Background: an optimization exercise with open tools, aiming at a short achievable clock period and few clock cycles. Do not read the settings as production practice. RTL that was checked went through simulation tests only; none was proved equivalent to the original. Some runs may be left out. An edit can pass the tests and still lose a function that they never use. Only the layout flow was run in runs 3, 4, 6 and 7; the RTL was not checked for function there.

## flow/design.v

```verilog
`timescale 1ns / 1ps
module ALU(
    input signed [31:0]a,b,
    input signed[3:0]s,
    output reg [31:0]y,
    output zero
    );
    parameter AND=4'b0000;
    parameter OR=4'b0001;
    parameter ADD=4'b0010;
    parameter SUB=4'b0110;
    parameter SLT=4'b0111;
    parameter NOR=4'b1100;
    parameter XOR=4'b1101;
    always @ (*)
    begin
        case(s)
            ADD:y=a+b;
            SUB:y=a+~b+1;
            AND:y=a&b;
            OR:y=a|b;
            XOR:y=a^b;
            NOR:y=~(a|b);
            SLT:y=(a<b)?1:0;
            default:y=0;
        endcase
    end
    assign zero = (y == 0) ? 1:0;
endmodule
`timescale 1ns / 1ps
module Control_Unit(
    input [5:0]op,
    input [5:0]funct,
    input [2:0]state,
    output PCWriteCond_E,PCWriteCond_NE,PCWrite,IorD,MemWrite,MemToReg,IRWrite,
    output [1:0]PCSource,
    output [3:0]ALUOp,
    output [1:0]ALUSrcB,
    output ALUSrcA,RegWrite,RegDst
    );
    parameter I=3'b000;
    parameter II=3'b001;
    parameter III=3'b010;
    parameter IV=3'b011;
    parameter V=3'b100;
    parameter AND=4'b0000;
    parameter OR=4'b0001;
    parameter ADD=4'b0010;
    parameter SUB=4'b0110;
    parameter SLT=4'b0111;
    parameter NOR=4'b1100;
    parameter XOR=4'b1101;
    parameter ADD_f=6'b100000;
    parameter AND_f=6'b100100;
    parameter NOR_f=6'b100111;
    parameter OR_f=6'b100101;
    parameter SLT_f=6'b101010;
    parameter XOR_f=6'b100110;
    parameter SUB_f=6'b100010;
    parameter SW=6'b101011;
    parameter LW=6'b100011;
    parameter Rtype=6'b000000;
    parameter BEQ=6'b000100;
    parameter BNE=6'b000101;
    parameter J=6'b000010;
    parameter ADDI=6'b001000;
    parameter ANDI=6'b001100;
    parameter ORI=6'b001101;
    parameter XORI=6'b001110;
    parameter SLTI=6'b001010;
    parameter Imm=3'b001;
    reg  [17:0]signal;
    assign {PCWriteCond_E,PCWriteCond_NE,PCWrite,IorD,MemWrite,MemToReg,IRWrite,ALUSrcA,RegWrite,RegDst,PCSource,ALUOp,ALUSrcB}=signal;
    always @ (*)
    begin
        if (state==I)
        begin
            signal=18'b001000100000001001;
        end
        else if (state==II)
        begin
            signal=18'b000000000000001011;
        end
        else if (state==III)
        begin
            if (op == LW || op == SW)
            begin
                signal=18'b000000010000001010;
            end
            else if (op[5:3]==Imm) 
            begin
                case(op)
                    ADDI:signal=18'b000000010000001010;
                    ANDI:signal=18'b000000010000000010;
                    ORI:signal=18'b000000010000000110;
                    XORI:signal=18'b000000010000110110;
                    SLTI:signal=18'b000000010000011110;
                    default:signal=18'd0;
                endcase
            end
            else if (op == Rtype)
            begin
                case(funct)
                    ADD_f:signal=18'b000000010000001000;
                    AND_f:signal=18'b000000010000000000;
                    NOR_f:signal=18'b000000010000110000;
                    OR_f:signal=18'b000000010000000100;
                    SLT_f:signal=18'b000000010000011100;
                    SUB_f:signal=18'b000000010000011000;
                    XOR_f:signal=18'b000000010000110100;
                    default:signal=18'd0;
                endcase
            end
            else if (op == BEQ)
            begin
                signal=18'b100000010001011000;
            end
            else if (op == BNE)
            begin
                signal=18'b010000010001011000;
            end
            else if (op == J) 
            begin
                signal=18'b001000000010001000;
            end
            else 
            begin
                signal=18'd0;
            end
        end
        else if (state==IV)
        begin
            if (op == LW)
            begin
                signal=18'b000100000000001000;
            end
            else if (op == SW)
            begin
                signal=18'b000110000000001000;
            end
            else if (op == Rtype) 
            begin
                signal=18'b000000001100001000;
            end
            else if (op[5:3] ==Imm) 
            begin
                signal=18'b000000001000001000;
            end
            else 
            begin
                signal=18'd0;
            end
        end
        else if (state==V)
        begin
            if (op == LW)
            begin
                signal=18'b000001001000001000;
            end
            else 
            begin
                signal=18'd0;
            end
        end
        else
        begin
            signal=18'd0;
        end
    end
endmodule
`timescale 1ns / 1ps
module Mux_2_5bits(
    input [4:0]in0,in1,
    input select,
    output [4:0]out
    );
    assign out = (select == 0) ? in0 : in1;
endmodule
`timescale 1ns / 1ps
module Mux_2(
    input [31:0]in0,in1,
    input select,
    output [31:0]out
    );
    assign out = (select == 0) ? in0 : in1;
endmodule
`timescale 1ns / 1ps
module Mux_4(
    input [31:0]in0,in1,in2,in3,
    input [1:0]select,
    output reg [31:0]out
    );
    always @ (*)
    begin
        case (select)
            2'b00:out=in0;
            2'b01:out=in1;
            2'b10:out=in2;
            2'b11:out=in3;
        endcase
    end
endmodule
`timescale 1ns / 1ps
module Reg_File(
    input [4:0]ra0,ra1,wa,
    input [31:0]wd,
    input we,rst,clk,
    output [31:0]rd0,rd1
    );
    reg [31:0]rf[31:0];
    always @ (posedge clk or posedge rst)
    begin
        if (rst)
        begin
            rf[0]=0;
            rf[1]=0;
            rf[2]=0;
            rf[3]=0;
            rf[4]=0;
            rf[5]=0;
            rf[6]=0;
            rf[7]=0;
            rf[8]=0;
            rf[9]=0;
            rf[10]=0;
            rf[11]=0;
            rf[12]=0;
            rf[13]=0;
            rf[14]=0;
            rf[15]=0;
            rf[16]=0;
            rf[17]=0;
            rf[18]=0;
            rf[19]=0;
            rf[20]=0;
            rf[21]=0;
            rf[22]=0;
            rf[23]=0;
            rf[24]=0;
            rf[25]=0;
            rf[26]=0;
            rf[27]=0;
            rf[28]=0;
            rf[29]=0;
            rf[30]=0;
            rf[31]=0;
        end
        else
        begin
            if (we)
            begin
                rf[wa]=wd;
                rf[0]=0;
            end
        end
    end
    assign rd0=rf[ra0];
    assign rd1=rf[ra1];
endmodule
`timescale 1ns / 1ps
module Register #(parameter WIDTH=32)(
    input [WIDTH-1:0]in,
    input clk,rst,we,
    output reg [WIDTH-1:0]out
    );
    always @ (posedge clk or posedge rst)
    begin
        if (rst)
            out<=0;
        else
        begin
            if (we)
                out<=in;
        end        
    end
endmodule
`timescale 1ns / 1ps
module SignExtend_Unit(
    input [15:0]in,
    output [31:0]out
    );
    assign out=(in[15]==0)?{16'h0000,in}:{16'hffff,in};
endmodule
`timescale 1ns / 1ps
module State_Machine(
    input clk,rst,
    output reg [2:0]state
    );
    always @ (posedge clk or posedge rst)
    begin
        if (rst)
            state<=3'b000;
        else
        begin
            if(state == 3'b100)
                state<=3'b000;
            else
                state<=state+1;
        end
    end
endmodule
`timescale 1ns / 1ps
module CPU(
    input clk,rst,
    input [31:0]mem_rdata,
    output [7:0]mem_addr,
    output [31:0]mem_wdata,
    output mem_we
    );
    wire PCWriteCond_E,PCWriteCond_NE,PCWrite,IorD,MemWrite,MemtoReg,IRWrite;
    wire [1:0]PCSource,ALUSrcB;
    wire [3:0]ALUOp;
    wire ALUSrcA,RegWrite,RegDst;
    wire zero,PC_WE;
    wire [31:0]ALU_out,PC_out,MEM_out,IR_out,DR_out;
    wire [31:0]RF1_out,RF2_out,A_out,B_out;
    wire [31:0]ALU_res;
    wire [31:0]PC_mux_out,ALUSrcA_mux_out;
    wire [31:0]Writedata,WriteData_mux_out,SignExtend_out,ALUSrcB_mux_out,PCSource_mux_out;
    wire [4:0]WriteReg_mux_out;
    wire [2:0]state;
    assign PC_WE=(((zero & PCWriteCond_E) | (~zero & PCWriteCond_NE)) | PCWrite);
    assign MEM_out=mem_rdata;
    assign mem_addr=PC_mux_out[7:0];
    assign mem_wdata=B_out;
    assign mem_we=MemWrite;
    Register PC (PCSource_mux_out,clk,rst,PC_WE,PC_out);
    Register IR (MEM_out,clk,rst,IRWrite,IR_out);
    Register DR (MEM_out,clk,rst,1,DR_out);
    Register A (RF1_out,clk,rst,1,A_out);
    Register B (RF2_out,clk,rst,1,B_out);
    Register ALUOut (ALU_res,clk,rst,1,ALU_out);
    Mux_2 PC_mux (PC_out,ALU_out,IorD,PC_mux_out);
    Mux_2 ALUSrcA_mux (PC_out,A_out,ALUSrcA,ALUSrcA_mux_out);
    Mux_2 WriteData_mux (ALU_out,DR_out,MemtoReg,WriteData_mux_out);
    Mux_2_5bits WriteRegister_mux (IR_out[20:16],IR_out[15:11],RegDst,WriteReg_mux_out);
    Mux_4 ALUSrcB_mux (B_out,1,SignExtend_out,SignExtend_out,ALUSrcB,ALUSrcB_mux_out);
    Mux_4 PCSource_mux (ALU_res,ALU_out,{PC_out[31:26],IR_out[25:0]},0,PCSource,PCSource_mux_out);
    State_Machine SM (clk,rst,state);
    Control_Unit CU (IR_out[31:26],IR_out[5:0],state,PCWriteCond_E,PCWriteCond_NE,PCWrite,IorD,MemWrite,MemtoReg,IRWrite,PCSource,ALUOp,ALUSrcB,ALUSrcA,RegWrite,RegDst); 
    Reg_File RF (IR_out[25:21],IR_out[20:16],WriteReg_mux_out,WriteData_mux_out,RegWrite,rst,clk,RF1_out,RF2_out);
    ALU alu (ALUSrcA_mux_out,ALUSrcB_mux_out,ALUOp,ALU_res,zero);
    SignExtend_Unit SEU (IR_out[15:0],SignExtend_out);
endmodule
```

## flow/run.sh

```bash
#!/bin/bash
# synth_recipe.tcl (not shown) runs the flow's synth.tcl, then flattens the netlist and writes it again
# the make line also repeats each setting of config.mk as NAME=value (left out here)
make -C /OpenROAD-flow-scripts/flow DESIGN_CONFIG=/design/flow/config.mk WORK_HOME=/design/flow/orfs CLKGATE_MAP_FILE= SYNTH_SCRIPT=/design/flow/synth_recipe.tcl finish
```

## flow/config.mk

```make
export PLATFORM = sky130hd
export DESIGN_NAME = CPU
export DESIGN_NICKNAME = CPU
export VERILOG_FILES = /design/flow/design.v
export SDC_FILE = /design/flow/constraint.sdc
export NUM_CORES = 8
export LEC_CHECK = 0
export CAP_MARGIN = 20
export CORE_MARGIN = 2
export CORE_UTILIZATION = 30
export SLEW_MARGIN = 20
```

## flow/constraint.sdc

```tcl
create_clock -name core_clock -period 9.0 [get_ports {clk}]
set_input_delay 1.8000 -clock core_clock [delete_from_list [all_inputs] [get_ports {clk}]]
set_output_delay 1.8000 -clock core_clock [all_outputs]
set_load 0.01 [all_outputs]
```

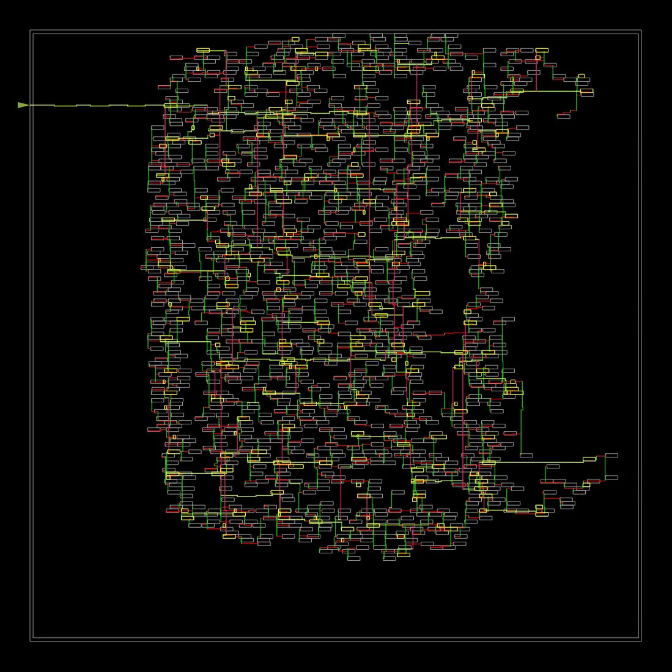
**Above:** run 1 (the clock network).
clkbuf count: 182
Inserted Clock Buffers: 131

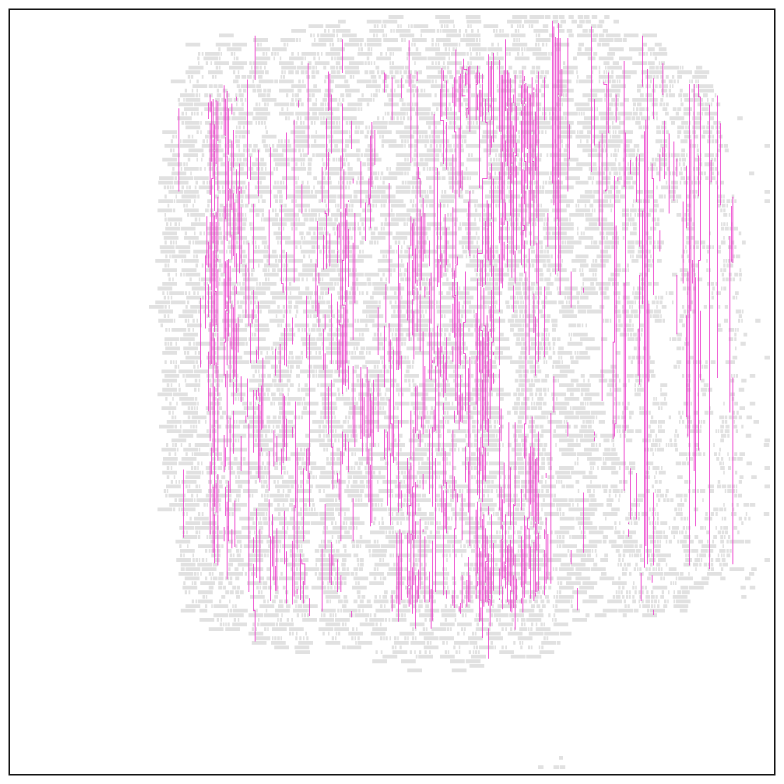
**Above:** run 1 (the metal 4 layer).
Cells faint in the background.
longest straight run: 292 µm
wire length on this layer: 24.3 mm
share of all routed wire: 7.8%
nets with wire on the layer: 256
vias: 59500
final wirelength: 310 mm

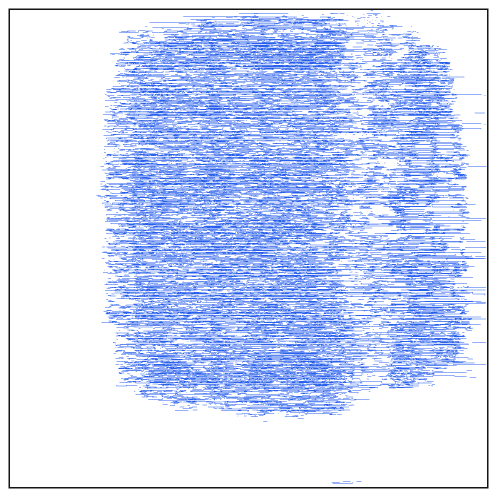
**Above:** run 1 (M1 wires).
share of all routed wire: 36%
wire length on this layer: 112 mm
nets with wire on the layer: 6118
main direction: horizontal
longest straight run: 89.7 µm

run 1: worst register-to-register path, delay by kind of cell, from the launching register on:
kind                       cells  cell delay (ps)
buffers and inverters          6             1350
adders and majority gates      2              860
and+or+nand+nor                8             2770
muxes                          3             1150
DFF                            1              400
AOI/OAI and AO/OA              4             1550
run 1: flip-flops by register name (all words and copies together) (netlist names):
name,cells
DR.out,32
PC.out,32
ALUOut.out,32
IR.out,32
SM.state,3
RF.rf,992
B.out,32
A.out,32
run 1: synthesized netlist by cell type (30+ instances only):
| cell | instances |
|---|---|
| nand4_1 | 112 |
| inv_1 | 126 |
| dfrtp_1 | 1187 |
| buf_1 | 34 |
| a221oi_1 | 170 |
| a22oi_1 | 609 |
| mux2i_1 | 55 |
| nor3_1 | 48 |
| or4_1 | 50 |
| a222oi_1 | 64 |
| nand3_1 | 197 |
| nand2_1 | 453 |
| clkbuf_1 | 528 |
| a21oi_1 | 909 |
| ha_1 | 119 |
| a22o_1 | 179 |
| o21ai_0 | 266 |
| nor2_1 | 964 |
| mux2_2 | 40 |
| or3_1 | 30 |
==> out/results.ini, run 1 <==
[run]
cap_violations=0

[global_route]
grt_pass1_vias=55400
use_met3_pct=12.9
overflow=0

[synthesis]
synthXorXnorAreaFrac_pct=0.364
synth-seq-area-share_pct=49.4
netlist_area_um2=60100
synth_top_area_share_pct=49.4
yosysTopAreaCell=dfrtp_1

[placed_design]
dpl_cell_area_um2=64400
placedCellCount=8868

[detailed_routing]
wl_met3_mm=47.0
vias_per_cell=6.51

[worst_setup_path]
cp_slowest_stage_delay_ps=800
cp_max_fo=26
critical_path_arrival_ps=8860
path_depth=23
critPathSlowestCell=a221oi_1

[finish]
n_all_inverters=126
fin_nets=6509
layout-drive-gt1-share_pct=10.0
instances_no_fill=9143
regArea_um2=29700
clock_area_share_pct=6.42

[clock_network]
hold_buffers=0
cts_resized=0
cts_setup_buffers=0
clk_pin_slew_ps=60

[outcome]
status=complete, no violations

[worst_hold_path]
min_path_cells=1

[timing]
timing.hold.ws_ps=504
setup_slack_ps=788
worstMarginPinSlew_ps=1290
setup_viol=0

[floorplanning]
die_w_um=452
core_area_um2=199000

Testbench counts for the RTL of run 1, summed over its fixed seeds: cycles 373,098.
--- run 2 (changed files replaced; the others as in run 1) ---
==> flow/design.v <==
`timescale 1ns / 1ps
module CPU(
    input clk,rst,
    input [31:0]mem_rdata,
    output [7:0]mem_addr,
    output [31:0]mem_wdata,
    output mem_we
    );
    reg  [7:0]  fpc;                  
    reg         vD;
    reg  [31:0] irD;
    reg  [7:0]  pcD;
    reg         ptD;                  
    reg         hitD;
    reg  [1:0]  ctrD;
    reg         x_add, x_sub, x_and, x_or, x_xor, x_nor, x_slt;
    reg         x_ld, x_st, x_beq, x_bne, x_j;
    reg  [31:1] x_wen;                
    reg         x_imm;                
    reg  [31:0] immX;
    reg  [31:0] aX, bX;
    reg         fwdA, fwdB;
    reg  [7:0]  pcX, tgtX, pc1X;
    reg         ptX;                  
    reg         hitX;
    reg  [1:0]  ctrX;
    reg  [31:0] lw_val;               
    wire [31:0] rf_wd;
    wire [32*32-1:0] rf_flat;
    assign rf_flat[31:0] = 32'd0;
    genvar g;
    generate
        for (g = 1; g < 32; g = g + 1) begin : R
            reg [31:0] r;
            always @(posedge clk or posedge rst)
                if (rst) r <= 32'd0;
                else if (x_wen[g]) r <= rf_wd;
            assign rf_flat[g*32 +: 32] = r;
        end
    endgenerate
    reg         btb_v   [0:31];
    reg  [2:0]  btb_tag [0:31];
    reg  [7:0]  btb_tgt [0:31];
    reg  [1:0]  btb_ctr [0:31];
    wire [4:0]  fidx = fpc[4:0];
    wire        f_hit = btb_v[fidx] && (btb_tag[fidx] == fpc[7:5]);
    wire [1:0]  f_ctr = btb_ctr[fidx];
    wire        f_pt  = f_hit && f_ctr[1];
    wire [7:0]  f_tgt = btb_tgt[fidx];
    wire [31:0] opA = fwdA ? lw_val : aX;
    wire [31:0] opBr = fwdB ? lw_val : bX;
    wire [31:0] opB = x_imm ? immX : opBr;
    wire [31:0] sum  = opA + (x_sub | x_slt ? ~opB : opB) + {31'd0, x_sub | x_slt};
    wire        lt   = (opA[31] != opB[31]) ? opA[31] : sum[31];
    wire [31:0] alu_res =
          ({32{x_add | x_sub}} & sum)
        | ({32{x_and}} & (opA & opB))
        | ({32{x_or }} & (opA | opB))
        | ({32{x_xor}} & (opA ^ opB))
        | ({32{x_nor}} & ~(opA | opB))
        | ({32{x_slt}} & {31'd0, lt});
    wire        x_mem = x_ld | x_st;
    wire [7:0]  daddr = opA[7:0] + immX[7:0];
    assign rf_wd = x_ld ? mem_rdata : alu_res;
    wire        x_wr = |x_wen;
    wire        eq = (opA == opBr);
    wire        x_br = x_beq | x_bne;
    wire        taken = (x_beq & eq) | (x_bne & ~eq);
    wire        x_redir = x_br & (taken != ptX);
    wire [7:0]  x_rtgt = taken ? tgtX : pc1X;
    assign mem_addr  = x_mem ? daddr : fpc;
    assign mem_wdata = opBr;
    assign mem_we    = x_st;
    wire [5:0]  op = irD[31:26];
    wire [5:0]  fn = irD[5:0];
    wire [4:0]  rs = irD[25:21];
    wire [4:0]  rt = irD[20:16];
    wire [4:0]  rd = irD[15:11];
    wire [31:0] imm = {{16{irD[15]}}, irD[15:0]};
    wire d_r    = (op == 6'h00);
    wire d_add  = (d_r & (fn == 6'h20)) | (op == 6'h08);
    wire d_sub  = (d_r & (fn == 6'h22));
    wire d_and  = (d_r & (fn == 6'h24)) | (op == 6'h0c);
    wire d_or   = (d_r & (fn == 6'h25)) | (op == 6'h0d);
    wire d_xor  = (d_r & (fn == 6'h26)) | (op == 6'h0e);
    wire d_nor  = (d_r & (fn == 6'h27));
    wire d_slt  = (d_r & (fn == 6'h2a)) | (op == 6'h0a);
    wire d_ld   = (op == 6'h23);
    wire d_st   = (op == 6'h2b);
    wire d_beq  = (op == 6'h04);
    wire d_bne  = (op == 6'h05);
    wire d_j    = (op == 6'h02);
    wire d_immop = (op == 6'h08) | (op == 6'h0c) | (op == 6'h0d) | (op == 6'h0e) | (op == 6'h0a);
    wire d_ralu = d_r & ((fn == 6'h20) | (fn == 6'h22) | (fn == 6'h24) | (fn == 6'h25) |
                         (fn == 6'h26) | (fn == 6'h27) | (fn == 6'h2a));
    wire [4:0] d_dst = d_ralu ? rd : rt;
    wire       d_wr  = d_ralu | d_immop | d_ld;
    wire [7:0] d_pc1 = pcD + 8'd1;
    wire [7:0] d_btgt = d_pc1 + irD[7:0];
    wire [7:0] d_jtgt = irD[7:0];
    wire [7:0] d_tgt = d_j ? d_jtgt : d_btgt;
    wire d_br = d_beq | d_bne;
    wire d_wantt = d_j | (d_br & irD[15]) | (d_br & ptD);
    wire d_redir = vD & (d_wantt != ptD);
    wire [7:0] d_rtgt = d_wantt ? d_tgt : d_pc1;
    wire [4:0] x_dst_now;
    function [4:0] enc32;
        input [31:1] v;
        integer k;
        begin
            enc32 = 5'd0;
            for (k = 1; k < 32; k = k + 1)
                if (v[k]) enc32 = enc32 | k[4:0];
        end
    endfunction
    assign x_dst_now = enc32(x_wen);
    wire [31:0] rf_a = rf_flat[rs*32 +: 32];
    wire [31:0] rf_b = rf_flat[rt*32 +: 32];
    wire fetch = ~x_mem;              
    wire [7:0] f_next = f_pt ? f_tgt : fpc + 8'd1;
    integer i;
    always @(posedge clk or posedge rst) begin
        if (rst) begin
            fpc  <= 8'd0;
            vD   <= 1'b0;
            {x_add, x_sub, x_and, x_or, x_xor, x_nor, x_slt} <= 7'd0;
            {x_ld, x_st, x_beq, x_bne, x_j} <= 5'd0;
            x_wen <= 31'd0;
            for (i = 0; i < 32; i = i + 1) btb_v[i] <= 1'b0;
        end else begin
            if (x_redir) begin
                fpc <= x_rtgt;
                vD  <= 1'b0;
            end else if (d_redir) begin
                fpc <= d_rtgt;
                vD  <= 1'b0;
            end else if (fetch) begin
                fpc <= f_next;
                vD  <= 1'b1;
            end else begin
                vD  <= 1'b0;
            end
            if (vD & ~x_redir) begin
                {x_add, x_sub, x_and, x_or, x_xor, x_nor, x_slt} <= {d_add, d_sub, d_and, d_or, d_xor, d_nor, d_slt};
                {x_ld, x_st, x_beq, x_bne, x_j} <= {d_ld, d_st, d_beq, d_bne, d_j};
                for (i = 1; i < 32; i = i + 1) x_wen[i] <= d_wr & (d_dst == i);
            end else begin
                {x_add, x_sub, x_and, x_or, x_xor, x_nor, x_slt} <= 7'd0;
                {x_ld, x_st, x_beq, x_bne, x_j} <= 5'd0;
                x_wen <= 31'd0;
            end
            if ((x_br & taken) | x_j)
                btb_v[pcX[4:0]] <= 1'b1;
        end
    end
    always @(posedge clk) begin
        if (fetch) begin
            irD  <= mem_rdata;
            pcD  <= fpc;
            ptD  <= f_pt;
            hitD <= f_hit;
            ctrD <= f_ctr;
        end
        x_imm <= d_immop | d_ld | d_st;
        immX  <= imm;
        aX    <= rf_a;
        bX    <= rf_b;
        fwdA  <= x_wr & (x_dst_now == rs);
        fwdB  <= x_wr & (x_dst_now == rt);
        pcX   <= pcD;
        tgtX  <= d_tgt;
        pc1X  <= d_pc1;
        ptX   <= d_wantt;
        hitX  <= hitD;
        ctrX  <= ctrD;
        if (x_wr)
            lw_val <= rf_wd;
        if ((x_br & taken) | x_j) begin
            btb_tag[pcX[4:0]] <= pcX[7:5];
            btb_tgt[pcX[4:0]] <= tgtX;
            btb_ctr[pcX[4:0]] <= x_j ? 2'd3 : (hitX ? (ctrX == 2'd3 ? 2'd3 : ctrX + 2'd1) : 2'd2);
        end else if (x_br & hitX) begin
            btb_ctr[pcX[4:0]] <= (ctrX == 2'd0) ? 2'd0 : ctrX - 2'd1;
        end
    end
endmodule
==> out/results.ini, run 2 <==
[outcome]
status=complete, no violations  ; unchanged

[global_route]
grt_pass1_vias=55000  ; was 55400
track_usage_pct=18.3  ; was 29.4%
use_met3_pct=2.68  ; was 12.9%
overflow=0  ; unchanged
grt_pass1_wl_mm=389  ; was 432 mm

[worst_setup_path]
critPathSlowestCell=clkdlybuf4s50_1  ; was a221oi_1
cp_max_fo=33  ; was 26
cp-end-kind=primary output  ; was register
start_kind=register  ; unchanged
crit_type=register to primary output  ; was register to register
critical_path_arrival_ps=4970  ; was 8860 ps
cp_slowest_stage_delay_ps=680  ; was 800 ps
cp.required_ps=7200  ; was 9650 ps
critPathTopFamily=buffers and inverters  ; was simple AND/OR/NAND/NOR gates

[timing]
skew_ps=88.9  ; was 50.7 ps
worstMarginPinSlew_ps=1170  ; was 1290 ps
setup_slack_ps=2230  ; was 788 ps
clock.fmax_ghz=0.148  ; was 0.122 GHz
fin_crit_ps=6770  ; was 8210 ps
slew_headroom_pct=21.9  ; was 13.6%
setup_tns_ps=0  ; unchanged
setup_viol=0  ; unchanged
timing.hold.ws_ps=297  ; was 504 ps

[detailed_routing]
wl_met3_mm=18.0  ; was 47.0 mm
antenna_left=0  ; unchanged
vias_per_cell=5.54  ; was 6.51
first_pass_iters=8  ; was 13
drtIter0Drc=5621  ; was 10200

[floorplanning]
core_area_um2=283000  ; was 199000 µm²
die_w_um=537  ; was 452 µm

[placed_design]
io_buffers=74  ; unchanged
placedCellCount=9375  ; was 8868
dpl_cell_area_um2=89900  ; was 64400 µm²
dp_hpwl_mm=161  ; was 177 mm

[clock_network]
clk_pin_slew_ps=60  ; about the same
cts_resized=0  ; unchanged
numCtsBuffers=182  ; was 131
cts_tree=built  ; unchanged
cts_setup_buffers=0  ; unchanged
htree_levels=4  ; unchanged
hold_buffers=0  ; unchanged

[synthesis]
yosysTopAreaCell=dfrtp_1  ; unchanged
synth_edf_count=492  ; was 0
netlist_area_um2=85300  ; was 60100 µm²
async_flop_share_pct=64.1  ; was 100%
synth-seq-area-share_pct=51.5  ; was 49.4%
ys_top_cells_by_count=1076 x dfrtp_1, 847 x mux2_2, 700 x mux4_2  ; was 1187 x dfrtp_1, 964 x nor2_1, 909 x a21oi_1
synth_nets=6129  ; was 6690
ys.flop_type=dfrtp_1  ; unchanged
ys_warn_count=2  ; was 11
synth_top_area_share_pct=31.6  ; was 49.4%
yosysMostFrequentCell=dfrtp_1  ; unchanged

[run]
cap_violations=0  ; unchanged

[finish]
clockBufferCount=248  ; was 182
multi_input_gates=3573  ; was 4645
n_all_inverters=179  ; was 126
regArea_um2=44100  ; was 29700 µm²
layout-drive-gt1-share_pct=35.7  ; was 10.0%
fin_nets=5975  ; was 6509
sh_seq_area_pct=45.8  ; was 42.9%
fin_util_pct=34.1  ; was 34.7%
clock_area_share_pct=6.51  ; was 6.42%
num-fill-cells=27100  ; was 20200
instances_no_fill=9728  ; was 9143
areaGrowthSynthToFinish_pct=12.9  ; was 15.1%
antenna_cells=7  ; was 30
largest_reg_flops=992  ; unchanged

Testbench counts for the RTL of run 2, summed over its fixed seeds: cycles 104,039.
[run 2: cell types whose count changed in the layout (fill, tap and decap cells not counted), sizes merged, moves of 254 or more]
cell    before  now
a22oi      609   12
nor2       966  386
edfxtp       0  492
a21oi      911  323
nand2      454  200
mux2        60  848
mux4         0  700
[run 2: kinds of logic (layout without fill, tap and decap cells)]
| kind of cell | Yosys count | count (layout) | share of synthesized area (%) |
|---|---|---|---|
| and+or+nand+nor | 865 | 865 | 4.56 |
| other | 0 | 7 | 0 |
| muxes | 1638 | 1638 | 30.8 |
| adders and majority gates | 124 | 124 | 1.84 |
| buffers and inverters | 720 | 726 | 3.32 |
| xor gates and xnor gates | 157 | 157 | 1.61 |
| AOI/OAI and AO/OA | 789 | 789 | 6.32 |
| DFF | 1679 | 1679 | 51.5 |
[run 2: final timing paths]
kind,from,depth (start not counted),slack [ps],to
worst min register to register,ctrD[1],0,300,ctrX[1]
worst max-delay path,fwdA,13,2230,mem_addr[7]
worst max register to register,fwdB,15,3700,R[6].r[26]
max in group asynchronous,rst,4,5410,R[20].r[31]
worst min-delay path,ctrD[1],0,300,ctrX[1]
min in group asynchronous,rst,2,1470,R[8].r[20]
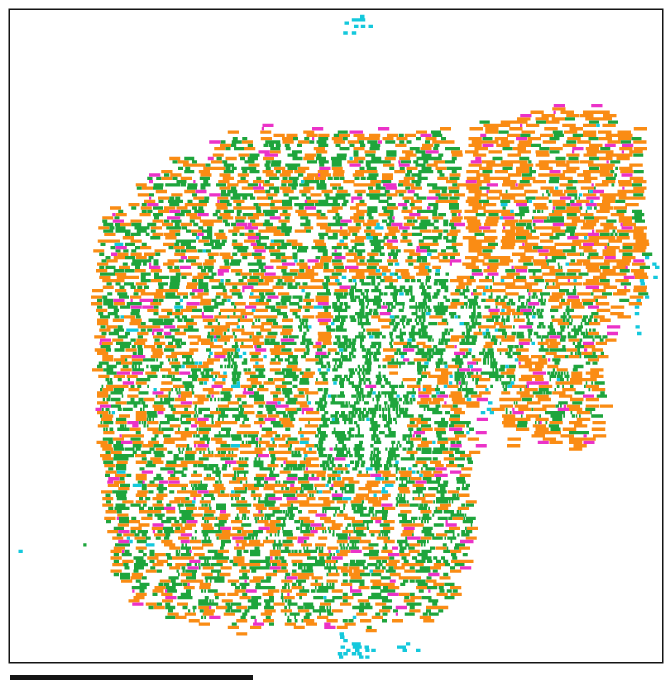
**Above:** run 2 (placement by cell class).
Bar = 200 µm.
[other buffers and delay cells] cyan | cells: 203 | share of their area: 2.1%
[all other logic] green | cells: 3752 | share of their area: 43%
[flops] orange | cells: 1679 | share of their area: 48%
[clock drivers and dummy loads] magenta | cells: 344 | share of their area: 6.8%

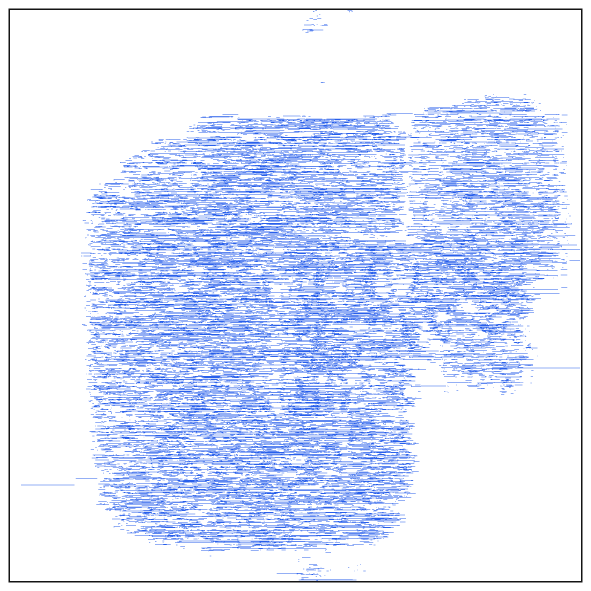
**Above:** run 2 (M1 wires).
nets with wire on the layer: 5674
wire length on this layer: 108 mm
longest straight run: 85.1 µm
share of all routed wire: 41%
main direction: horizontal
vias: 53900
met1 usage: 24.1%
final wirelength: 266 mm

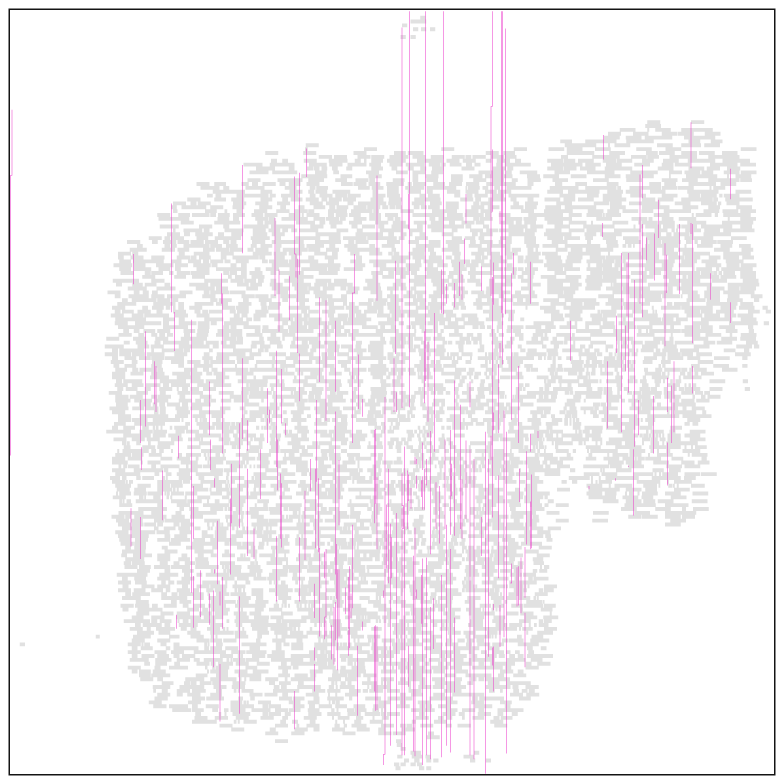
**Above:** run 2 (the metal 4 layer).
Cells faint in the background.
main direction: vertical
longest straight run: 278 µm
share of all routed wire: 5.2%

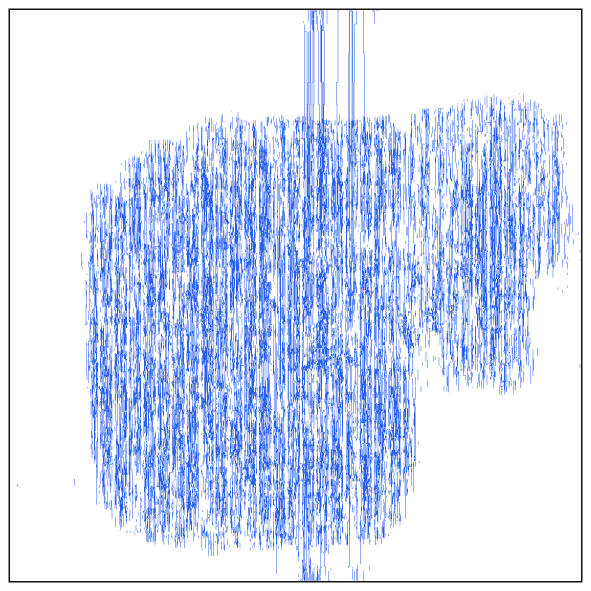
**Above:** run 2 (signal wires on met2).
share of all routed wire: 47%
nets with wire on the layer: 5275
main direction: vertical
longest straight run: 215 µm
met2 Usage GRT: 29.6%

==> run 3: a larger rewrite; changed files in full <==
==> flow/design.v <==
`timescale 1ns / 1ps
module CPU(
    input clk,rst,
    input [31:0]mem_rdata,
    output [7:0]mem_addr,
    output [31:0]mem_wdata,
    output mem_we
    );
    reg  [7:0]  maddr;                
    reg         mwe;                  
    reg  [31:0] mwdata;
    reg         dcyc;                 
    reg  [7:0]  fpc;                  
    assign mem_addr  = maddr;
    assign mem_we    = mwe;
    assign mem_wdata = mwdata;
    reg         vD;
    reg  [31:0] irD;
    reg  [7:0]  pcD;
    reg         ptD;                  
    reg         hitD;
    reg  [1:0]  ctrD;
    reg         x_add, x_sub, x_and, x_or, x_xor, x_nor, x_slt;    
    reg         x_ld, x_beq, x_bne, x_j, x_wr;                     
    reg  [4:0]  x_dst;
    reg  [31:0] aX, bX;               
    reg  [7:0]  pcX, tgtX, pc1X;
    reg         ptX, hitX;
    reg  [1:0]  ctrX;
    reg         w_wr;
    reg  [4:0]  w_dst;
    reg  [31:0] resW;
    wire [32*32-1:0] rf_flat;
    assign rf_flat[31:0] = 32'd0;
    genvar g;
    generate
        for (g = 1; g < 32; g = g + 1) begin : R
            reg [31:0] r;
            always @(posedge clk or posedge rst)
                if (rst) r <= 32'd0;
                else if (w_wr && w_dst == g) r <= resW;
            assign rf_flat[g*32 +: 32] = r;
        end
    endgenerate
    reg         btb_v   [0:31];
    reg  [2:0]  btb_tag [0:31];
    reg  [7:0]  btb_tgt [0:31];
    reg  [1:0]  btb_ctr [0:31];
    wire [4:0]  fidx  = maddr[4:0];
    wire        f_hit = btb_v[fidx] && (btb_tag[fidx] == maddr[7:5]);
    wire [1:0]  f_ctr = btb_ctr[fidx];
    wire        f_pt  = f_hit && f_ctr[1];
    wire [7:0]  f_npc = f_pt ? btb_tgt[fidx] : maddr + 8'd1;
    wire        x_inv = x_sub | x_slt;
    wire [31:0] sum   = aX + bX + {31'd0, x_inv};
    wire        b31   = bX[31] ^ x_inv;                  
    wire        lt    = (aX[31] != b31) ? aX[31] : sum[31];
    wire [31:0] logic_res =
          ({32{x_and}} & (aX & bX))
        | ({32{x_or }} & (aX | bX))
        | ({32{x_xor}} & (aX ^ bX))
        | ({32{x_nor}} & ~(aX | bX))
        | ({32{x_slt}} & {31'd0, lt});
    wire [31:0] alu_res = ({32{x_add | x_sub}} & sum) | logic_res;
    wire [7:0]  sum8  = aX[7:0] + bX[7:0] + {7'd0, x_inv};
    wire [7:0]  alu8  = ({8{x_add | x_sub}} & sum8) | logic_res[7:0];
    wire [31:0] xres  = x_ld ? mem_rdata : alu_res;
    wire        eq    = (aX == bX);
    wire        x_br  = x_beq | x_bne;
    wire        taken = (x_beq & eq) | (x_bne & ~eq);
    wire        x_redir = x_br & (taken != ptX);
    wire [7:0]  x_rtgt  = taken ? tgtX : pc1X;
    wire [5:0]  op = irD[31:26];
    wire [5:0]  fn = irD[5:0];
    wire [4:0]  rs = irD[25:21];
    wire [4:0]  rt = irD[20:16];
    wire [4:0]  rd = irD[15:11];
    wire [31:0] imm = {{16{irD[15]}}, irD[15:0]};
    wire d_r    = (op == 6'h00);
    wire d_add  = (d_r & (fn == 6'h20)) | (op == 6'h08);
    wire d_sub  = (d_r & (fn == 6'h22));
    wire d_and  = (d_r & (fn == 6'h24)) | (op == 6'h0c);
    wire d_or   = (d_r & (fn == 6'h25)) | (op == 6'h0d);
    wire d_xor  = (d_r & (fn == 6'h26)) | (op == 6'h0e);
    wire d_nor  = (d_r & (fn == 6'h27));
    wire d_slt  = (d_r & (fn == 6'h2a)) | (op == 6'h0a);
    wire d_ld   = (op == 6'h23);
    wire d_st   = (op == 6'h2b);
    wire d_beq  = (op == 6'h04);
    wire d_bne  = (op == 6'h05);
    wire d_j    = (op == 6'h02);
    wire d_immop = (op == 6'h08) | (op == 6'h0c) | (op == 6'h0d) | (op == 6'h0e) | (op == 6'h0a);
    wire d_ralu = d_add | d_sub | d_and | d_or | d_xor | d_nor | d_slt;
    wire d_rtype = d_r & d_ralu;
    wire [4:0] d_dst = d_rtype ? rd : rt;
    wire       d_wr  = (d_ralu | d_ld) & (d_dst != 5'd0);
    wire       d_mem = d_ld | d_st;
    wire [7:0] d_pc1  = pcD + 8'd1;
    wire [7:0] d_btgt = d_pc1 + irD[7:0];
    wire [7:0] d_tgt  = d_j ? irD[7:0] : d_btgt;
    wire d_br    = d_beq | d_bne;
    wire d_wantt = d_j | (d_br & (irD[15] | ptD));
    wire d_redir = vD & (d_wantt != ptD);
    wire [7:0] d_rtgt = d_wantt ? d_tgt : d_pc1;
    wire fxa = x_wr & (x_dst == rs);
    wire fxb = x_wr & (x_dst == rt);
    wire fwa = w_wr & (w_dst == rs);
    wire fwb = w_wr & (w_dst == rt);
    wire [31:0] rf_a = rf_flat[rs*32 +: 32];
    wire [31:0] rf_b = rf_flat[rt*32 +: 32];
    wire [31:0] a_nx = fwa ? resW : rf_a;                
    wire [31:0] b_nx = fwb ? resW : rf_b;
    wire [31:0] valA = fxa ? xres : a_nx;
    wire [31:0] valB = fxb ? xres : b_nx;
    wire        d_inv = d_sub | d_slt;
    wire [31:0] b_sel = d_immop ? imm : valB;
    wire        stall = vD & d_mem & x_ld & fxa;
    wire [7:0]  base8 = (x_wr & (x_dst == rs) & ~x_ld) ? alu8 : a_nx[7:0];
    wire [7:0]  daddr = base8 + irD[7:0];
    wire fetch  = ~dcyc;
    wire go_mem = vD & d_mem & ~stall & ~x_redir;         
    wire [7:0] nf = x_redir ? x_rtgt :
                    d_redir ? d_rtgt :
                    fetch   ? f_npc  : fpc;
    wire x_next = vD & ~stall & ~x_redir;                 
    integer i;
    always @(posedge clk or posedge rst) begin
        if (rst) begin
            maddr <= 8'd0;
            mwe   <= 1'b0;
            dcyc  <= 1'b0;
            fpc   <= 8'd0;
            vD    <= 1'b0;
            {x_add, x_sub, x_and, x_or, x_xor, x_nor, x_slt} <= 7'd0;
            {x_ld, x_beq, x_bne, x_j, x_wr} <= 5'd0;
            w_wr  <= 1'b0;
            for (i = 0; i < 32; i = i + 1) btb_v[i] <= 1'b0;
        end else begin
            fpc   <= nf;
            maddr <= go_mem ? daddr : nf;
            mwe   <= go_mem & d_st;
            dcyc  <= go_mem;
            if (stall)
                vD <= 1'b1;
            else
                vD <= fetch & ~x_redir & ~d_redir;
            if (x_next) begin
                {x_add, x_sub, x_and, x_or, x_xor, x_nor, x_slt} <= {d_add, d_sub, d_and, d_or, d_xor, d_nor, d_slt};
                {x_ld, x_beq, x_bne, x_j, x_wr} <= {d_ld, d_beq, d_bne, d_j, d_wr};
            end else begin
                {x_add, x_sub, x_and, x_or, x_xor, x_nor, x_slt} <= 7'd0;
                {x_ld, x_beq, x_bne, x_j, x_wr} <= 5'd0;
            end
            w_wr <= x_wr;
            if ((x_br & taken) | x_j)
                btb_v[pcX[4:0]] <= 1'b1;
        end
    end
    always @(posedge clk) begin
        if (fetch & ~stall) begin
            irD  <= mem_rdata;
            pcD  <= maddr;
            ptD  <= f_pt;
            hitD <= f_hit;
            ctrD <= f_ctr;
        end
        mwdata <= valB;
        x_dst <= d_dst;
        aX    <= valA;
        bX    <= b_sel ^ {32{d_inv}};
        pcX   <= pcD;
        tgtX  <= d_tgt;
        pc1X  <= d_pc1;
        ptX   <= d_wantt;
        hitX  <= hitD;
        ctrX  <= ctrD;
        w_dst <= x_dst;
        resW  <= xres;
        if ((x_br & taken) | x_j) begin
            btb_tag[pcX[4:0]] <= pcX[7:5];
            btb_tgt[pcX[4:0]] <= tgtX;
            btb_ctr[pcX[4:0]] <= x_j ? 2'd3 : (hitX ? (ctrX == 2'd3 ? 2'd3 : ctrX + 2'd1) : 2'd2);
        end else if (x_br & hitX) begin
            btb_ctr[pcX[4:0]] <= (ctrX == 2'd0) ? 2'd0 : ctrX - 2'd1;
        end
    end
endmodule
==> flow/config.mk <==
export PLATFORM = sky130hd
export DESIGN_NAME = CPU
export DESIGN_NICKNAME = CPU
export VERILOG_FILES = /design/flow/design.v
export SDC_FILE = /design/flow/constraint.sdc
export NUM_CORES = 8
export LEC_CHECK = 0
export ABC_CLOCK_PERIOD_IN_PS = 3000
export CAP_MARGIN = 20
export CORE_MARGIN = 2
export CORE_UTILIZATION = 30
export SETUP_SLACK_MARGIN = 5
export SLEW_MARGIN = 20
==> out/results.ini, run 3 <==
[synthesis]
ys_warn_count=2  ; unchanged
synth_top_family_by_area=multiplexers  ; unchanged
synthXorXnorAreaFrac_pct=0.874  ; was 1.61%
synth-compound-area-share_pct=4.64  ; was 6.32%
synth-seq-area-share_pct=51.8  ; was 51.5%
synthSimpleGateAreaFrac_pct=3.98  ; was 4.56%
yosysTopAreaCell=dfrtp_1  ; unchanged
yosysMostFrequentCell=mux2_2  ; was dfrtp_1
async_flop_share_pct=62.8  ; was 64.1%

[clock_network]
cts_setup_buffers=21  ; was 0
cts_resized=81  ; was 0
htree_levels=4  ; unchanged
hold_buffers=0  ; unchanged

[global_route]
grt_pass1_vias=53600  ; was 55000

[timing]
setup_tns_ps=0  ; unchanged
timing.hold.ws_ps=343  ; was 297 ps
slew_headroom_pct=23.1  ; was 21.9%

[finish]
areaGrowthSynthToFinish_pct=14.7  ; was 12.9%
instances_no_fill=9498  ; was 9728
largest_reg_flops=992  ; unchanged
clock_area_share_pct=6.40  ; was 6.51%
fin_nets=5740  ; was 5975
antenna_cells=6  ; was 7
multi_input_gates=3377  ; was 3573
regArea_um2=43600  ; was 44100 µm²
sh_seq_area_pct=45.2  ; was 45.8%

[worst_setup_path]
cp.required_ps=9750  ; was 7200 ps
critPathSlowestCell=a2111oi_1  ; was clkdlybuf4s50_1
reg2reg_depth=20  ; was 15
r2r_slack_ps=4610  ; was 3700 ps
path_depth=20  ; was 13
crit_type=register to register  ; was register to primary output
crit_path_start=aX[6]  ; was fwdA
reg2reg_from=aX[6]  ; was fwdB

[detailed_routing]
drtIter0Drc=5576  ; was 5621
vias_per_cell=5.59  ; was 5.54

[placed_design]
io_buffers=74  ; unchanged
placedCellCount=9097  ; was 9375
dp_hpwl_mm=159  ; was 161 mm
dpl_cell_area_um2=89100  ; was 89900 µm²

[worst_hold_path]
hold_start=ctrD[1]  ; unchanged

[run]
cap_violations=0  ; unchanged

[floorplanning]
core_area_um2=279000  ; was 283000 µm²

[outcome]
status=complete, no violations  ; unchanged

run 3: changes by cell type after synthesis, sizes merged, moves of 41 or more:
| cell | change |
|---|---|
| mux2 | +258 |
| clkbuf | -77 |
| a21oi | -178 |
| inv | -72 |
| nor2 | -160 |
| buf | +42 |
| dfxtp | +55 |
| o22ai | -41 |
| mux2i | +82 |
| xor2 | -49 |
| nand2 | -48 |
run 3: cell families (layout without fill, tap and decap cells):
group / Yosys count / count (layout)
AND/OR/NAND/NOR: 691 / 694
buffers and inverters: 611 / 709
XOR/XNOR: 84 / 84
flip-flops: 1682 / 1682
AO/OA/AOI/OAI: 572 / 572
adder cells (fa/ha/maj): 89 / 89
other: 0 / 6
multiplexers: 1938 / 1938
run 3: routing by layer:
| metal | track usage (%) | routed length (µm) | vias up |
|---|---|---|---|
| li1 | - | - | 21700 |
| met3 | 3.84 | 21000 | 520 |
| met5 | 0 | 23 | - |
| met2 | 29.6 | 127000 | 2262 |
| met1 | 25.1 | 113000 | 28600 |
| met4 | 6.74 | 11000 | 4 |
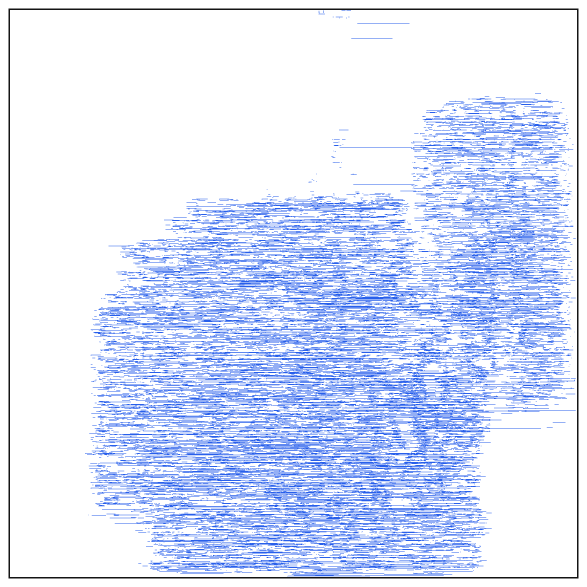
**Above:** run 3 (M1 wires).
nets with wire on the layer: 5511
main direction: horizontal
vias: 53100
met1 usage: 25.1%
final wirelength: 272 mm

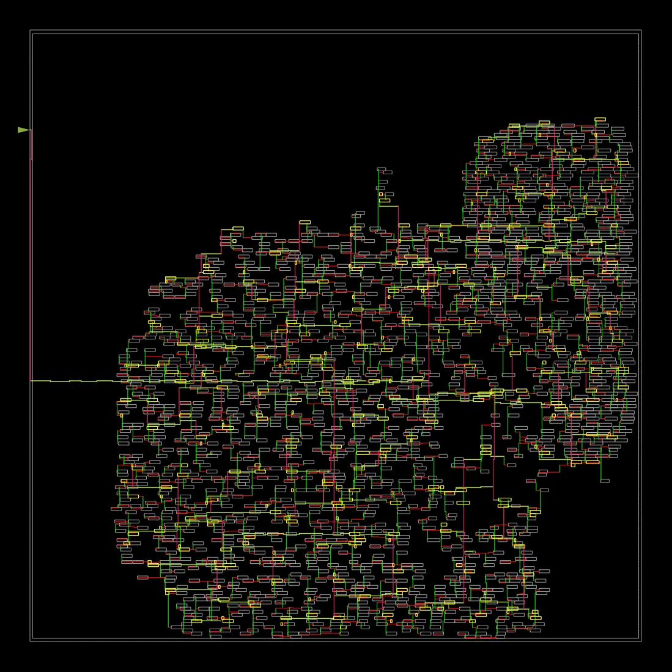
**Above:** run 3 (the clock network).
clkbuf count: 272
clock skew: 75.1 ps
clk sinks: 1682
Seq cells: 1682

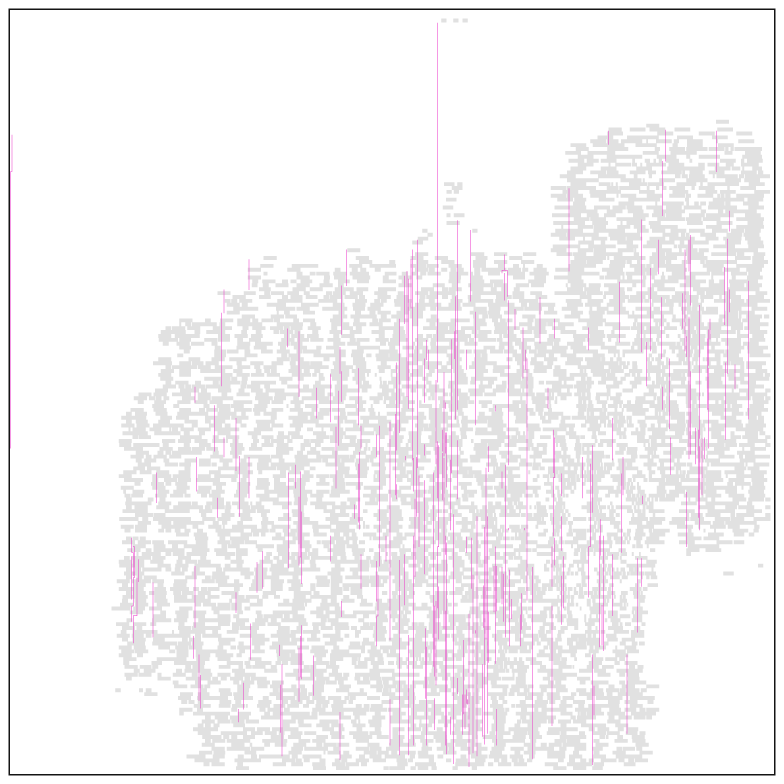
**Above:** run 3 (the metal 4 layer).
Cells faint in the background.
share of all routed wire: 4.0%
longest straight run: 251 µm
main direction: vertical
nets with wire on the layer: 137
wire length on this layer: 11000 µm

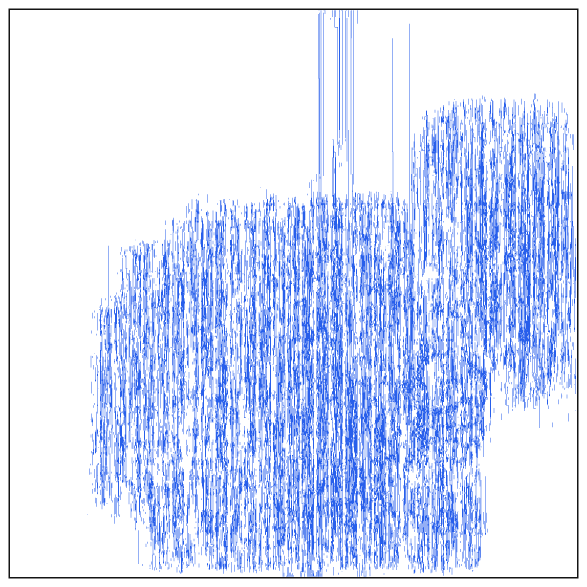
**Above:** run 3 (signal wires on met2).
longest straight run: 251 µm
main direction: vertical

==> inputs of run 4 (changes only) <==
--- a/flow/design.v
+++ b/flow/design.v
@@ -47,9 +47,17 @@
     reg  [7:0]  btb_tgt [0:31];
     reg  [1:0]  btb_ctr [0:31];
-    wire [4:0]  fidx  = maddr[4:0];
-    wire        f_hit = btb_v[fidx] && (btb_tag[fidx] == maddr[7:5]);
+    wire [4:0]  fidx  = fpc[4:0];
+    wire        f_hit = btb_v[fidx] && (btb_tag[fidx] == fpc[7:5]);
     wire [1:0]  f_ctr = btb_ctr[fidx];
     wire        f_pt  = f_hit && f_ctr[1];
-    wire [7:0]  f_npc = f_pt ? btb_tgt[fidx] : maddr + 8'd1;
+    wire [7:0]  f_npc = f_pt ? btb_tgt[fidx] : fpc + 8'd1;
+    localparam CB = 5;
+    localparam CN = 1 << CB;
+    reg         ic_v   [0:CN-1];
+    reg  [7-CB:0] ic_tag [0:CN-1];
+    reg  [31:0] ic_d   [0:CN-1];
+    wire [CB-1:0] cidx = fpc[CB-1:0];
+    wire        c_hit = ic_v[cidx] && (ic_tag[cidx] == fpc[7:CB]);
+    wire [31:0] f_inst = dcyc ? ic_d[cidx] : mem_rdata;
     wire        x_inv = x_sub | x_slt;
     wire [31:0] sum   = aX + bX + {31'd0, x_inv};
@@ -118,5 +126,5 @@
     wire [7:0]  base8 = (x_wr & (x_dst == rs) & ~x_ld) ? alu8 : a_nx[7:0];
     wire [7:0]  daddr = base8 + irD[7:0];
-    wire fetch  = ~dcyc;
+    wire fetch  = (~dcyc | c_hit) & ~stall;
     wire go_mem = vD & d_mem & ~stall & ~x_redir;         
     wire [7:0] nf = x_redir ? x_rtgt :
@@ -136,4 +144,5 @@
             w_wr  <= 1'b0;
             for (i = 0; i < 32; i = i + 1) btb_v[i] <= 1'b0;
+            for (i = 0; i < CN; i = i + 1) ic_v[i] <= 1'b0;
         end else begin
             fpc   <= nf;
@@ -141,4 +150,5 @@
             mwe   <= go_mem & d_st;
             dcyc  <= go_mem;
+            if (~dcyc) ic_v[cidx] <= 1'b1;
             if (stall)
                 vD <= 1'b1;
@@ -158,7 +168,11 @@
     end
     always @(posedge clk) begin
-        if (fetch & ~stall) begin
-            irD  <= mem_rdata;
-            pcD  <= maddr;
+        if (~dcyc) begin
+            ic_d[cidx]   <= mem_rdata;
+            ic_tag[cidx] <= fpc[7:CB];
+        end
+        if (fetch) begin
+            irD  <= f_inst;
+            pcD  <= fpc;
             ptD  <= f_pt;
             hitD <= f_hit;
==> out/results.ini, run 4 <==
[synthesis]
synthAdderAreaFrac_pct=0.894  ; was 1.36%
synth_mux_area_share_pct=28.6  ; was 34.5%
synth-seq-area-share_pct=61.0  ; was 51.8%
ys_warn_count=3  ; was 2
ys.flop_type=edfxtp_1  ; was dfrtp_1
netlist_area_um2=128000  ; was 84200 µm²
synth_top_area_share_pct=37.1  ; was 31.4%
synthXorXnorAreaFrac_pct=0.575  ; was 0.874%
synth_top_family_by_area=multiplexers  ; unchanged
synth-compound-area-share_pct=3.59  ; was 4.64%
yosysMostFrequentCell=edfxtp_1  ; was mux2_2
yosysTopAreaCell=edfxtp_1  ; was dfrtp_1
synth_edf_count=1580  ; was 460
ys_top_cells_by_count=1580 x edfxtp_1, 1088 x dfrtp_1, 1084 x mux2_2  ; was 1106 x mux2_2, 1056 x dfrtp_1, 658 x mux4_2

[clock_network]
cts_tree=built  ; unchanged
clk_pin_slew_ps=60  ; about the same
htree_levels=5  ; was 4
numCtsBuffers=308  ; was 184

[timing]
timing.hold.ws_ps=344  ; was 343 ps
skew_ps=81.3  ; was 75.1 ps
slew_headroom_pct=25.5  ; was 23.1%
setup_slack_ps=4670  ; was 4610 ps
setup_viol=0  ; unchanged
worstMarginPinSlew_ps=1120  ; was 1150 ps
fin_crit_ps=4330  ; was 4390 ps
clock.fmax_ghz=0.231  ; was 0.228 GHz

[detailed_routing]
vias_per_cell=5.45  ; was 5.59
drtIter0Drc=8140  ; was 5576
wl_met3_mm=28.5  ; was 21.0 mm
antenna_left=0  ; unchanged
vias=73900  ; was 53100
highest_layer=met5  ; unchanged

[finish]
clock_area_share_pct=6.94  ; was 6.40%
antenna_cells=13  ; was 6
nFlopsAndLatches=2834  ; was 1682
num-fill-cells=39900  ; was 26600
areaGrowthSynthToFinish_pct=16.1  ; was 14.7%
fin_nets=7768  ; was 5740
layout-drive-gt1-share_pct=40.2  ; was 42.1%
regArea_um2=78100  ; was 43600 µm²
n_all_inverters=116  ; was 105

[global_route]
gr-usage-met1_pct=23.3  ; was 25.1%
grt_use_met2_pct=29.7  ; was 29.6%
track_usage_pct=17.7  ; was 18.6%
overflow=0  ; unchanged
grt-busiest-layer=met2  ; unchanged
grt_pass1_vias=76000  ; was 53600
use_met3_pct=2.43  ; was 3.84%

[worst_setup_path]
reg2reg_from=irD[21]  ; was aX[6]
critical_path_arrival_ps=5140  ; about the same
crit_type=register to register  ; unchanged
crit_path_start=irD[21]  ; was aX[6]
start_kind=register  ; unchanged
reg2reg_depth=18  ; was 20
r2r_slack_ps=4670  ; was 4610 ps
cp.required_ps=9810  ; was 9750 ps
cp_max_fo=19  ; was 7

[floorplanning]
core_area_um2=424000  ; was 279000 µm²
die_w_um=657  ; was 534 µm

[placed_design]
io_buffers=74  ; unchanged
dpl_cell_area_um2=136000  ; was 89100 µm²
dp_hpwl_mm=218  ; was 159 mm

[outcome]
status=complete, no violations  ; unchanged

[worst_hold_path]
min_path_cells=0  ; unchanged
hold_end=ctrX[0]  ; was ctrX[1]
hold_start=ctrD[0]  ; was ctrD[1]

[run]
cap_violations=0  ; unchanged

-- run 4: cell types whose count changed in the layout (fill, tap and decap cells not counted), moves of 31 or more --
cell / before / now
a21oi_1: 136 / 199
buf_4: 141 / 238
clkbuf_16: 188 / 325
dfrtp_1: 1051 / 1082
edfxtp_1: 460 / 1580
mux4_2: 658 / 998
nand2_1: 140 / 203
nor2_1: 191 / 244
nor2_4: 23 / 64
-- run 4: metrics by stage --
| step | cells |
|---|---|
| after global placement | 12900 |
| after global routing | 13600 |
| after CTS | 13500 |
| after floorplan | 7537 |
| final | 13600 |
| after detailed placement | 12900 |
-- run 4: critical path: stages (launching register included) --
cell	delay, ps
edfxtp_1	410
buf_12	220
buf_4	150
mux4_2	490
mux4_2	470
mux2i_1	400
nor2_1	80
a21oi_1	310
a21oi_2	110
ha_2	190
a21o_1	160
a21oi_2	150
nor2b_1	60
o21a_1	190
o41ai_2	250
xnor2_1	180
xnor2_1	150
o21ai_1	80
a22o_1	190
-- run 4: timing repair --
action	in CTS	in global routing
gates resized for setup	146	78
setup endpoints to repair	1049	102
gates cloned	13	6
hold buffers	0	0
setup buffers	84	23
pin swaps	33	24
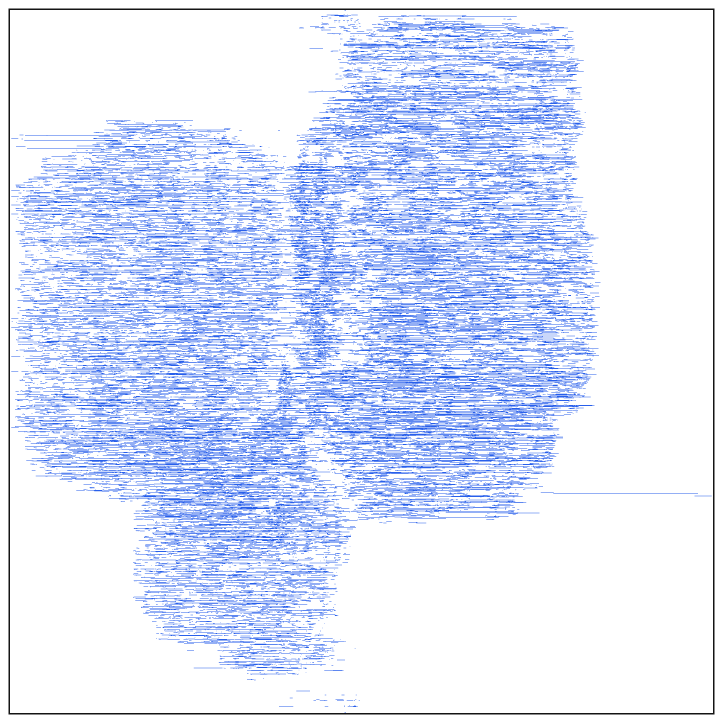
**Above:** run 4 (M1 wires).
longest straight run: 135 µm
wire length on this layer: 155 mm

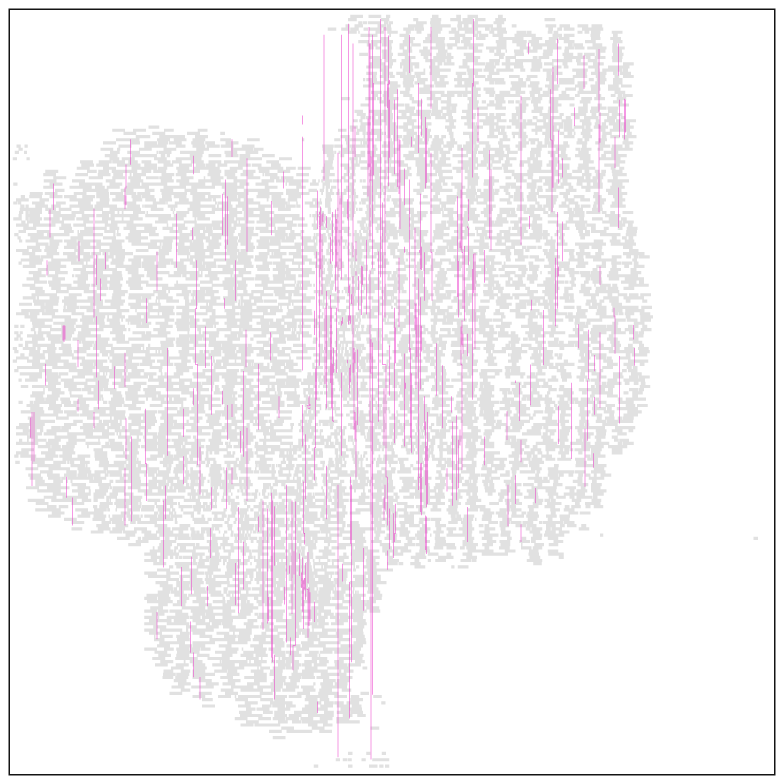
**Above:** run 4 (the metal 4 layer).
Cells faint in the background.
longest straight run: 303 µm
main direction: vertical
wire length on this layer: 16300 µm
share of all routed wire: 4.2%
nets with wire on the layer: 198

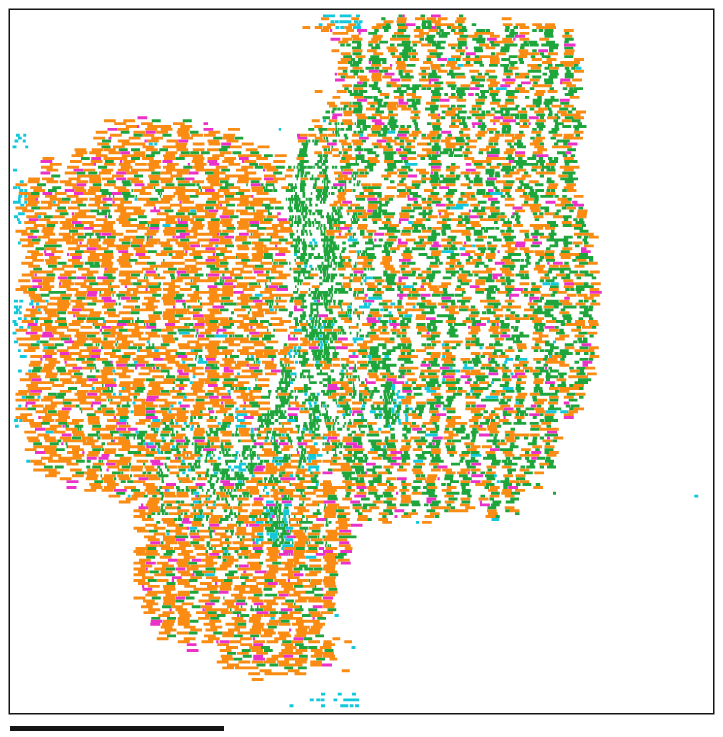
**Above:** run 4 (placement by cell class).
Bar = 200 µm.
[all other logic] green | cells: 4101 | share of their area: 34%
[other buffers and delay cells] cyan | cells: 400 | share of their area: 3.1%
[clock drivers and dummy loads] magenta | cells: 555 | share of their area: 7.3%
[flops] orange | cells: 2834 | share of their area: 55%

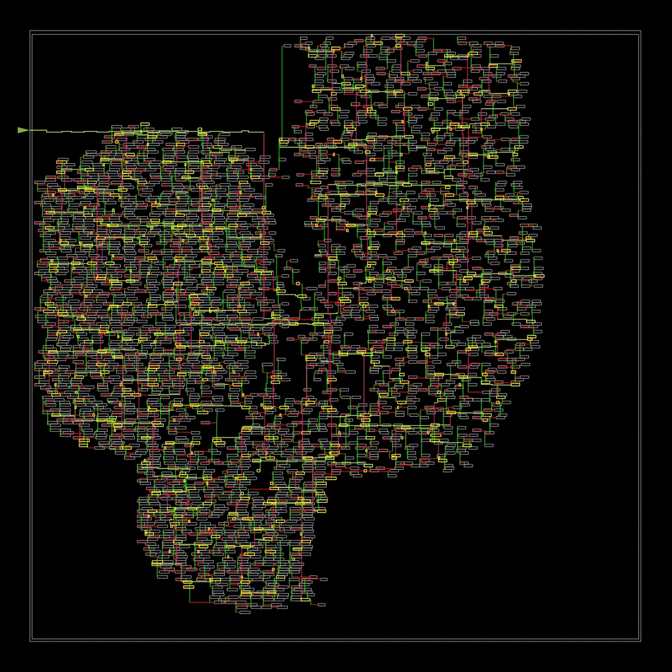
**Above:** run 4 (the clock network).
clkbuf count: 414
clock latency on the worst-skew pair: 940 ps

==> inputs of run 5 (changes only) <==
--- a/flow/design.v
+++ b/flow/design.v
@@ -7,9 +7,14 @@
     output mem_we
     );
+    localparam CB  = 6;          
+    localparam CN  = 1 << CB;
+    localparam PFL = 48;          
     reg  [7:0]  maddr;                
     reg         mwe;                  
     reg  [31:0] mwdata;
     reg         dcyc;                 
+    reg         pfetch;               
     reg  [7:0]  fpc;                  
+    reg  [7:0]  pf;                   
     assign mem_addr  = maddr;
     assign mem_we    = mwe;
@@ -51,13 +56,22 @@
     wire [1:0]  f_ctr = btb_ctr[fidx];
     wire        f_pt  = f_hit && f_ctr[1];
-    wire [7:0]  f_npc = f_pt ? btb_tgt[fidx] : fpc + 8'd1;
-    localparam CB = 5;
-    localparam CN = 1 << CB;
-    reg         ic_v   [0:CN-1];
+    wire [7:0]  f_tgt = btb_tgt[fidx];
+    wire [7:0]  f_seq = fpc + 8'd1;
+    wire [7:0]  f_npc = f_pt ? f_tgt : f_seq;
+    reg           ic_v   [0:CN-1];
     reg  [7-CB:0] ic_tag [0:CN-1];
-    reg  [31:0] ic_d   [0:CN-1];
-    wire [CB-1:0] cidx = fpc[CB-1:0];
-    wire        c_hit = ic_v[cidx] && (ic_tag[cidx] == fpc[7:CB]);
-    wire [31:0] f_inst = dcyc ? ic_d[cidx] : mem_rdata;
+    reg  [31:0]   ic_d   [0:CN-1];
+    function lookup;
+        input [7:0] a;
+        lookup = ic_v[a[CB-1:0]] && (ic_tag[a[CB-1:0]] == a[7:CB]);
+    endfunction
+    wire        c_hit  = lookup(fpc);
+    wire [31:0] f_inst = pfetch ? mem_rdata : ic_d[fpc[CB-1:0]];
+    wire        h_seq  = lookup(f_seq);
+    wire        h_btb  = lookup(f_tgt);
+    wire        h_pf   = lookup(pf);
+    wire        m_hit  = lookup(maddr);
+    wire [7:0]  pf_dist = pf - fpc;
+    wire        pf_ok  = (pf_dist < PFL);
     wire        x_inv = x_sub | x_slt;
     wire [31:0] sum   = aX + bX + {31'd0, x_inv};
@@ -124,7 +138,7 @@
     wire [31:0] b_sel = d_immop ? imm : valB;
     wire        stall = vD & d_mem & x_ld & fxa;
-    wire [7:0]  base8 = (x_wr & (x_dst == rs) & ~x_ld) ? alu8 : a_nx[7:0];
+    wire [7:0]  base8 = (fxa & ~x_ld) ? alu8 : a_nx[7:0];
     wire [7:0]  daddr = base8 + irD[7:0];
-    wire fetch  = (~dcyc | c_hit) & ~stall;
+    wire fetch  = (pfetch | c_hit) & ~stall;               
     wire go_mem = vD & d_mem & ~stall & ~x_redir;         
     wire [7:0] nf = x_redir ? x_rtgt :
@@ -132,23 +146,41 @@
                     fetch   ? f_npc  : fpc;
     wire x_next = vD & ~stall & ~x_redir;                 
+    wire h_xt = lookup(tgtX);
+    wire h_xp = lookup(pc1X);
+    wire h_dt = lookup(d_tgt);
+    wire h_dp = lookup(d_pc1);
+    wire nf_hit = x_redir ? (taken ? h_xt : h_xp) :
+                  d_redir ? (d_wantt ? h_dt : h_dp) :
+                  fetch   ? (f_pt ? h_btb : h_seq) : c_hit;
+    wire [7:0] pf_lead = pf - nf;                          
+    wire do_pre = ~go_mem & nf_hit & pf_ok & ~h_pf;       
+    wire ic_we  = ~dcyc | (mwe & m_hit);
     integer i;
     always @(posedge clk or posedge rst) begin
         if (rst) begin
-            maddr <= 8'd0;
-            mwe   <= 1'b0;
-            dcyc  <= 1'b0;
-            fpc   <= 8'd0;
-            vD    <= 1'b0;
+            maddr  <= 8'd0;
+            mwe    <= 1'b0;
+            dcyc   <= 1'b0;
+            pfetch <= 1'b1;
+            fpc    <= 8'd0;
+            pf     <= 8'd0;
+            vD     <= 1'b0;
             {x_add, x_sub, x_and, x_or, x_xor, x_nor, x_slt} <= 7'd0;
             {x_ld, x_beq, x_bne, x_j, x_wr} <= 5'd0;
-            w_wr  <= 1'b0;
+            w_wr   <= 1'b0;
             for (i = 0; i < 32; i = i + 1) btb_v[i] <= 1'b0;
             for (i = 0; i < CN; i = i + 1) ic_v[i] <= 1'b0;
         end else begin
-            fpc   <= nf;
-            maddr <= go_mem ? daddr : nf;
-            mwe   <= go_mem & d_st;
-            dcyc  <= go_mem;
-            if (~dcyc) ic_v[cidx] <= 1'b1;
+            fpc    <= nf;
+            maddr  <= go_mem ? daddr : do_pre ? pf : nf;
+            mwe    <= go_mem & d_st;
+            dcyc   <= go_mem;
+            pfetch <= ~go_mem & ~do_pre;
+            if (~go_mem & ~nf_hit & ((pf_lead == 8'd0) | (pf_lead > PFL)))
+                pf <= nf + 8'd1;
+            else if (nf_hit & pf_ok & (do_pre | h_pf))
+                pf <= pf + 8'd1;
+            if (ic_we)
+                ic_v[maddr[CB-1:0]] <= 1'b1;
             if (stall)
                 vD <= 1'b1;
@@ -168,7 +200,7 @@
     end
     always @(posedge clk) begin
-        if (~dcyc) begin
-            ic_d[cidx]   <= mem_rdata;
-            ic_tag[cidx] <= fpc[7:CB];
+        if (ic_we) begin
+            ic_d[maddr[CB-1:0]]   <= dcyc ? mwdata : mem_rdata;
+            ic_tag[maddr[CB-1:0]] <= maddr[7:CB];
         end
         if (fetch) begin
==> out/results.ini, run 5 <==
[outcome]
status=complete, no violations  ; unchanged

[clock_network]
cts.path.max_buffers=4  ; unchanged
hold_buffers=0  ; unchanged
clk_pin_slew_ps=70  ; was 60 ps
cts_tree=built  ; unchanged
clkLatencyLatePin_ps=1170  ; was 940 ps
numCtsBuffers=404  ; was 308
htree_levels=5  ; unchanged

[finish]
largest_reg_flops=2048  ; was 1024
instances_no_fill=20500  ; was 13600
layout-drive-gt1-share_pct=44.4  ; was 40.2%
areaGrowthSynthToFinish_pct=25.9  ; was 16.1%
num-fill-cells=55100  ; was 39900
fin_nets=12100  ; was 7768
layout_commonest_cell=edfxtp_1  ; unchanged
fin_util_pct=38.0  ; was 35.0%

[floorplanning]
die_w_um=791  ; was 657 µm
dieArea_um2=625000  ; was 432000 µm²
core_area_um2=616000  ; was 424000 µm²
pin_count=75  ; unchanged
num_rows=288  ; was 239

[global_route]
grt_pass1_vias=119000  ; was 76000
use_met3_pct=9.23  ; was 2.43%
grt-busiest-layer=met2  ; unchanged
track_usage_pct=23.6  ; was 17.7%
gr-usage-met1_pct=28.9  ; was 23.3%
overflow=0  ; unchanged
grt_pass1_wl_mm=1030  ; was 562 mm
grt_max_degree=150  ; was 161
antenna_found_initial=92  ; was 23

[detailed_routing]
vias_per_cell=6.21  ; was 5.45
highest_layer=met5  ; unchanged
wl_per_cell_um=39.0  ; was 28.8 µm
wl_met1_mm=268  ; was 155 mm
drtIter0Drc=21300  ; was 8140
antenna_left=0  ; unchanged
wl_met3_mm=119  ; was 28.5 mm
wl_met2_mm=340  ; was 192 mm
first_pass_iters=28  ; was 8

[timing]
setup_slack_ps=1840  ; was 4670 ps
setup_viol=0  ; unchanged
skew_ps=135  ; was 81.3 ps
rsz0062_at_grt=yes  ; unchanged
worstMarginPinSlew_ps=1200  ; was 1120 ps
timing.hold.ws_ps=358  ; was 344 ps
fin_crit_ps=7160  ; was 4330 ps
setup_tns_ps=0  ; unchanged
clock.fmax_ghz=0.140  ; was 0.231 GHz
slew_headroom_pct=19.8  ; was 25.5%
fin_crit_sh_pct=79.6  ; was 48.1%

[worst_setup_path]
cp-end-kind=register  ; unchanged
crit_type=register to register  ; unchanged
critPathTopFamily=compound AO/OA/AOI/OAI gates  ; unchanged
cp.required_ps=9980  ; was 9810 ps
critPathSlowestCell=dfrtp_4  ; was mux4_2
path_common_cell=buf_4
cp_num_buf_inv=8  ; was 2
cp_max_fo=6  ; was 19
start_kind=register  ; unchanged
critical_path_arrival_ps=8150  ; was 5140 ps
cp_slowest_stage_delay_ps=500  ; was 490 ps

[synthesis]
ys.flop_type=edfxtp_1  ; unchanged
synth_cell_types=110  ; was 83
synth_edf_count=2636  ; was 1580
ys_top_cells_by_count=2636 x edfxtp_1, 1631 x mux4_2, 1163 x mux2_2  ; was 1580 x edfxtp_1, 1088 x dfrtp_1, 1084 x mux2_2
synth-seq-area-share_pct=59.6  ; was 61.0%
synthAdderAreaFrac_pct=0.749  ; was 0.894%
yosysMostFrequentCell=edfxtp_1  ; unchanged
synth_seq_cells=3931  ; was 2834
synth-compound-area-share_pct=4.73  ; was 3.59%
synth_mux_area_share_pct=28.4  ; was 28.6%
yosysTopAreaCell=edfxtp_1  ; unchanged
synthSimpleGateAreaFrac_pct=3.50  ; was 3.10%
synthXorXnorAreaFrac_pct=0.582  ; was 0.575%
synth_top_area_share_pct=42.6  ; was 37.1%
synth_nets=11100  ; was 7660
ys_warn_count=3  ; unchanged
syn_inst=10900  ; was 7537
async_flop_share_pct=28.7  ; was 38.4%
netlist_area_um2=186000  ; was 128000 µm²
synth_top_family_by_area=multiplexers  ; unchanged

[placed_design]
dp_hpwl_mm=387  ; was 218 mm
dpl_cell_area_um2=198000  ; was 136000 µm²
placedCellCount=18600  ; was 12900
io_buffers=74  ; unchanged

[run]
cap_violations=0  ; unchanged

Testbench counts for the RTL of run 5, summed over its fixed seeds: cycles 86,014.
-- run 5: path summary, 6_finish.rpt --
check | from | end | cells past startpoint | slack (ps)
worst min-delay path | ctrD[0] | ctrX[0] | 0 | 360
worst max register to register | fpc[0] | pf[2] | 34 | 1840
max in group asynchronous | rst | R[19].r[23] | 4 | 5950
worst max-delay path | fpc[0] | pf[2] | 34 | 1840
min in group asynchronous | rst | pf[5] | 2 | 1150
worst min register to register | ctrD[0] | ctrX[0] | 0 | 360
-- run 5: timing repair --
item,CTS,global route
setup buffers,528,193
pin swaps,105,151
endpoints found under the setup margin,2867,2786
gates cloned,243,53
resized for setup,1346,453
-- run 5: final cells by class --
| class | instances | area, µm² | area share, % |
|---|---|---|---|
| multi-input cells | 5905 | 73300 | 31.4 |
| repair buffers | 1540 | 25000 | 10.7 |
| clock inverters | 231 | 2510 | 1.07 |
| flip-flops and latches | 3931 | 111000 | 47.4 |
| inverters | 171 | 697 | 0.298 |
| well taps | 8120 | 10200 | 4.35 |
| clock buffers | 521 | 11000 | 4.71 |
| diodes | 84 | 210 | 0.0899 |
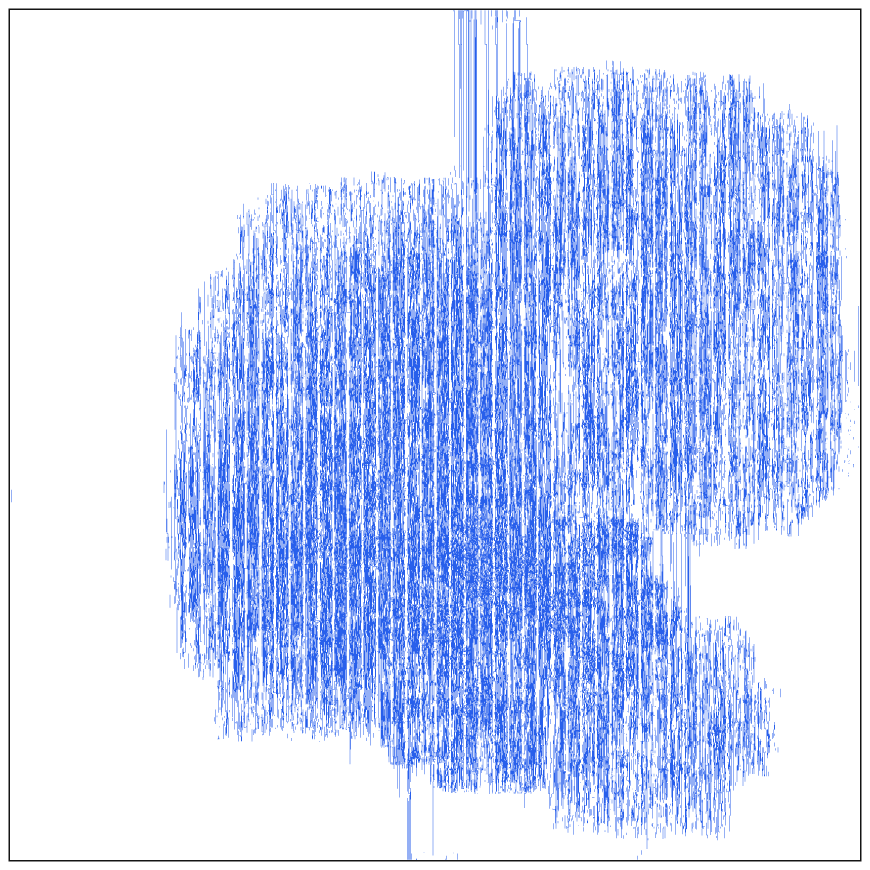
**Above:** run 5 (signal wires on met2).
nets with wire on the layer: 11024
share of all routed wire: 43%
final wirelength: 800 mm
vias: 127000
met2 Usage GRT: 35.1%

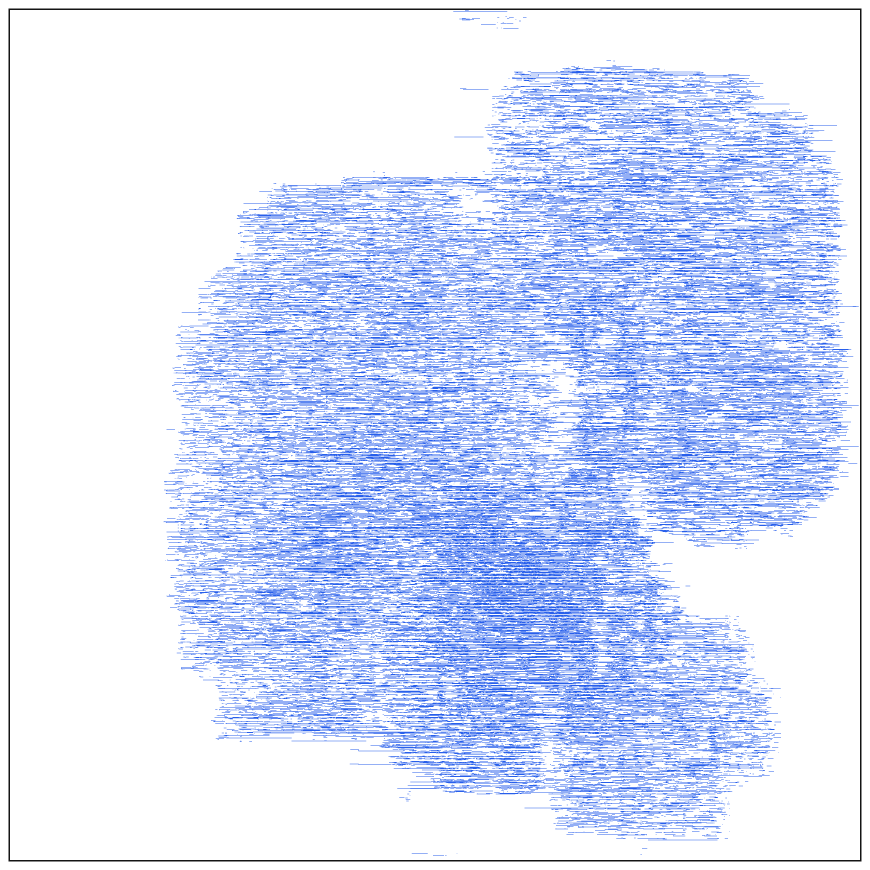
**Above:** run 5 (M1 wires).
longest straight run: 96.1 µm
share of all routed wire: 34%
main direction: horizontal

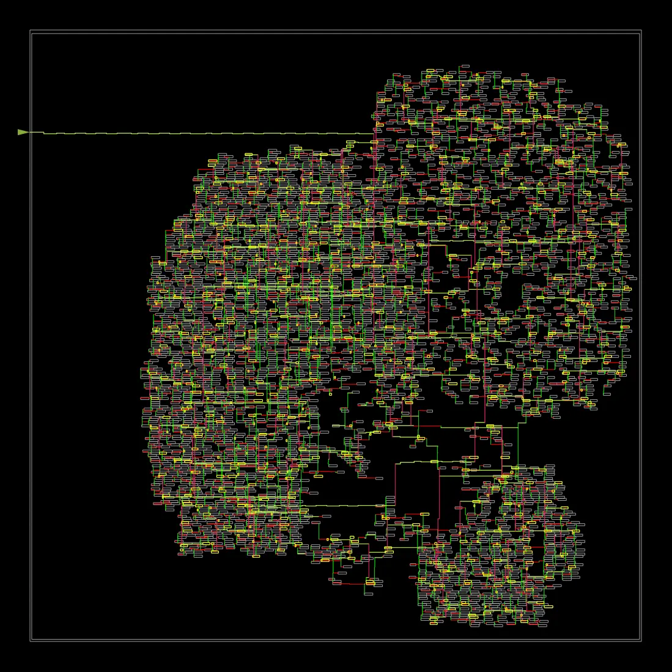
**Above:** run 5 (the clock network).
clk sinks: 3931
Seq cells: 3931

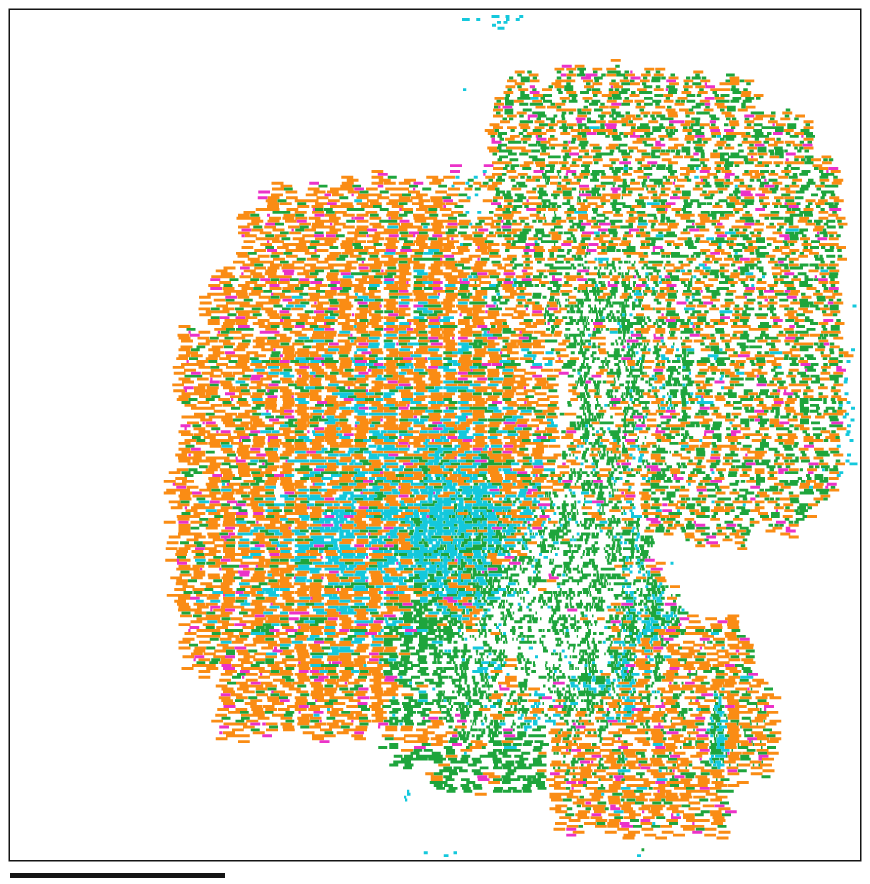
**Above:** run 5 (placement by cell class).
Bar = 200 µm.
[all other logic] green | cells: 6076 | share of their area: 33%
[flops] orange | cells: 3931 | share of their area: 50%
[clock drivers and dummy loads] magenta | cells: 752 | share of their area: 6.1%
[other buffers and delay cells] cyan | cells: 1540 | share of their area: 11%

==> inputs of run 6 (changes only) <==
--- a/flow/design.v
+++ b/flow/design.v
@@ -75,5 +75,6 @@
     wire        pf_ok  = (pf_dist < PFL);
     wire        x_inv = x_sub | x_slt;
-    wire [31:0] sum   = aX + bX + {31'd0, x_inv};
+    wire [31:0] sum;
+    ks_add #(32) u_add (.a(aX), .b(bX), .cin(x_inv), .s(sum));
     wire        b31   = bX[31] ^ x_inv;                  
     wire        lt    = (aX[31] != b31) ? aX[31] : sum[31];
@@ -85,6 +86,9 @@
         | ({32{x_slt}} & {31'd0, lt});
     wire [31:0] alu_res = ({32{x_add | x_sub}} & sum) | logic_res;
-    wire [7:0]  sum8  = aX[7:0] + bX[7:0] + {7'd0, x_inv};
-    wire [7:0]  alu8  = ({8{x_add | x_sub}} & sum8) | logic_res[7:0];
+    wire [7:0]  logic8 =
+          ({8{x_and}} & (aX[7:0] & bX[7:0]))
+        | ({8{x_or }} & (aX[7:0] | bX[7:0]))
+        | ({8{x_xor}} & (aX[7:0] ^ bX[7:0]))
+        | ({8{x_nor}} & ~(aX[7:0] | bX[7:0]));
     wire [31:0] xres  = x_ld ? mem_rdata : alu_res;
     wire        eq    = (aX == bX);
@@ -137,7 +141,14 @@
     wire        d_inv = d_sub | d_slt;
     wire [31:0] b_sel = d_immop ? imm : valB;
-    wire        stall = vD & d_mem & x_ld & fxa;
-    wire [7:0]  base8 = (fxa & ~x_ld) ? alu8 : a_nx[7:0];
-    wire [7:0]  daddr = base8 + irD[7:0];
+    wire        stall = vD & d_mem & (x_ld | x_slt) & fxa;
+    wire [7:0]  imm8  = irD[7:0];
+    wire [7:0]  ad_nx, ad_lg, ad_as;
+    ks_add #(8) u_anx (.a(a_nx[7:0]), .b(imm8), .cin(1'b0), .s(ad_nx));
+    ks_add #(8) u_alg (.a(logic8), .b(imm8), .cin(1'b0), .s(ad_lg));
+    wire [7:0]  csa_s = aX[7:0] ^ bX[7:0] ^ imm8;
+    wire [7:0]  csa_c = (aX[7:0] & bX[7:0]) | (aX[7:0] & imm8) | (bX[7:0] & imm8);
+    ks_add #(8) u_aas (.a(csa_s), .b({csa_c[6:0], x_inv}), .cin(1'b0), .s(ad_as));
+    wire        x_as  = x_add | x_sub;
+    wire [7:0]  daddr = ~fxa ? ad_nx : x_as ? ad_as : ad_lg;
     wire fetch  = (pfetch | c_hit) & ~stall;               
     wire go_mem = vD & d_mem & ~stall & ~x_redir;         
@@ -232,2 +243,28 @@
     end
 endmodule
+module ks_add #(parameter W = 32) (
+    input  [W-1:0] a, b,
+    input          cin,
+    output [W-1:0] s
+    );
+    localparam L = $clog2(W + 1);
+    wire [W:0] g [0:L];
+    wire [W:0] p [0:L];
+    assign g[0] = {a & b, cin};
+    assign p[0] = {a ^ b, 1'b0};
+    genvar k, i;
+    generate
+        for (k = 0; k < L; k = k + 1) begin : lv
+            for (i = 0; i <= W; i = i + 1) begin : bt
+                if (i >= (1 << k)) begin : c
+                    assign g[k+1][i] = g[k][i] | (p[k][i] & g[k][i - (1 << k)]);
+                    assign p[k+1][i] = p[k][i] & p[k][i - (1 << k)];
+                end else begin : n
+                    assign g[k+1][i] = g[k][i];
+                    assign p[k+1][i] = p[k][i];
+                end
+            end
+        end
+    endgenerate
+    assign s = p[0][W:1] ^ g[L][W-1:0];
+endmodule
==> out/results.ini, run 6 <==
[finish]
fin_util_pct=38.0  ; about the same
num-fill-cells=55600  ; was 55100
layout-drive-gt1-share_pct=43.5  ; was 44.4%
nonClkBufAreaFrac_pct=10.7  ; about the same
antenna_cells=60  ; was 84
clock_area_share_pct=5.76  ; was 5.79%
sh_seq_area_pct=47.1  ; was 47.4%
layout_commonest_cell=edfxtp_1  ; unchanged
areaGrowthSynthToFinish_pct=26.0  ; was 25.9%
largest_reg_flops=2048  ; unchanged
multi_input_gates=6114  ; was 5905
n_all_inverters=191  ; was 171
multi_input_area_um2=74600  ; was 73300 µm²

[worst_setup_path]
cp_max_fo=7  ; was 6
cp-end-kind=register  ; unchanged
start_kind=register  ; unchanged
crit_type=register to register  ; unchanged
cp_slowest_stage_delay_ps=550  ; was 500 ps
critPathSlowestCell=mux4_2  ; was dfrtp_4

[global_route]
use_met3_pct=8.56  ; was 9.23%
grt_pass1_wl_mm=1050  ; was 1030 mm
track_usage_pct=23.9  ; was 23.6%
grt_pass1_vias=121000  ; was 119000
grt_max_degree=164  ; was 150
overflow=0  ; unchanged

[placed_design]
dpl_cell_area_um2=200000  ; was 198000 µm²
dp_hpwl_mm=394  ; was 387 mm
io_buffers=74  ; unchanged

[detailed_routing]
wl_met3_mm=111  ; was 119 mm
first_pass_iters=14  ; was 28
drtIter0Drc=21900  ; was 21300
highest_layer=met5  ; unchanged
wl_met2_mm=343  ; was 340 mm

[synthesis]
synth_edf_count=2636  ; unchanged
synthXorXnorAreaFrac_pct=0.665  ; was 0.582%
synthSimpleGateAreaFrac_pct=3.78  ; was 3.50%
syn_inst=11200  ; was 10900
synth_mux_area_share_pct=28.0  ; was 28.4%
ys_warn_count=5  ; was 3
synth_cell_types=111  ; was 110
synth_top_family_by_area=multiplexers  ; unchanged
yosysMostFrequentCell=edfxtp_1  ; unchanged
ys.flop_type=edfxtp_1  ; unchanged
synth-compound-area-share_pct=4.94  ; was 4.73%

[run]
cap_violations=0  ; unchanged

[floorplanning]
nWellTaps=8293  ; was 8120
die_w_um=793  ; was 791 µm
core_area_um2=620000  ; was 616000 µm²

[clock_network]
cts.sinks=3931  ; unchanged
htree_levels=5  ; unchanged

[outcome]
status=complete, no violations  ; unchanged

[timing]
fin_crit_ps=7300  ; was 7160 ps
clock.fmax_ghz=0.137  ; was 0.140 GHz

## run 6: changes by cell type in the layout (fill, tap and decap cells not counted), sizes merged, moves of 31 or more
| cell | delta |
|---|---|
| a22oi | -35 |
| buf | +57 |
| mux2 | -35 |
| nand2 | +122 |
| o211ai | +32 |
| o21ai | +45 |
| o22ai | -32 |
| o311ai | +31 |
| or3 | +35 |
## run 6: final timing paths
check,from,to,slack (ps),cells past startpoint
max,fpc[0],pf[6],1700,28
min,ctrD[0],ctrX[0],340,0
max reg2reg,fpc[0],pf[6],1700,28
min reg2reg,ctrD[0],ctrX[0],340,0
max in group asynchronous,rst,R[10].r[25],5670,4
min in group asynchronous,rst,R[21].r[5],1340,2
## run 6: repair_timing
| item | 4_1_cts | 5_1_grt |
|---|---|---|
| resized for setup | 1390 | 396 |
| buffers inserted | 547 | 182 |
| gates cloned | 232 | 40 |
| pin swaps | 129 | 127 |
| endpoints found under the setup margin | 2880 | 2378 |
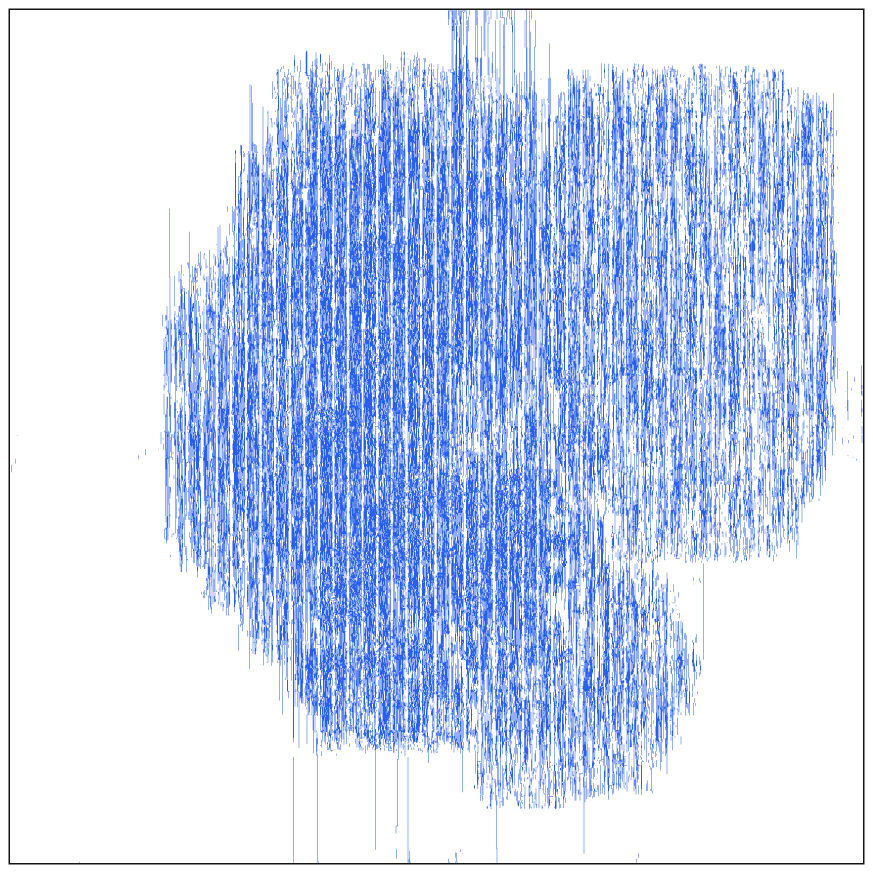
**Above:** run 6 (signal wires on met2).
share of all routed wire: 43%
longest straight run: 184 µm

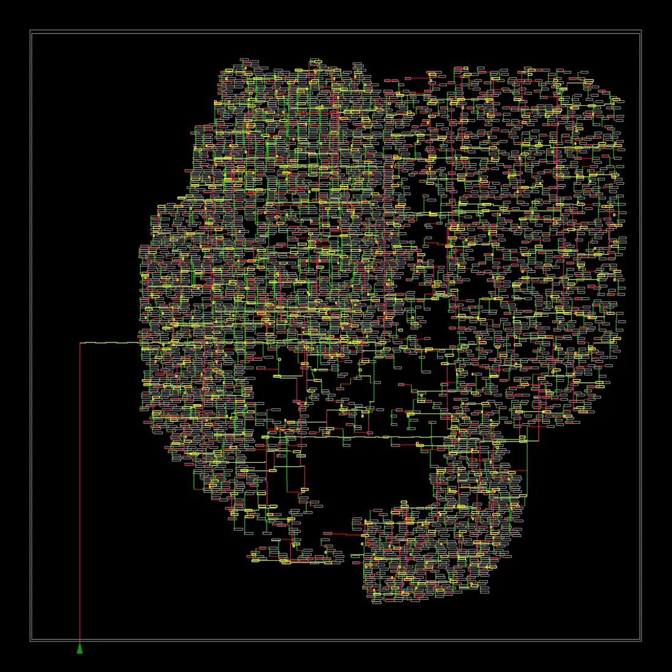
**Above:** run 6 (the clock network).
clkbuf count: 550
clock latency on the worst-skew pair: 1160 ps

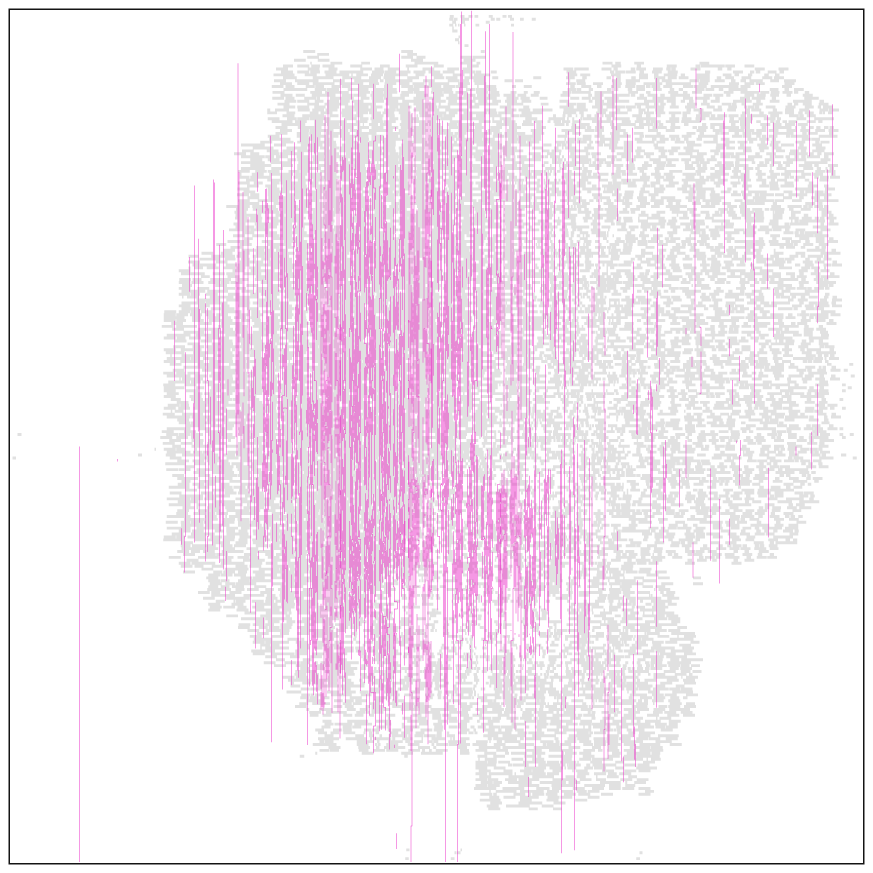
**Above:** run 6 (the metal 4 layer).
Cells faint in the background.
main direction: vertical
nets with wire on the layer: 877
wire length on this layer: 80.1 mm
longest straight run: 386 µm

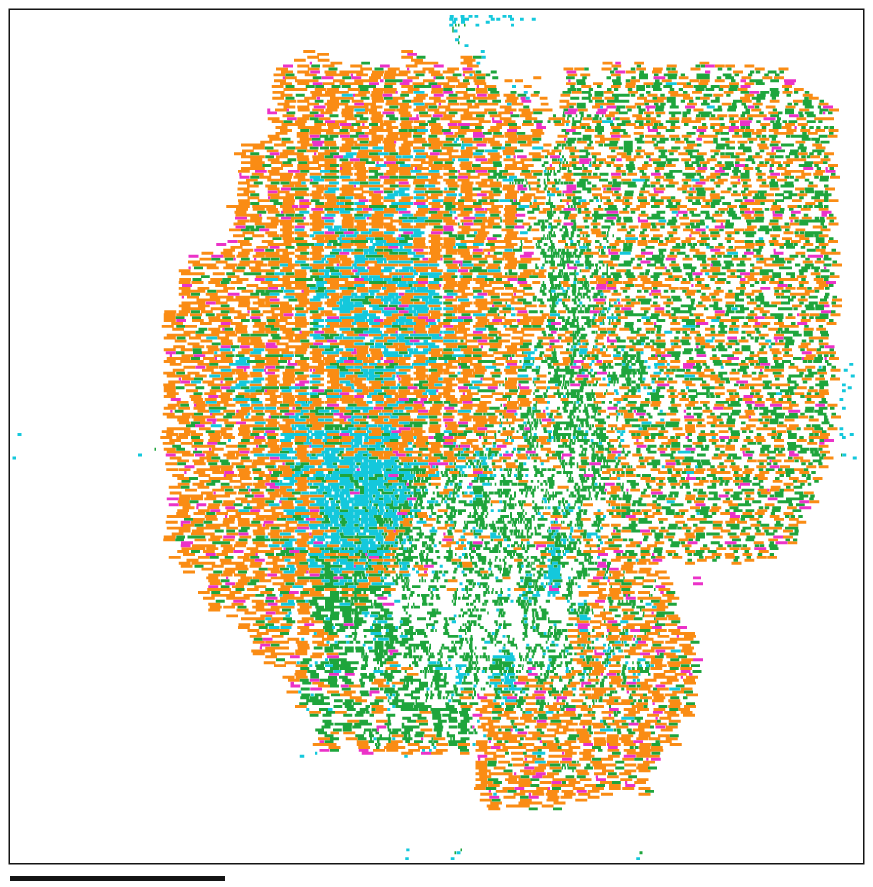
**Above:** run 6 (placement by cell class).
Bar = 200 µm.
[flops] orange | cells: 3931 | share of their area: 49%
[other buffers and delay cells] cyan | cells: 1577 | share of their area: 11%
[clock drivers and dummy loads] magenta | cells: 752 | share of their area: 6.0%
[all other logic] green | cells: 6305 | share of their area: 34%

==> inputs of run 7 (changes only) <==
--- a/flow/design.v
+++ b/flow/design.v
@@ -52,11 +52,15 @@
     reg  [7:0]  btb_tgt [0:31];
     reg  [1:0]  btb_ctr [0:31];
+    reg         btb_lp  [0:31];
+    reg         btb_lv  [0:31];
+    reg  [3:0]  btb_ltrip [0:31];
+    reg  [3:0]  btb_lcnt  [0:31];
     wire [4:0]  fidx  = fpc[4:0];
     wire        f_hit = btb_v[fidx] && (btb_tag[fidx] == fpc[7:5]);
     wire [1:0]  f_ctr = btb_ctr[fidx];
-    wire        f_pt  = f_hit && f_ctr[1];
+    wire        f_lexit = btb_lp[fidx] && btb_lv[fidx] && (btb_lcnt[fidx] == btb_ltrip[fidx]);
+    wire        f_pt  = f_hit && f_ctr[1] && !f_lexit;
     wire [7:0]  f_tgt = btb_tgt[fidx];
     wire [7:0]  f_seq = fpc + 8'd1;
-    wire [7:0]  f_npc = f_pt ? f_tgt : f_seq;
     reg           ic_v   [0:CN-1];
     reg  [7-CB:0] ic_tag [0:CN-1];
@@ -72,7 +76,17 @@
     wire        h_pf   = lookup(pf);
     wire        m_hit  = lookup(maddr);
+    wire [5:0]  f_op   = f_inst[31:26];
+    wire        f_j    = (f_op == 6'h02);
+    wire        f_beq  = (f_op == 6'h04);
+    wire        f_bne  = (f_op == 6'h05);
+    wire        f_same = (f_inst[25:21] == f_inst[20:16]);
+    wire        f_st   = ~f_hit & (f_j | (f_beq & (f_inst[15] | f_same)) | (f_bne & (f_inst[15] | ~f_same)));
+    wire [7:0]  f_stgt = f_j ? f_inst[7:0] : f_seq + f_inst[7:0];
+    wire        f_ptk  = f_pt | f_st;                      
+    wire [7:0]  f_npc  = f_pt ? f_tgt : f_st ? f_stgt : f_seq;
     wire [7:0]  pf_dist = pf - fpc;
-    wire        pf_ok  = (pf_dist < PFL);
+    wire        pf_ok  = (pf_dist != 8'd0) & (pf_dist <= PFL);    
     wire        x_inv = x_sub | x_slt;
+    wire        x_as  = x_add | x_sub;
     wire [31:0] sum;
     ks_add #(32) u_add (.a(aX), .b(bX), .cin(x_inv), .s(sum));
@@ -97,4 +111,5 @@
     wire        x_redir = x_br & (taken != ptX);
     wire [7:0]  x_rtgt  = taken ? tgtX : pc1X;
+    wire [3:0]  x_lcnt  = btb_lcnt[pcX[4:0]];
     wire [5:0]  op = irD[31:26];
     wire [5:0]  fn = irD[5:0];
@@ -126,7 +141,4 @@
     wire [7:0] d_tgt  = d_j ? irD[7:0] : d_btgt;
     wire d_br    = d_beq | d_bne;
-    wire d_wantt = d_j | (d_br & (irD[15] | ptD));
-    wire d_redir = vD & (d_wantt != ptD);
-    wire [7:0] d_rtgt = d_wantt ? d_tgt : d_pc1;
     wire fxa = x_wr & (x_dst == rs);
     wire fxb = x_wr & (x_dst == rt);
@@ -141,4 +153,21 @@
     wire        d_inv = d_sub | d_slt;
     wire [31:0] b_sel = d_immop ? imm : valB;
+    wire [31:0] zk    = {aX[30:0] | bX[30:0], x_inv};
+    wire        xz_as = ~|(aX ^ bX ^ zk);                 
+    wire        xz_lg = ~|logic_res;
+    wire        wz    = ~|resW;
+    wire        x_asl = x_add | x_sub | x_and | x_or | x_xor | x_nor;
+    wire        xz    = x_as ? xz_as : xz_lg;
+    wire        d_same = (rs == rt);
+    wire        zo_a  = (rt == 5'd0);                     
+    wire        zo_b  = (rs == 5'd0);
+    wire        o_x   = zo_a ? fxa : fxb;
+    wire        o_w   = zo_a ? fwa : fwb;
+    wire        d_res = d_same | ((zo_a | zo_b) & (o_x ? x_asl : o_w));
+    wire        d_eq  = d_same | (o_x ? xz : wz);
+    wire        d_tk  = d_beq ? d_eq : ~d_eq;
+    wire d_wantt = d_j | (d_br & (d_res ? d_tk : ptD));
+    wire d_redir = vD & (d_wantt != ptD);
+    wire [7:0] d_rtgt = d_wantt ? d_tgt : d_pc1;
     wire        stall = vD & d_mem & (x_ld | x_slt) & fxa;
     wire [7:0]  imm8  = irD[7:0];
@@ -149,5 +178,4 @@
     wire [7:0]  csa_c = (aX[7:0] & bX[7:0]) | (aX[7:0] & imm8) | (bX[7:0] & imm8);
     ks_add #(8) u_aas (.a(csa_s), .b({csa_c[6:0], x_inv}), .cin(1'b0), .s(ad_as));
-    wire        x_as  = x_add | x_sub;
     wire [7:0]  daddr = ~fxa ? ad_nx : x_as ? ad_as : ad_lg;
     wire fetch  = (pfetch | c_hit) & ~stall;               
@@ -163,6 +191,5 @@
     wire nf_hit = x_redir ? (taken ? h_xt : h_xp) :
                   d_redir ? (d_wantt ? h_dt : h_dp) :
-                  fetch   ? (f_pt ? h_btb : h_seq) : c_hit;
-    wire [7:0] pf_lead = pf - nf;                          
+                  fetch   ? (f_pt ? h_btb : ~f_st & h_seq) : c_hit;
     wire do_pre = ~go_mem & nf_hit & pf_ok & ~h_pf;       
     wire ic_we  = ~dcyc | (mwe & m_hit);
@@ -188,5 +215,5 @@
             dcyc   <= go_mem;
             pfetch <= ~go_mem & ~do_pre;
-            if (~go_mem & ~nf_hit & ((pf_lead == 8'd0) | (pf_lead > PFL)))
+            if (~go_mem & ~nf_hit & ~pf_ok)
                 pf <= nf + 8'd1;
             else if (nf_hit & pf_ok & (do_pre | h_pf))
@@ -218,5 +245,5 @@
             irD  <= f_inst;
             pcD  <= fpc;
-            ptD  <= f_pt;
+            ptD  <= f_ptk;
             hitD <= f_hit;
             ctrD <= f_ctr;
@@ -234,5 +261,16 @@
         w_dst <= x_dst;
         resW  <= xres;
+        if (x_br & (hitX | taken)) begin
+            if (taken) begin
+                btb_lcnt[pcX[4:0]] <= hitX ? (x_lcnt == 4'd15 ? 4'd15 : x_lcnt + 4'd1) : 4'd1;
+                if (~hitX) btb_lv[pcX[4:0]] <= 1'b0;
+            end else begin
+                btb_lcnt[pcX[4:0]]  <= 4'd0;
+                btb_ltrip[pcX[4:0]] <= x_lcnt;
+                btb_lv[pcX[4:0]]    <= 1'b1;
+            end
+        end
         if ((x_br & taken) | x_j) begin
+            btb_lp[pcX[4:0]]  <= x_br & (tgtX <= pcX);
             btb_tag[pcX[4:0]] <= pcX[7:5];
             btb_tgt[pcX[4:0]] <= tgtX;
--- a/flow/config.mk
+++ b/flow/config.mk
@@ -10,4 +10,5 @@
 export CORE_MARGIN = 2
 export CORE_UTILIZATION = 30
-export SETUP_SLACK_MARGIN = 5
+export SETUP_SLACK_MARGIN = 4.5
 export SLEW_MARGIN = 20
+export TNS_END_PERCENT = 20
==> out/results.ini, run 7 <==
[outcome]
status=complete, no violations  ; unchanged

[clock_network]
cts.path.max_buffers=4  ; unchanged
hold_buffers=0  ; unchanged
htree_levels=5  ; unchanged
cts_tree=built  ; unchanged
numCtsBuffers=431  ; was 407
clk_pin_slew_ps=60  ; about the same
cts_resized=510  ; was 1390
cts_setup_buffers=202  ; was 547
cts.sinks=4251  ; was 3931

[timing]
clock.fmax_ghz=0.169  ; was 0.137 GHz
setup_viol=0  ; unchanged
rsz0062_at_grt=yes  ; unchanged
skew_ps=151  ; was 177 ps
slew_headroom_pct=17.4  ; was 9.88%
fin_crit_ps=5930  ; was 7300 ps
worstMarginPinSlew_ps=1230  ; was 1350 ps

[worst_setup_path]
start_kind=register  ; unchanged
cp-end-kind=register  ; unchanged
cp.required_ps=9880  ; was 9920 ps
cp_slowest_stage_delay_ps=540  ; was 550 ps
critical_path_arrival_ps=6820  ; was 8220 ps
cp_max_fo=36  ; was 7
critPathTopFamily=compound AO/OA/AOI/OAI gates  ; was simple AND/OR/NAND/NOR gates

[finish]
buffers=938  ; was 1577
largest_reg_flops=2048  ; unchanged
n_all_inverters=215  ; was 191
multi_input_area_um2=79800  ; was 74600 µm²
regArea_um2=120000  ; was 111000 µm²
sh_seq_area_pct=50.7  ; was 47.1%
largest_class=sequential cells  ; unchanged
nFlopsAndLatches=4251  ; was 3931
num-fill-cells=63100  ; was 55600
nonClkBufAreaFrac_pct=4.72  ; was 10.7%
multi_input_area_share_pct=33.6  ; was 31.7%
layout_commonest_cell=edfxtp_1  ; unchanged
layout-drive-gt1-share_pct=37.3  ; was 43.5%
clockBufferCount=573  ; was 550
multi_input_gates=6960  ; was 6114
antenna_cells=37  ; was 60
areaGrowthSynthToFinish_pct=17.5  ; was 26.0%
clock_area_share_pct=5.92  ; was 5.76%

[global_route]
grt_max_degree=165  ; was 164
use_met3_pct=5.70  ; was 8.56%
antenna_found_initial=57  ; was 89
grt_pass1_vias=126000  ; was 121000
grt_pass1_wl_mm=1030  ; was 1050 mm

[synthesis]
synthAdderAreaFrac_pct=0.931  ; was 0.924%
synth-seq-area-share_pct=59.5  ; was 59.2%
synth-compound-area-share_pct=5.30  ; was 4.94%
yosysTopAreaCell=edfxtp_1  ; unchanged
synth_cell_types=113  ; was 111
async_flop_share_pct=26.6  ; was 28.7%
ys.flop_type=edfxtp_1  ; unchanged
synthSimpleGateAreaFrac_pct=4.60  ; was 3.78%
syn_inst=12500  ; was 11200
synthXorXnorAreaFrac_pct=0.836  ; was 0.665%
synth_nets=12700  ; was 11400
netlist_area_um2=202000  ; was 187000 µm²
ys_warn_count=5  ; unchanged
yosysMostFrequentCell=edfxtp_1  ; unchanged
synth_top_family_by_area=multiplexers  ; unchanged
synth_seq_cells=4251  ; was 3931
ys_top_cells_by_count=2956 x edfxtp_1, 1614 x mux4_2, 1138 x mux2_2  ; was 2636 x edfxtp_1, 1618 x mux4_2, 1138 x mux2_2
synth_top_area_share_pct=43.9  ; was 42.3%
synth_mux_area_share_pct=26.2  ; was 28.0%

[detailed_routing]
wl_met3_mm=87.4  ; was 111 mm
wl_met2_mm=333  ; was 343 mm
highest_layer=met5  ; unchanged
first_pass_iters=8  ; was 14
antenna_left=0  ; unchanged
wl_per_cell_um=34.0  ; was 38.4 µm
drtIter0Drc=18900  ; was 21900

[run]
cap_violations=0  ; unchanged

[placed_design]
io_buffers=74  ; unchanged
dpl_cell_area_um2=215000  ; was 200000 µm²
dp_hpwl_mm=440  ; was 394 mm

[floorplanning]
pin_count=75  ; unchanged

==> run 7: cell types whose count changed after synthesis, sizes merged, moves of 54 or more <==
cell,previous run,this run
nor2,412,533
a22oi,83,152
mux2i,280,381
nand3,146,200
nand2,412,593
buf,311,386
a211oi,48,111
edfxtp,2636,2956
and3,32,112
==> run 7: path summary, 6_finish.rpt <==
path	end	from	cells after the start	slack, ps
max	pf[6]	fpc[1]	25	3070
max in group asynchronous	R[26].r[23]	rst	4	5750
min in group asynchronous	btb_v[2]	rst	2	1230
min	ctrX[1]	ctrD[1]	0	350
min reg2reg	ctrX[1]	ctrD[1]	0	350
max reg2reg	pf[6]	fpc[1]	25	3070
==> run 7: worst register-to-register path: cells and delay by family (launching register included) <==
kind	cells	cell delay, ps
DFF	1	540
AOI/OAI and AO/OA	11	2000
muxes	1	250
and+or+nand+nor	5	1460
adders and majority gates	2	310
buffers and inverters	6	1160
==> run 7: stage by stage <==
stage	std cells	worst slack, ps	hold WS [ps]	utilization (%)	TNS, ps
after floorplan	12500	-8380	323	-	-9458580
after global placement	20900	951	326	32.0	0
after detailed placement	20900	1070	327	32.0	0
after CTS	22000	3340	345	35.0	0
after global routing	22100	3100	358	35.4	0
final	22100	3070	346	35.4	0
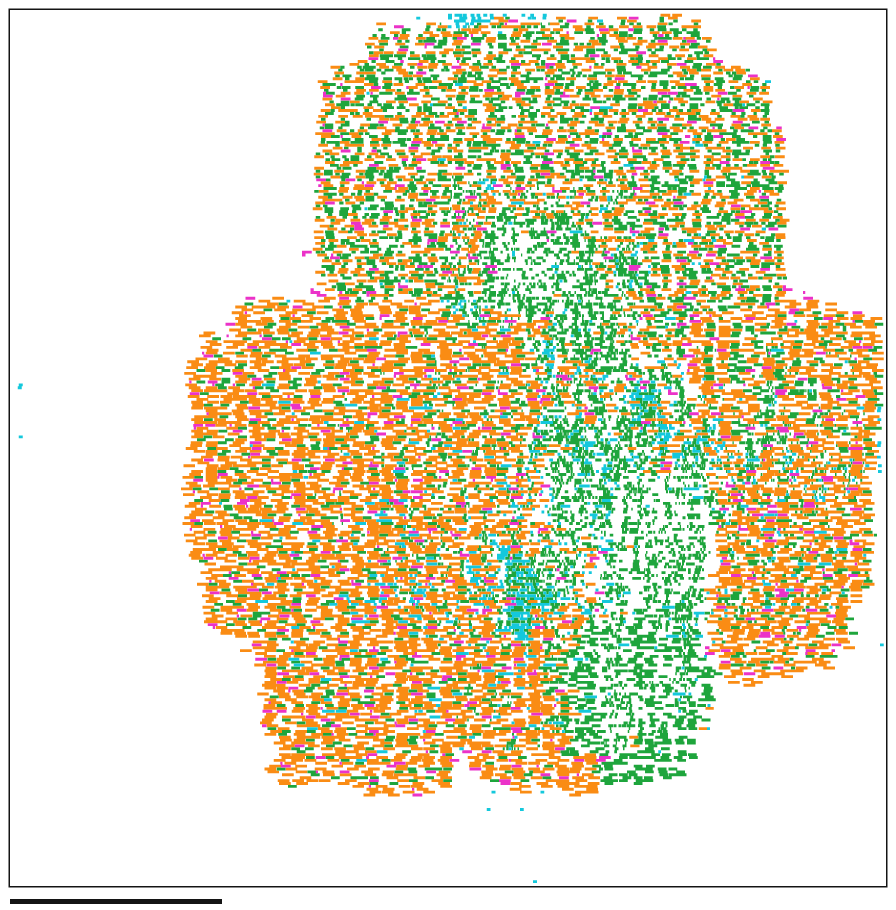
**Above:** run 7 (placement by cell class).
Bar = 200 µm.
[all other logic] green | cells: 7175 | share of their area: 36%
[other buffers and delay cells] cyan | cells: 938 | share of their area: 5.0%
[flops] orange | cells: 4251 | share of their area: 53%
[clock drivers and dummy loads] magenta | cells: 787 | share of their area: 6.2%
Core Util, Final: 35.4%
row count: 301
post-route design area: 238000 µm²
Placeable Area: 672000 µm²

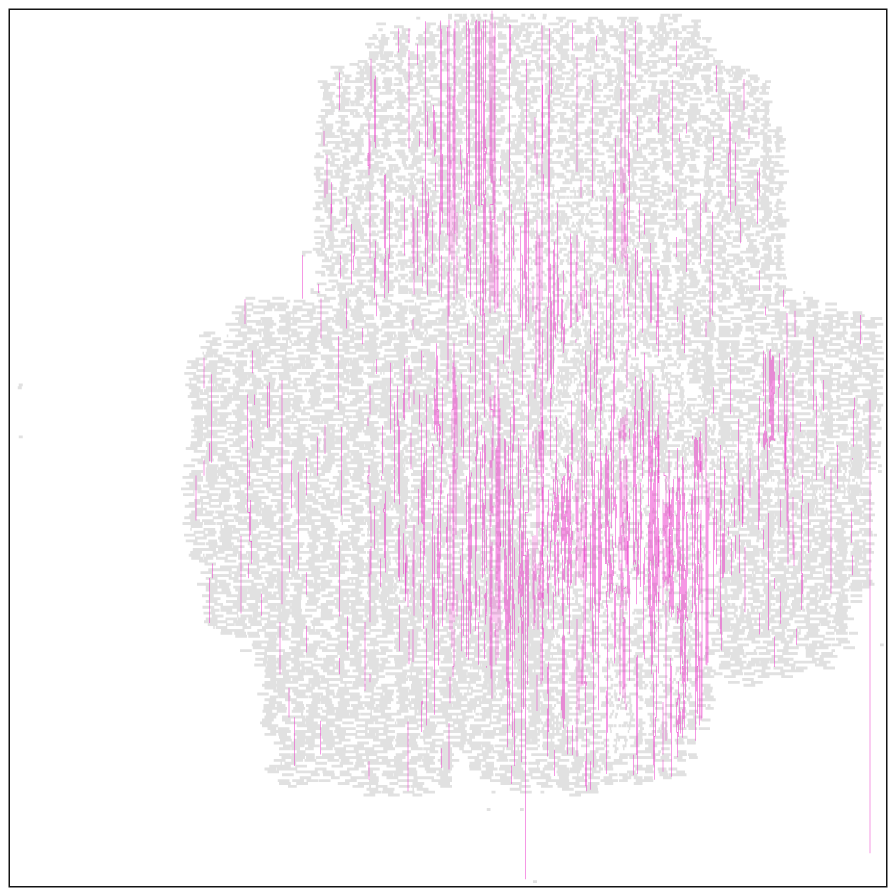
**Above:** run 7 (the metal 4 layer).
Cells faint in the background.
wire length on this layer: 51.1 mm
nets with wire on the layer: 589
longest straight run: 427 µm
main direction: vertical
vias: 130000
final wirelength: 753 mm

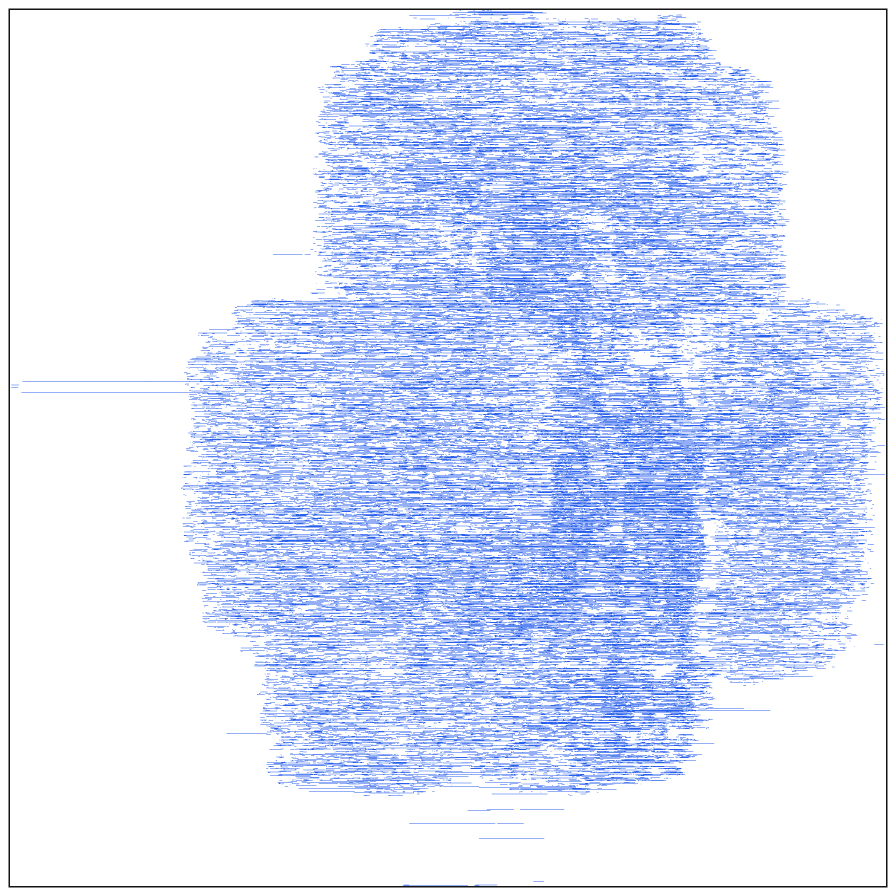
**Above:** run 7 (M1 wires).
longest straight run: 176 µm
nets with wire on the layer: 12467
wire length on this layer: 282 mm
share of all routed wire: 37%
met1 usage: 27.8%

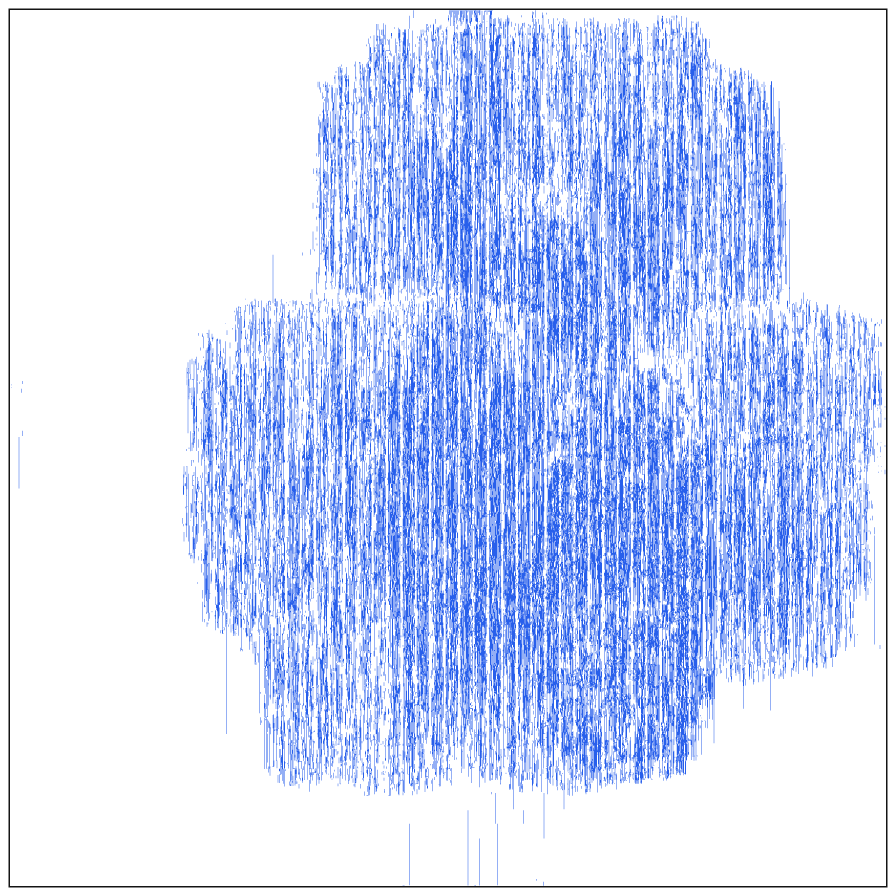
**Above:** run 7 (signal wires on met2).
main direction: vertical
longest straight run: 172 µm
wire length on this layer: 333 mm
met2 Usage GRT: 32.2%

## Run 8: large edit since run 7, in outline
flow/design.v: 308 -> 342 lines; modules unchanged: 0
  CPU: edited, 281 -> 316 lines
  ks_add: edited, 26 -> 25 lines
==> module ks_add as of run 8 <==
module ks_add #(parameter W = 32, parameter L = 6) (
    input  [W-1:0] a, b,
    input          cin,
    output [W-1:0] s
    );
    wire [W:0] g [0:L];
    wire [W:0] p [0:L];
    assign g[0] = {a & b, cin};
    assign p[0] = {a ^ b, 1'b0};
    genvar k, i;
    generate
        for (k = 0; k < L; k = k + 1) begin : lv
            for (i = 0; i <= W; i = i + 1) begin : bt
                if (i >= (1 << k)) begin : c
                    assign g[k+1][i] = g[k][i] | (p[k][i] & g[k][i - (1 << k)]);
                    assign p[k+1][i] = p[k][i] & p[k][i - (1 << k)];
                end else begin : n
                    assign g[k+1][i] = g[k][i];
                    assign p[k+1][i] = p[k][i];
                end
            end
        end
    endgenerate
    assign s = p[0][W:1] ^ g[L][W-1:0];
endmodule
--- a/flow/config.mk
+++ b/flow/config.mk
@@ -10,5 +10,5 @@
 export CORE_MARGIN = 2
 export CORE_UTILIZATION = 30
-export SETUP_SLACK_MARGIN = 4.5
+export SETUP_SLACK_MARGIN = 5
 export SLEW_MARGIN = 20
-export TNS_END_PERCENT = 20
+export TNS_END_PERCENT = 100
==> out/results.ini, run 8 <==
[worst_setup_path]
reg2reg_from=rsD_oh[1]  ; was fpc[1]
rr_endpoint=maddr[7]  ; was pf[6]
cp-end-kind=register  ; unchanged

[finish]
nFlopsAndLatches=4842  ; was 4251
n_all_inverters=192  ; was 215
num-fill-cells=64500  ; was 63100
instances_no_fill=22400  ; was 22100
largest_class=sequential cells  ; unchanged
sh_seq_area_pct=56.1  ; was 50.7%
multi_input_area_um2=68800  ; was 79800 µm²

[outcome]
status=complete, no violations  ; unchanged

[timing]
worstMarginPinSlew_ps=1210  ; was 1230 ps

[global_route]
grt_pass1_wl_mm=1080  ; was 1030 mm

[clock_network]
cts.path.max_buffers=4  ; unchanged

[floorplanning]
num_rows=306  ; was 301

[detailed_routing]
wl_met2_mm=341  ; was 333 mm

Testbench counts for the RTL of run 8, summed over its fixed seeds: cycles 82,359.
==> run 8: critical path, stage by stage (launching register included) <==
cell	delay, ps
edfxtp_1	930
buf_4	390
buf_4	590
a22oi_1	200
nand3_1	140
nor3_2	70
a21oi_2	500
ha_1	390
a21oi_1	240
o21bai_1	100
a21oi_1	180
xnor2_1	130
nand2_1	70
o31ai_1	200
o22ai_1	210
a41o_1	250
==> run 8: logic make-up after synthesis <==
family / synth area share, %
muxes: 18.7
adders and majority gates: 1.02
buffers and inverters: 2.27
AOI/OAI and AO/OA: 7.32
DFF: 66.2
and+or+nand+nor: 3.77
xor gates and xnor gates: 0.752
==> run 8: worst max path at each step <==
stage,from,to,cells past startpoint
floorplan,rst,R[10].r[0],1
global placement,mem_rdata[29],maddr[4],17
detailed placement,mem_rdata[29],maddr[4],17
CTS,fpc[0],maddr[3],19
global route,fpc[0],maddr_n[2],21
finish,rsD_oh[1],maddr[7],15
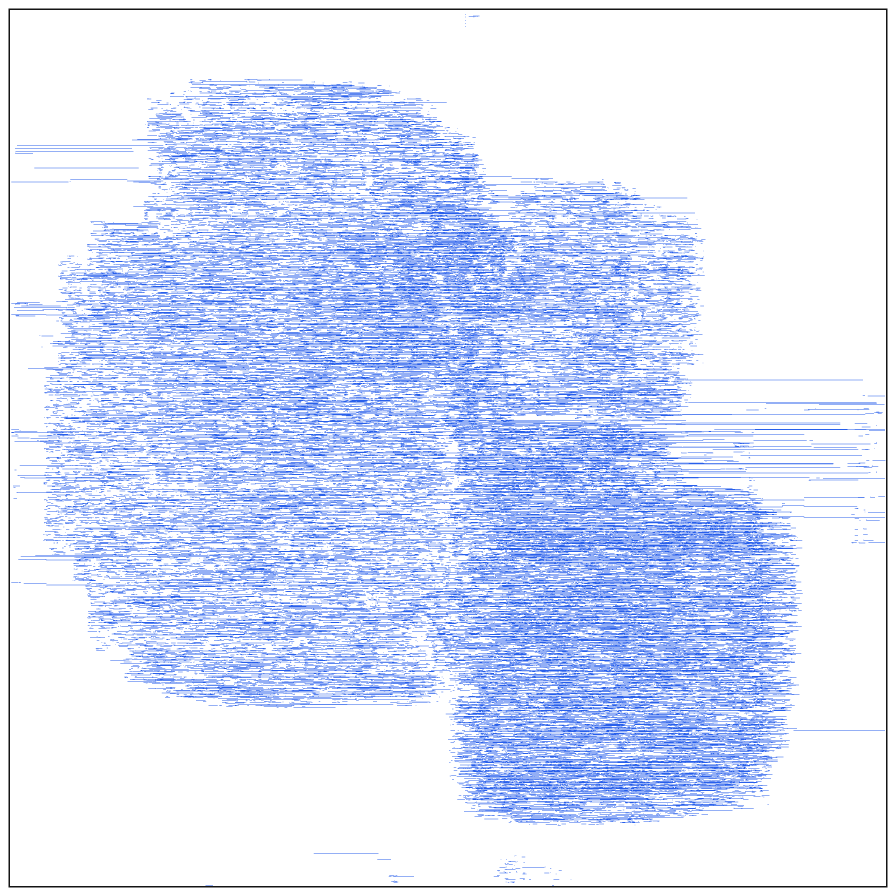
**Above:** run 8 (M1 wires).
wire length on this layer: 298 mm
nets with wire on the layer: 12490

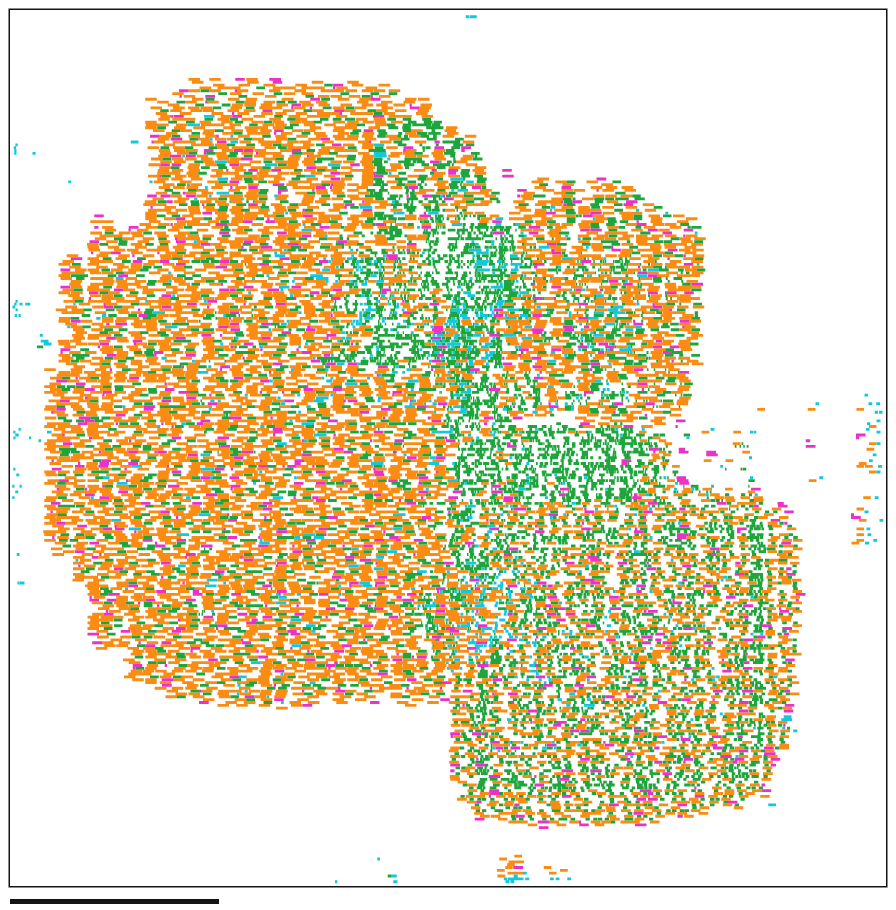
**Above:** run 8 (placement by cell class).
Bar = 200 µm.
[all other logic] green | cells: 6480 | share of their area: 30%
[clock drivers and dummy loads] magenta | cells: 948 | share of their area: 7.3%
[flops] orange | cells: 4842 | share of their area: 59%
[other buffers and delay cells] cyan | cells: 872 | share of their area: 4.1%

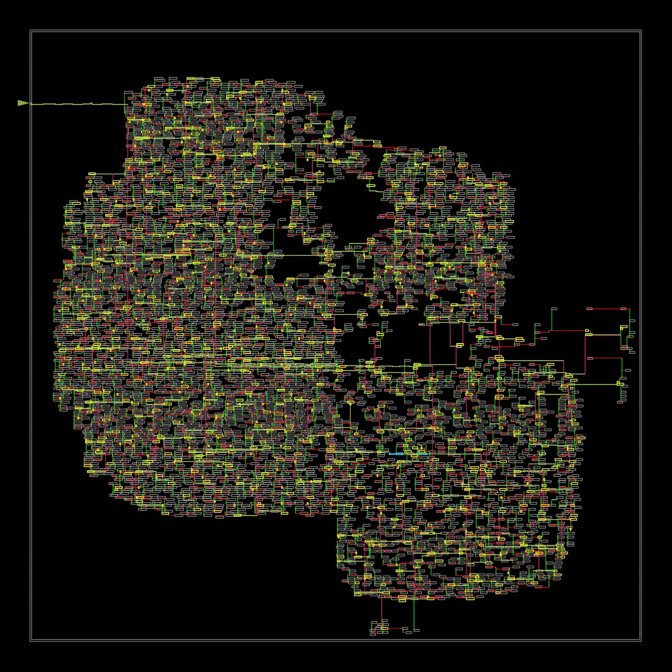
**Above:** run 8 (the clock network).
clk sinks: 4842
clkbuf count: 692
clock skew: 119 ps

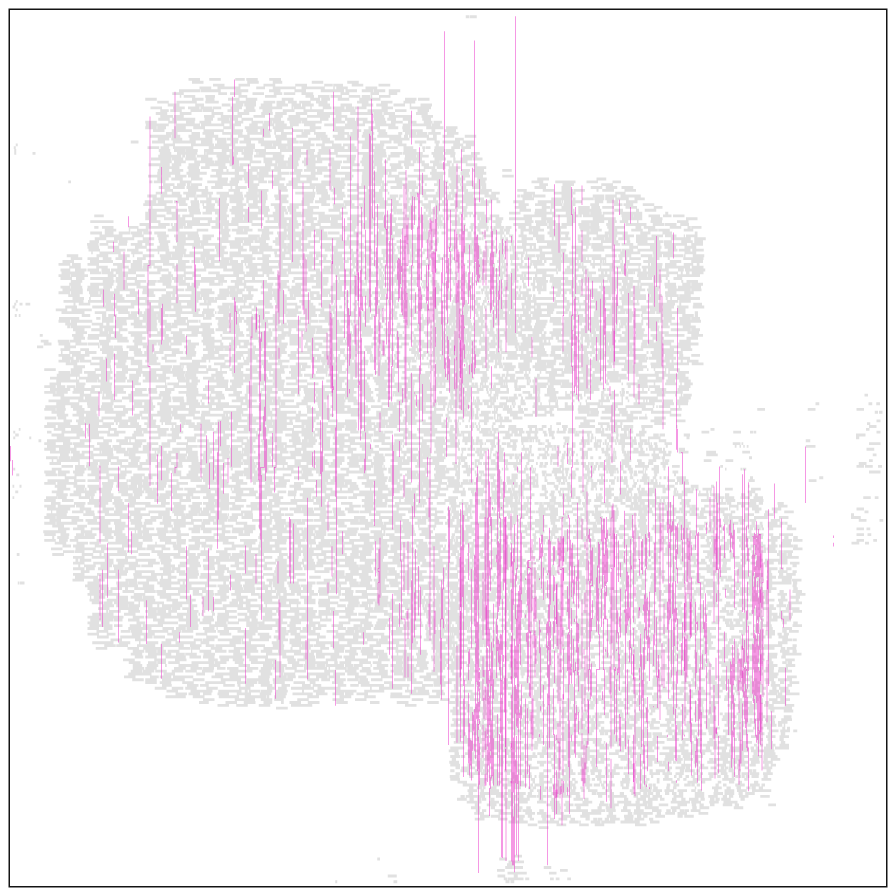
**Above:** run 8 (the metal 4 layer).
Cells faint in the background.
nets with wire on the layer: 548
main direction: vertical
wire length on this layer: 50.8 mm

## afterwards: timing with drivers on the ports
The results above use ideal ports. As a check the final layouts listed here were re-extracted and re-timed, cells and wires unchanged.
Step 1, drivers: a clkbuf_16 drives clk and a buf_2 each remaining input, both assumed.
Step 2 adds t to the input delays and takes it off the output delays; t is the mean of the earliest and latest rising clock arrival at the registers after step 1. Input paths then give back, and output paths get back, about the clock's delay inside the block.
a / b / c = ideal ports / drivers / drivers and shift; a / b = the first two.
run	shift t [ns]	setup slack, ns	worst hold slack (ns)	worst register clock-pin slew, ns	pins driven straight from the clock port
run 1	0.884	0.788 / 0.788 / 0.788	0.504 / 0.504 / 0.504	0.07 / 0.07	1
run 2	0.913	2.228 / 2.132 / 3.046	0.297 / 0.297 / 0.297	0.06 / 0.06	1
run 3	0.942	4.608 / 4.608 / 4.608	0.343 / 0.343 / 0.343	0.07 / 0.07	1
run 4	0.999	4.667 / 4.667 / 4.629	0.344 / 0.344 / 0.344	0.07 / 0.07	1
run 5	1.239	1.838 / 1.838 / 1.838	0.358 / 0.358 / 0.358	0.09 / 0.09	1
run 6	1.206	1.700 / 1.700 / 1.700	0.343 / 0.343 / 0.343	0.10 / 0.10	1
run 7	1.180	3.068 / 3.068 / 2.262	0.346 / 0.346 / 0.346	0.08 / 0.08	1
run 8	1.203	4.244 / 4.244 / 3.288	0.315 / 0.315 / 0.315	0.07 / 0.07	1
After both steps setup and hold are still met in every run listed. The setup slack of run 8, which loses most, moves by 0.000 ns with the drivers and by -0.956 ns with both steps. Setup slack includes reset recovery checks.
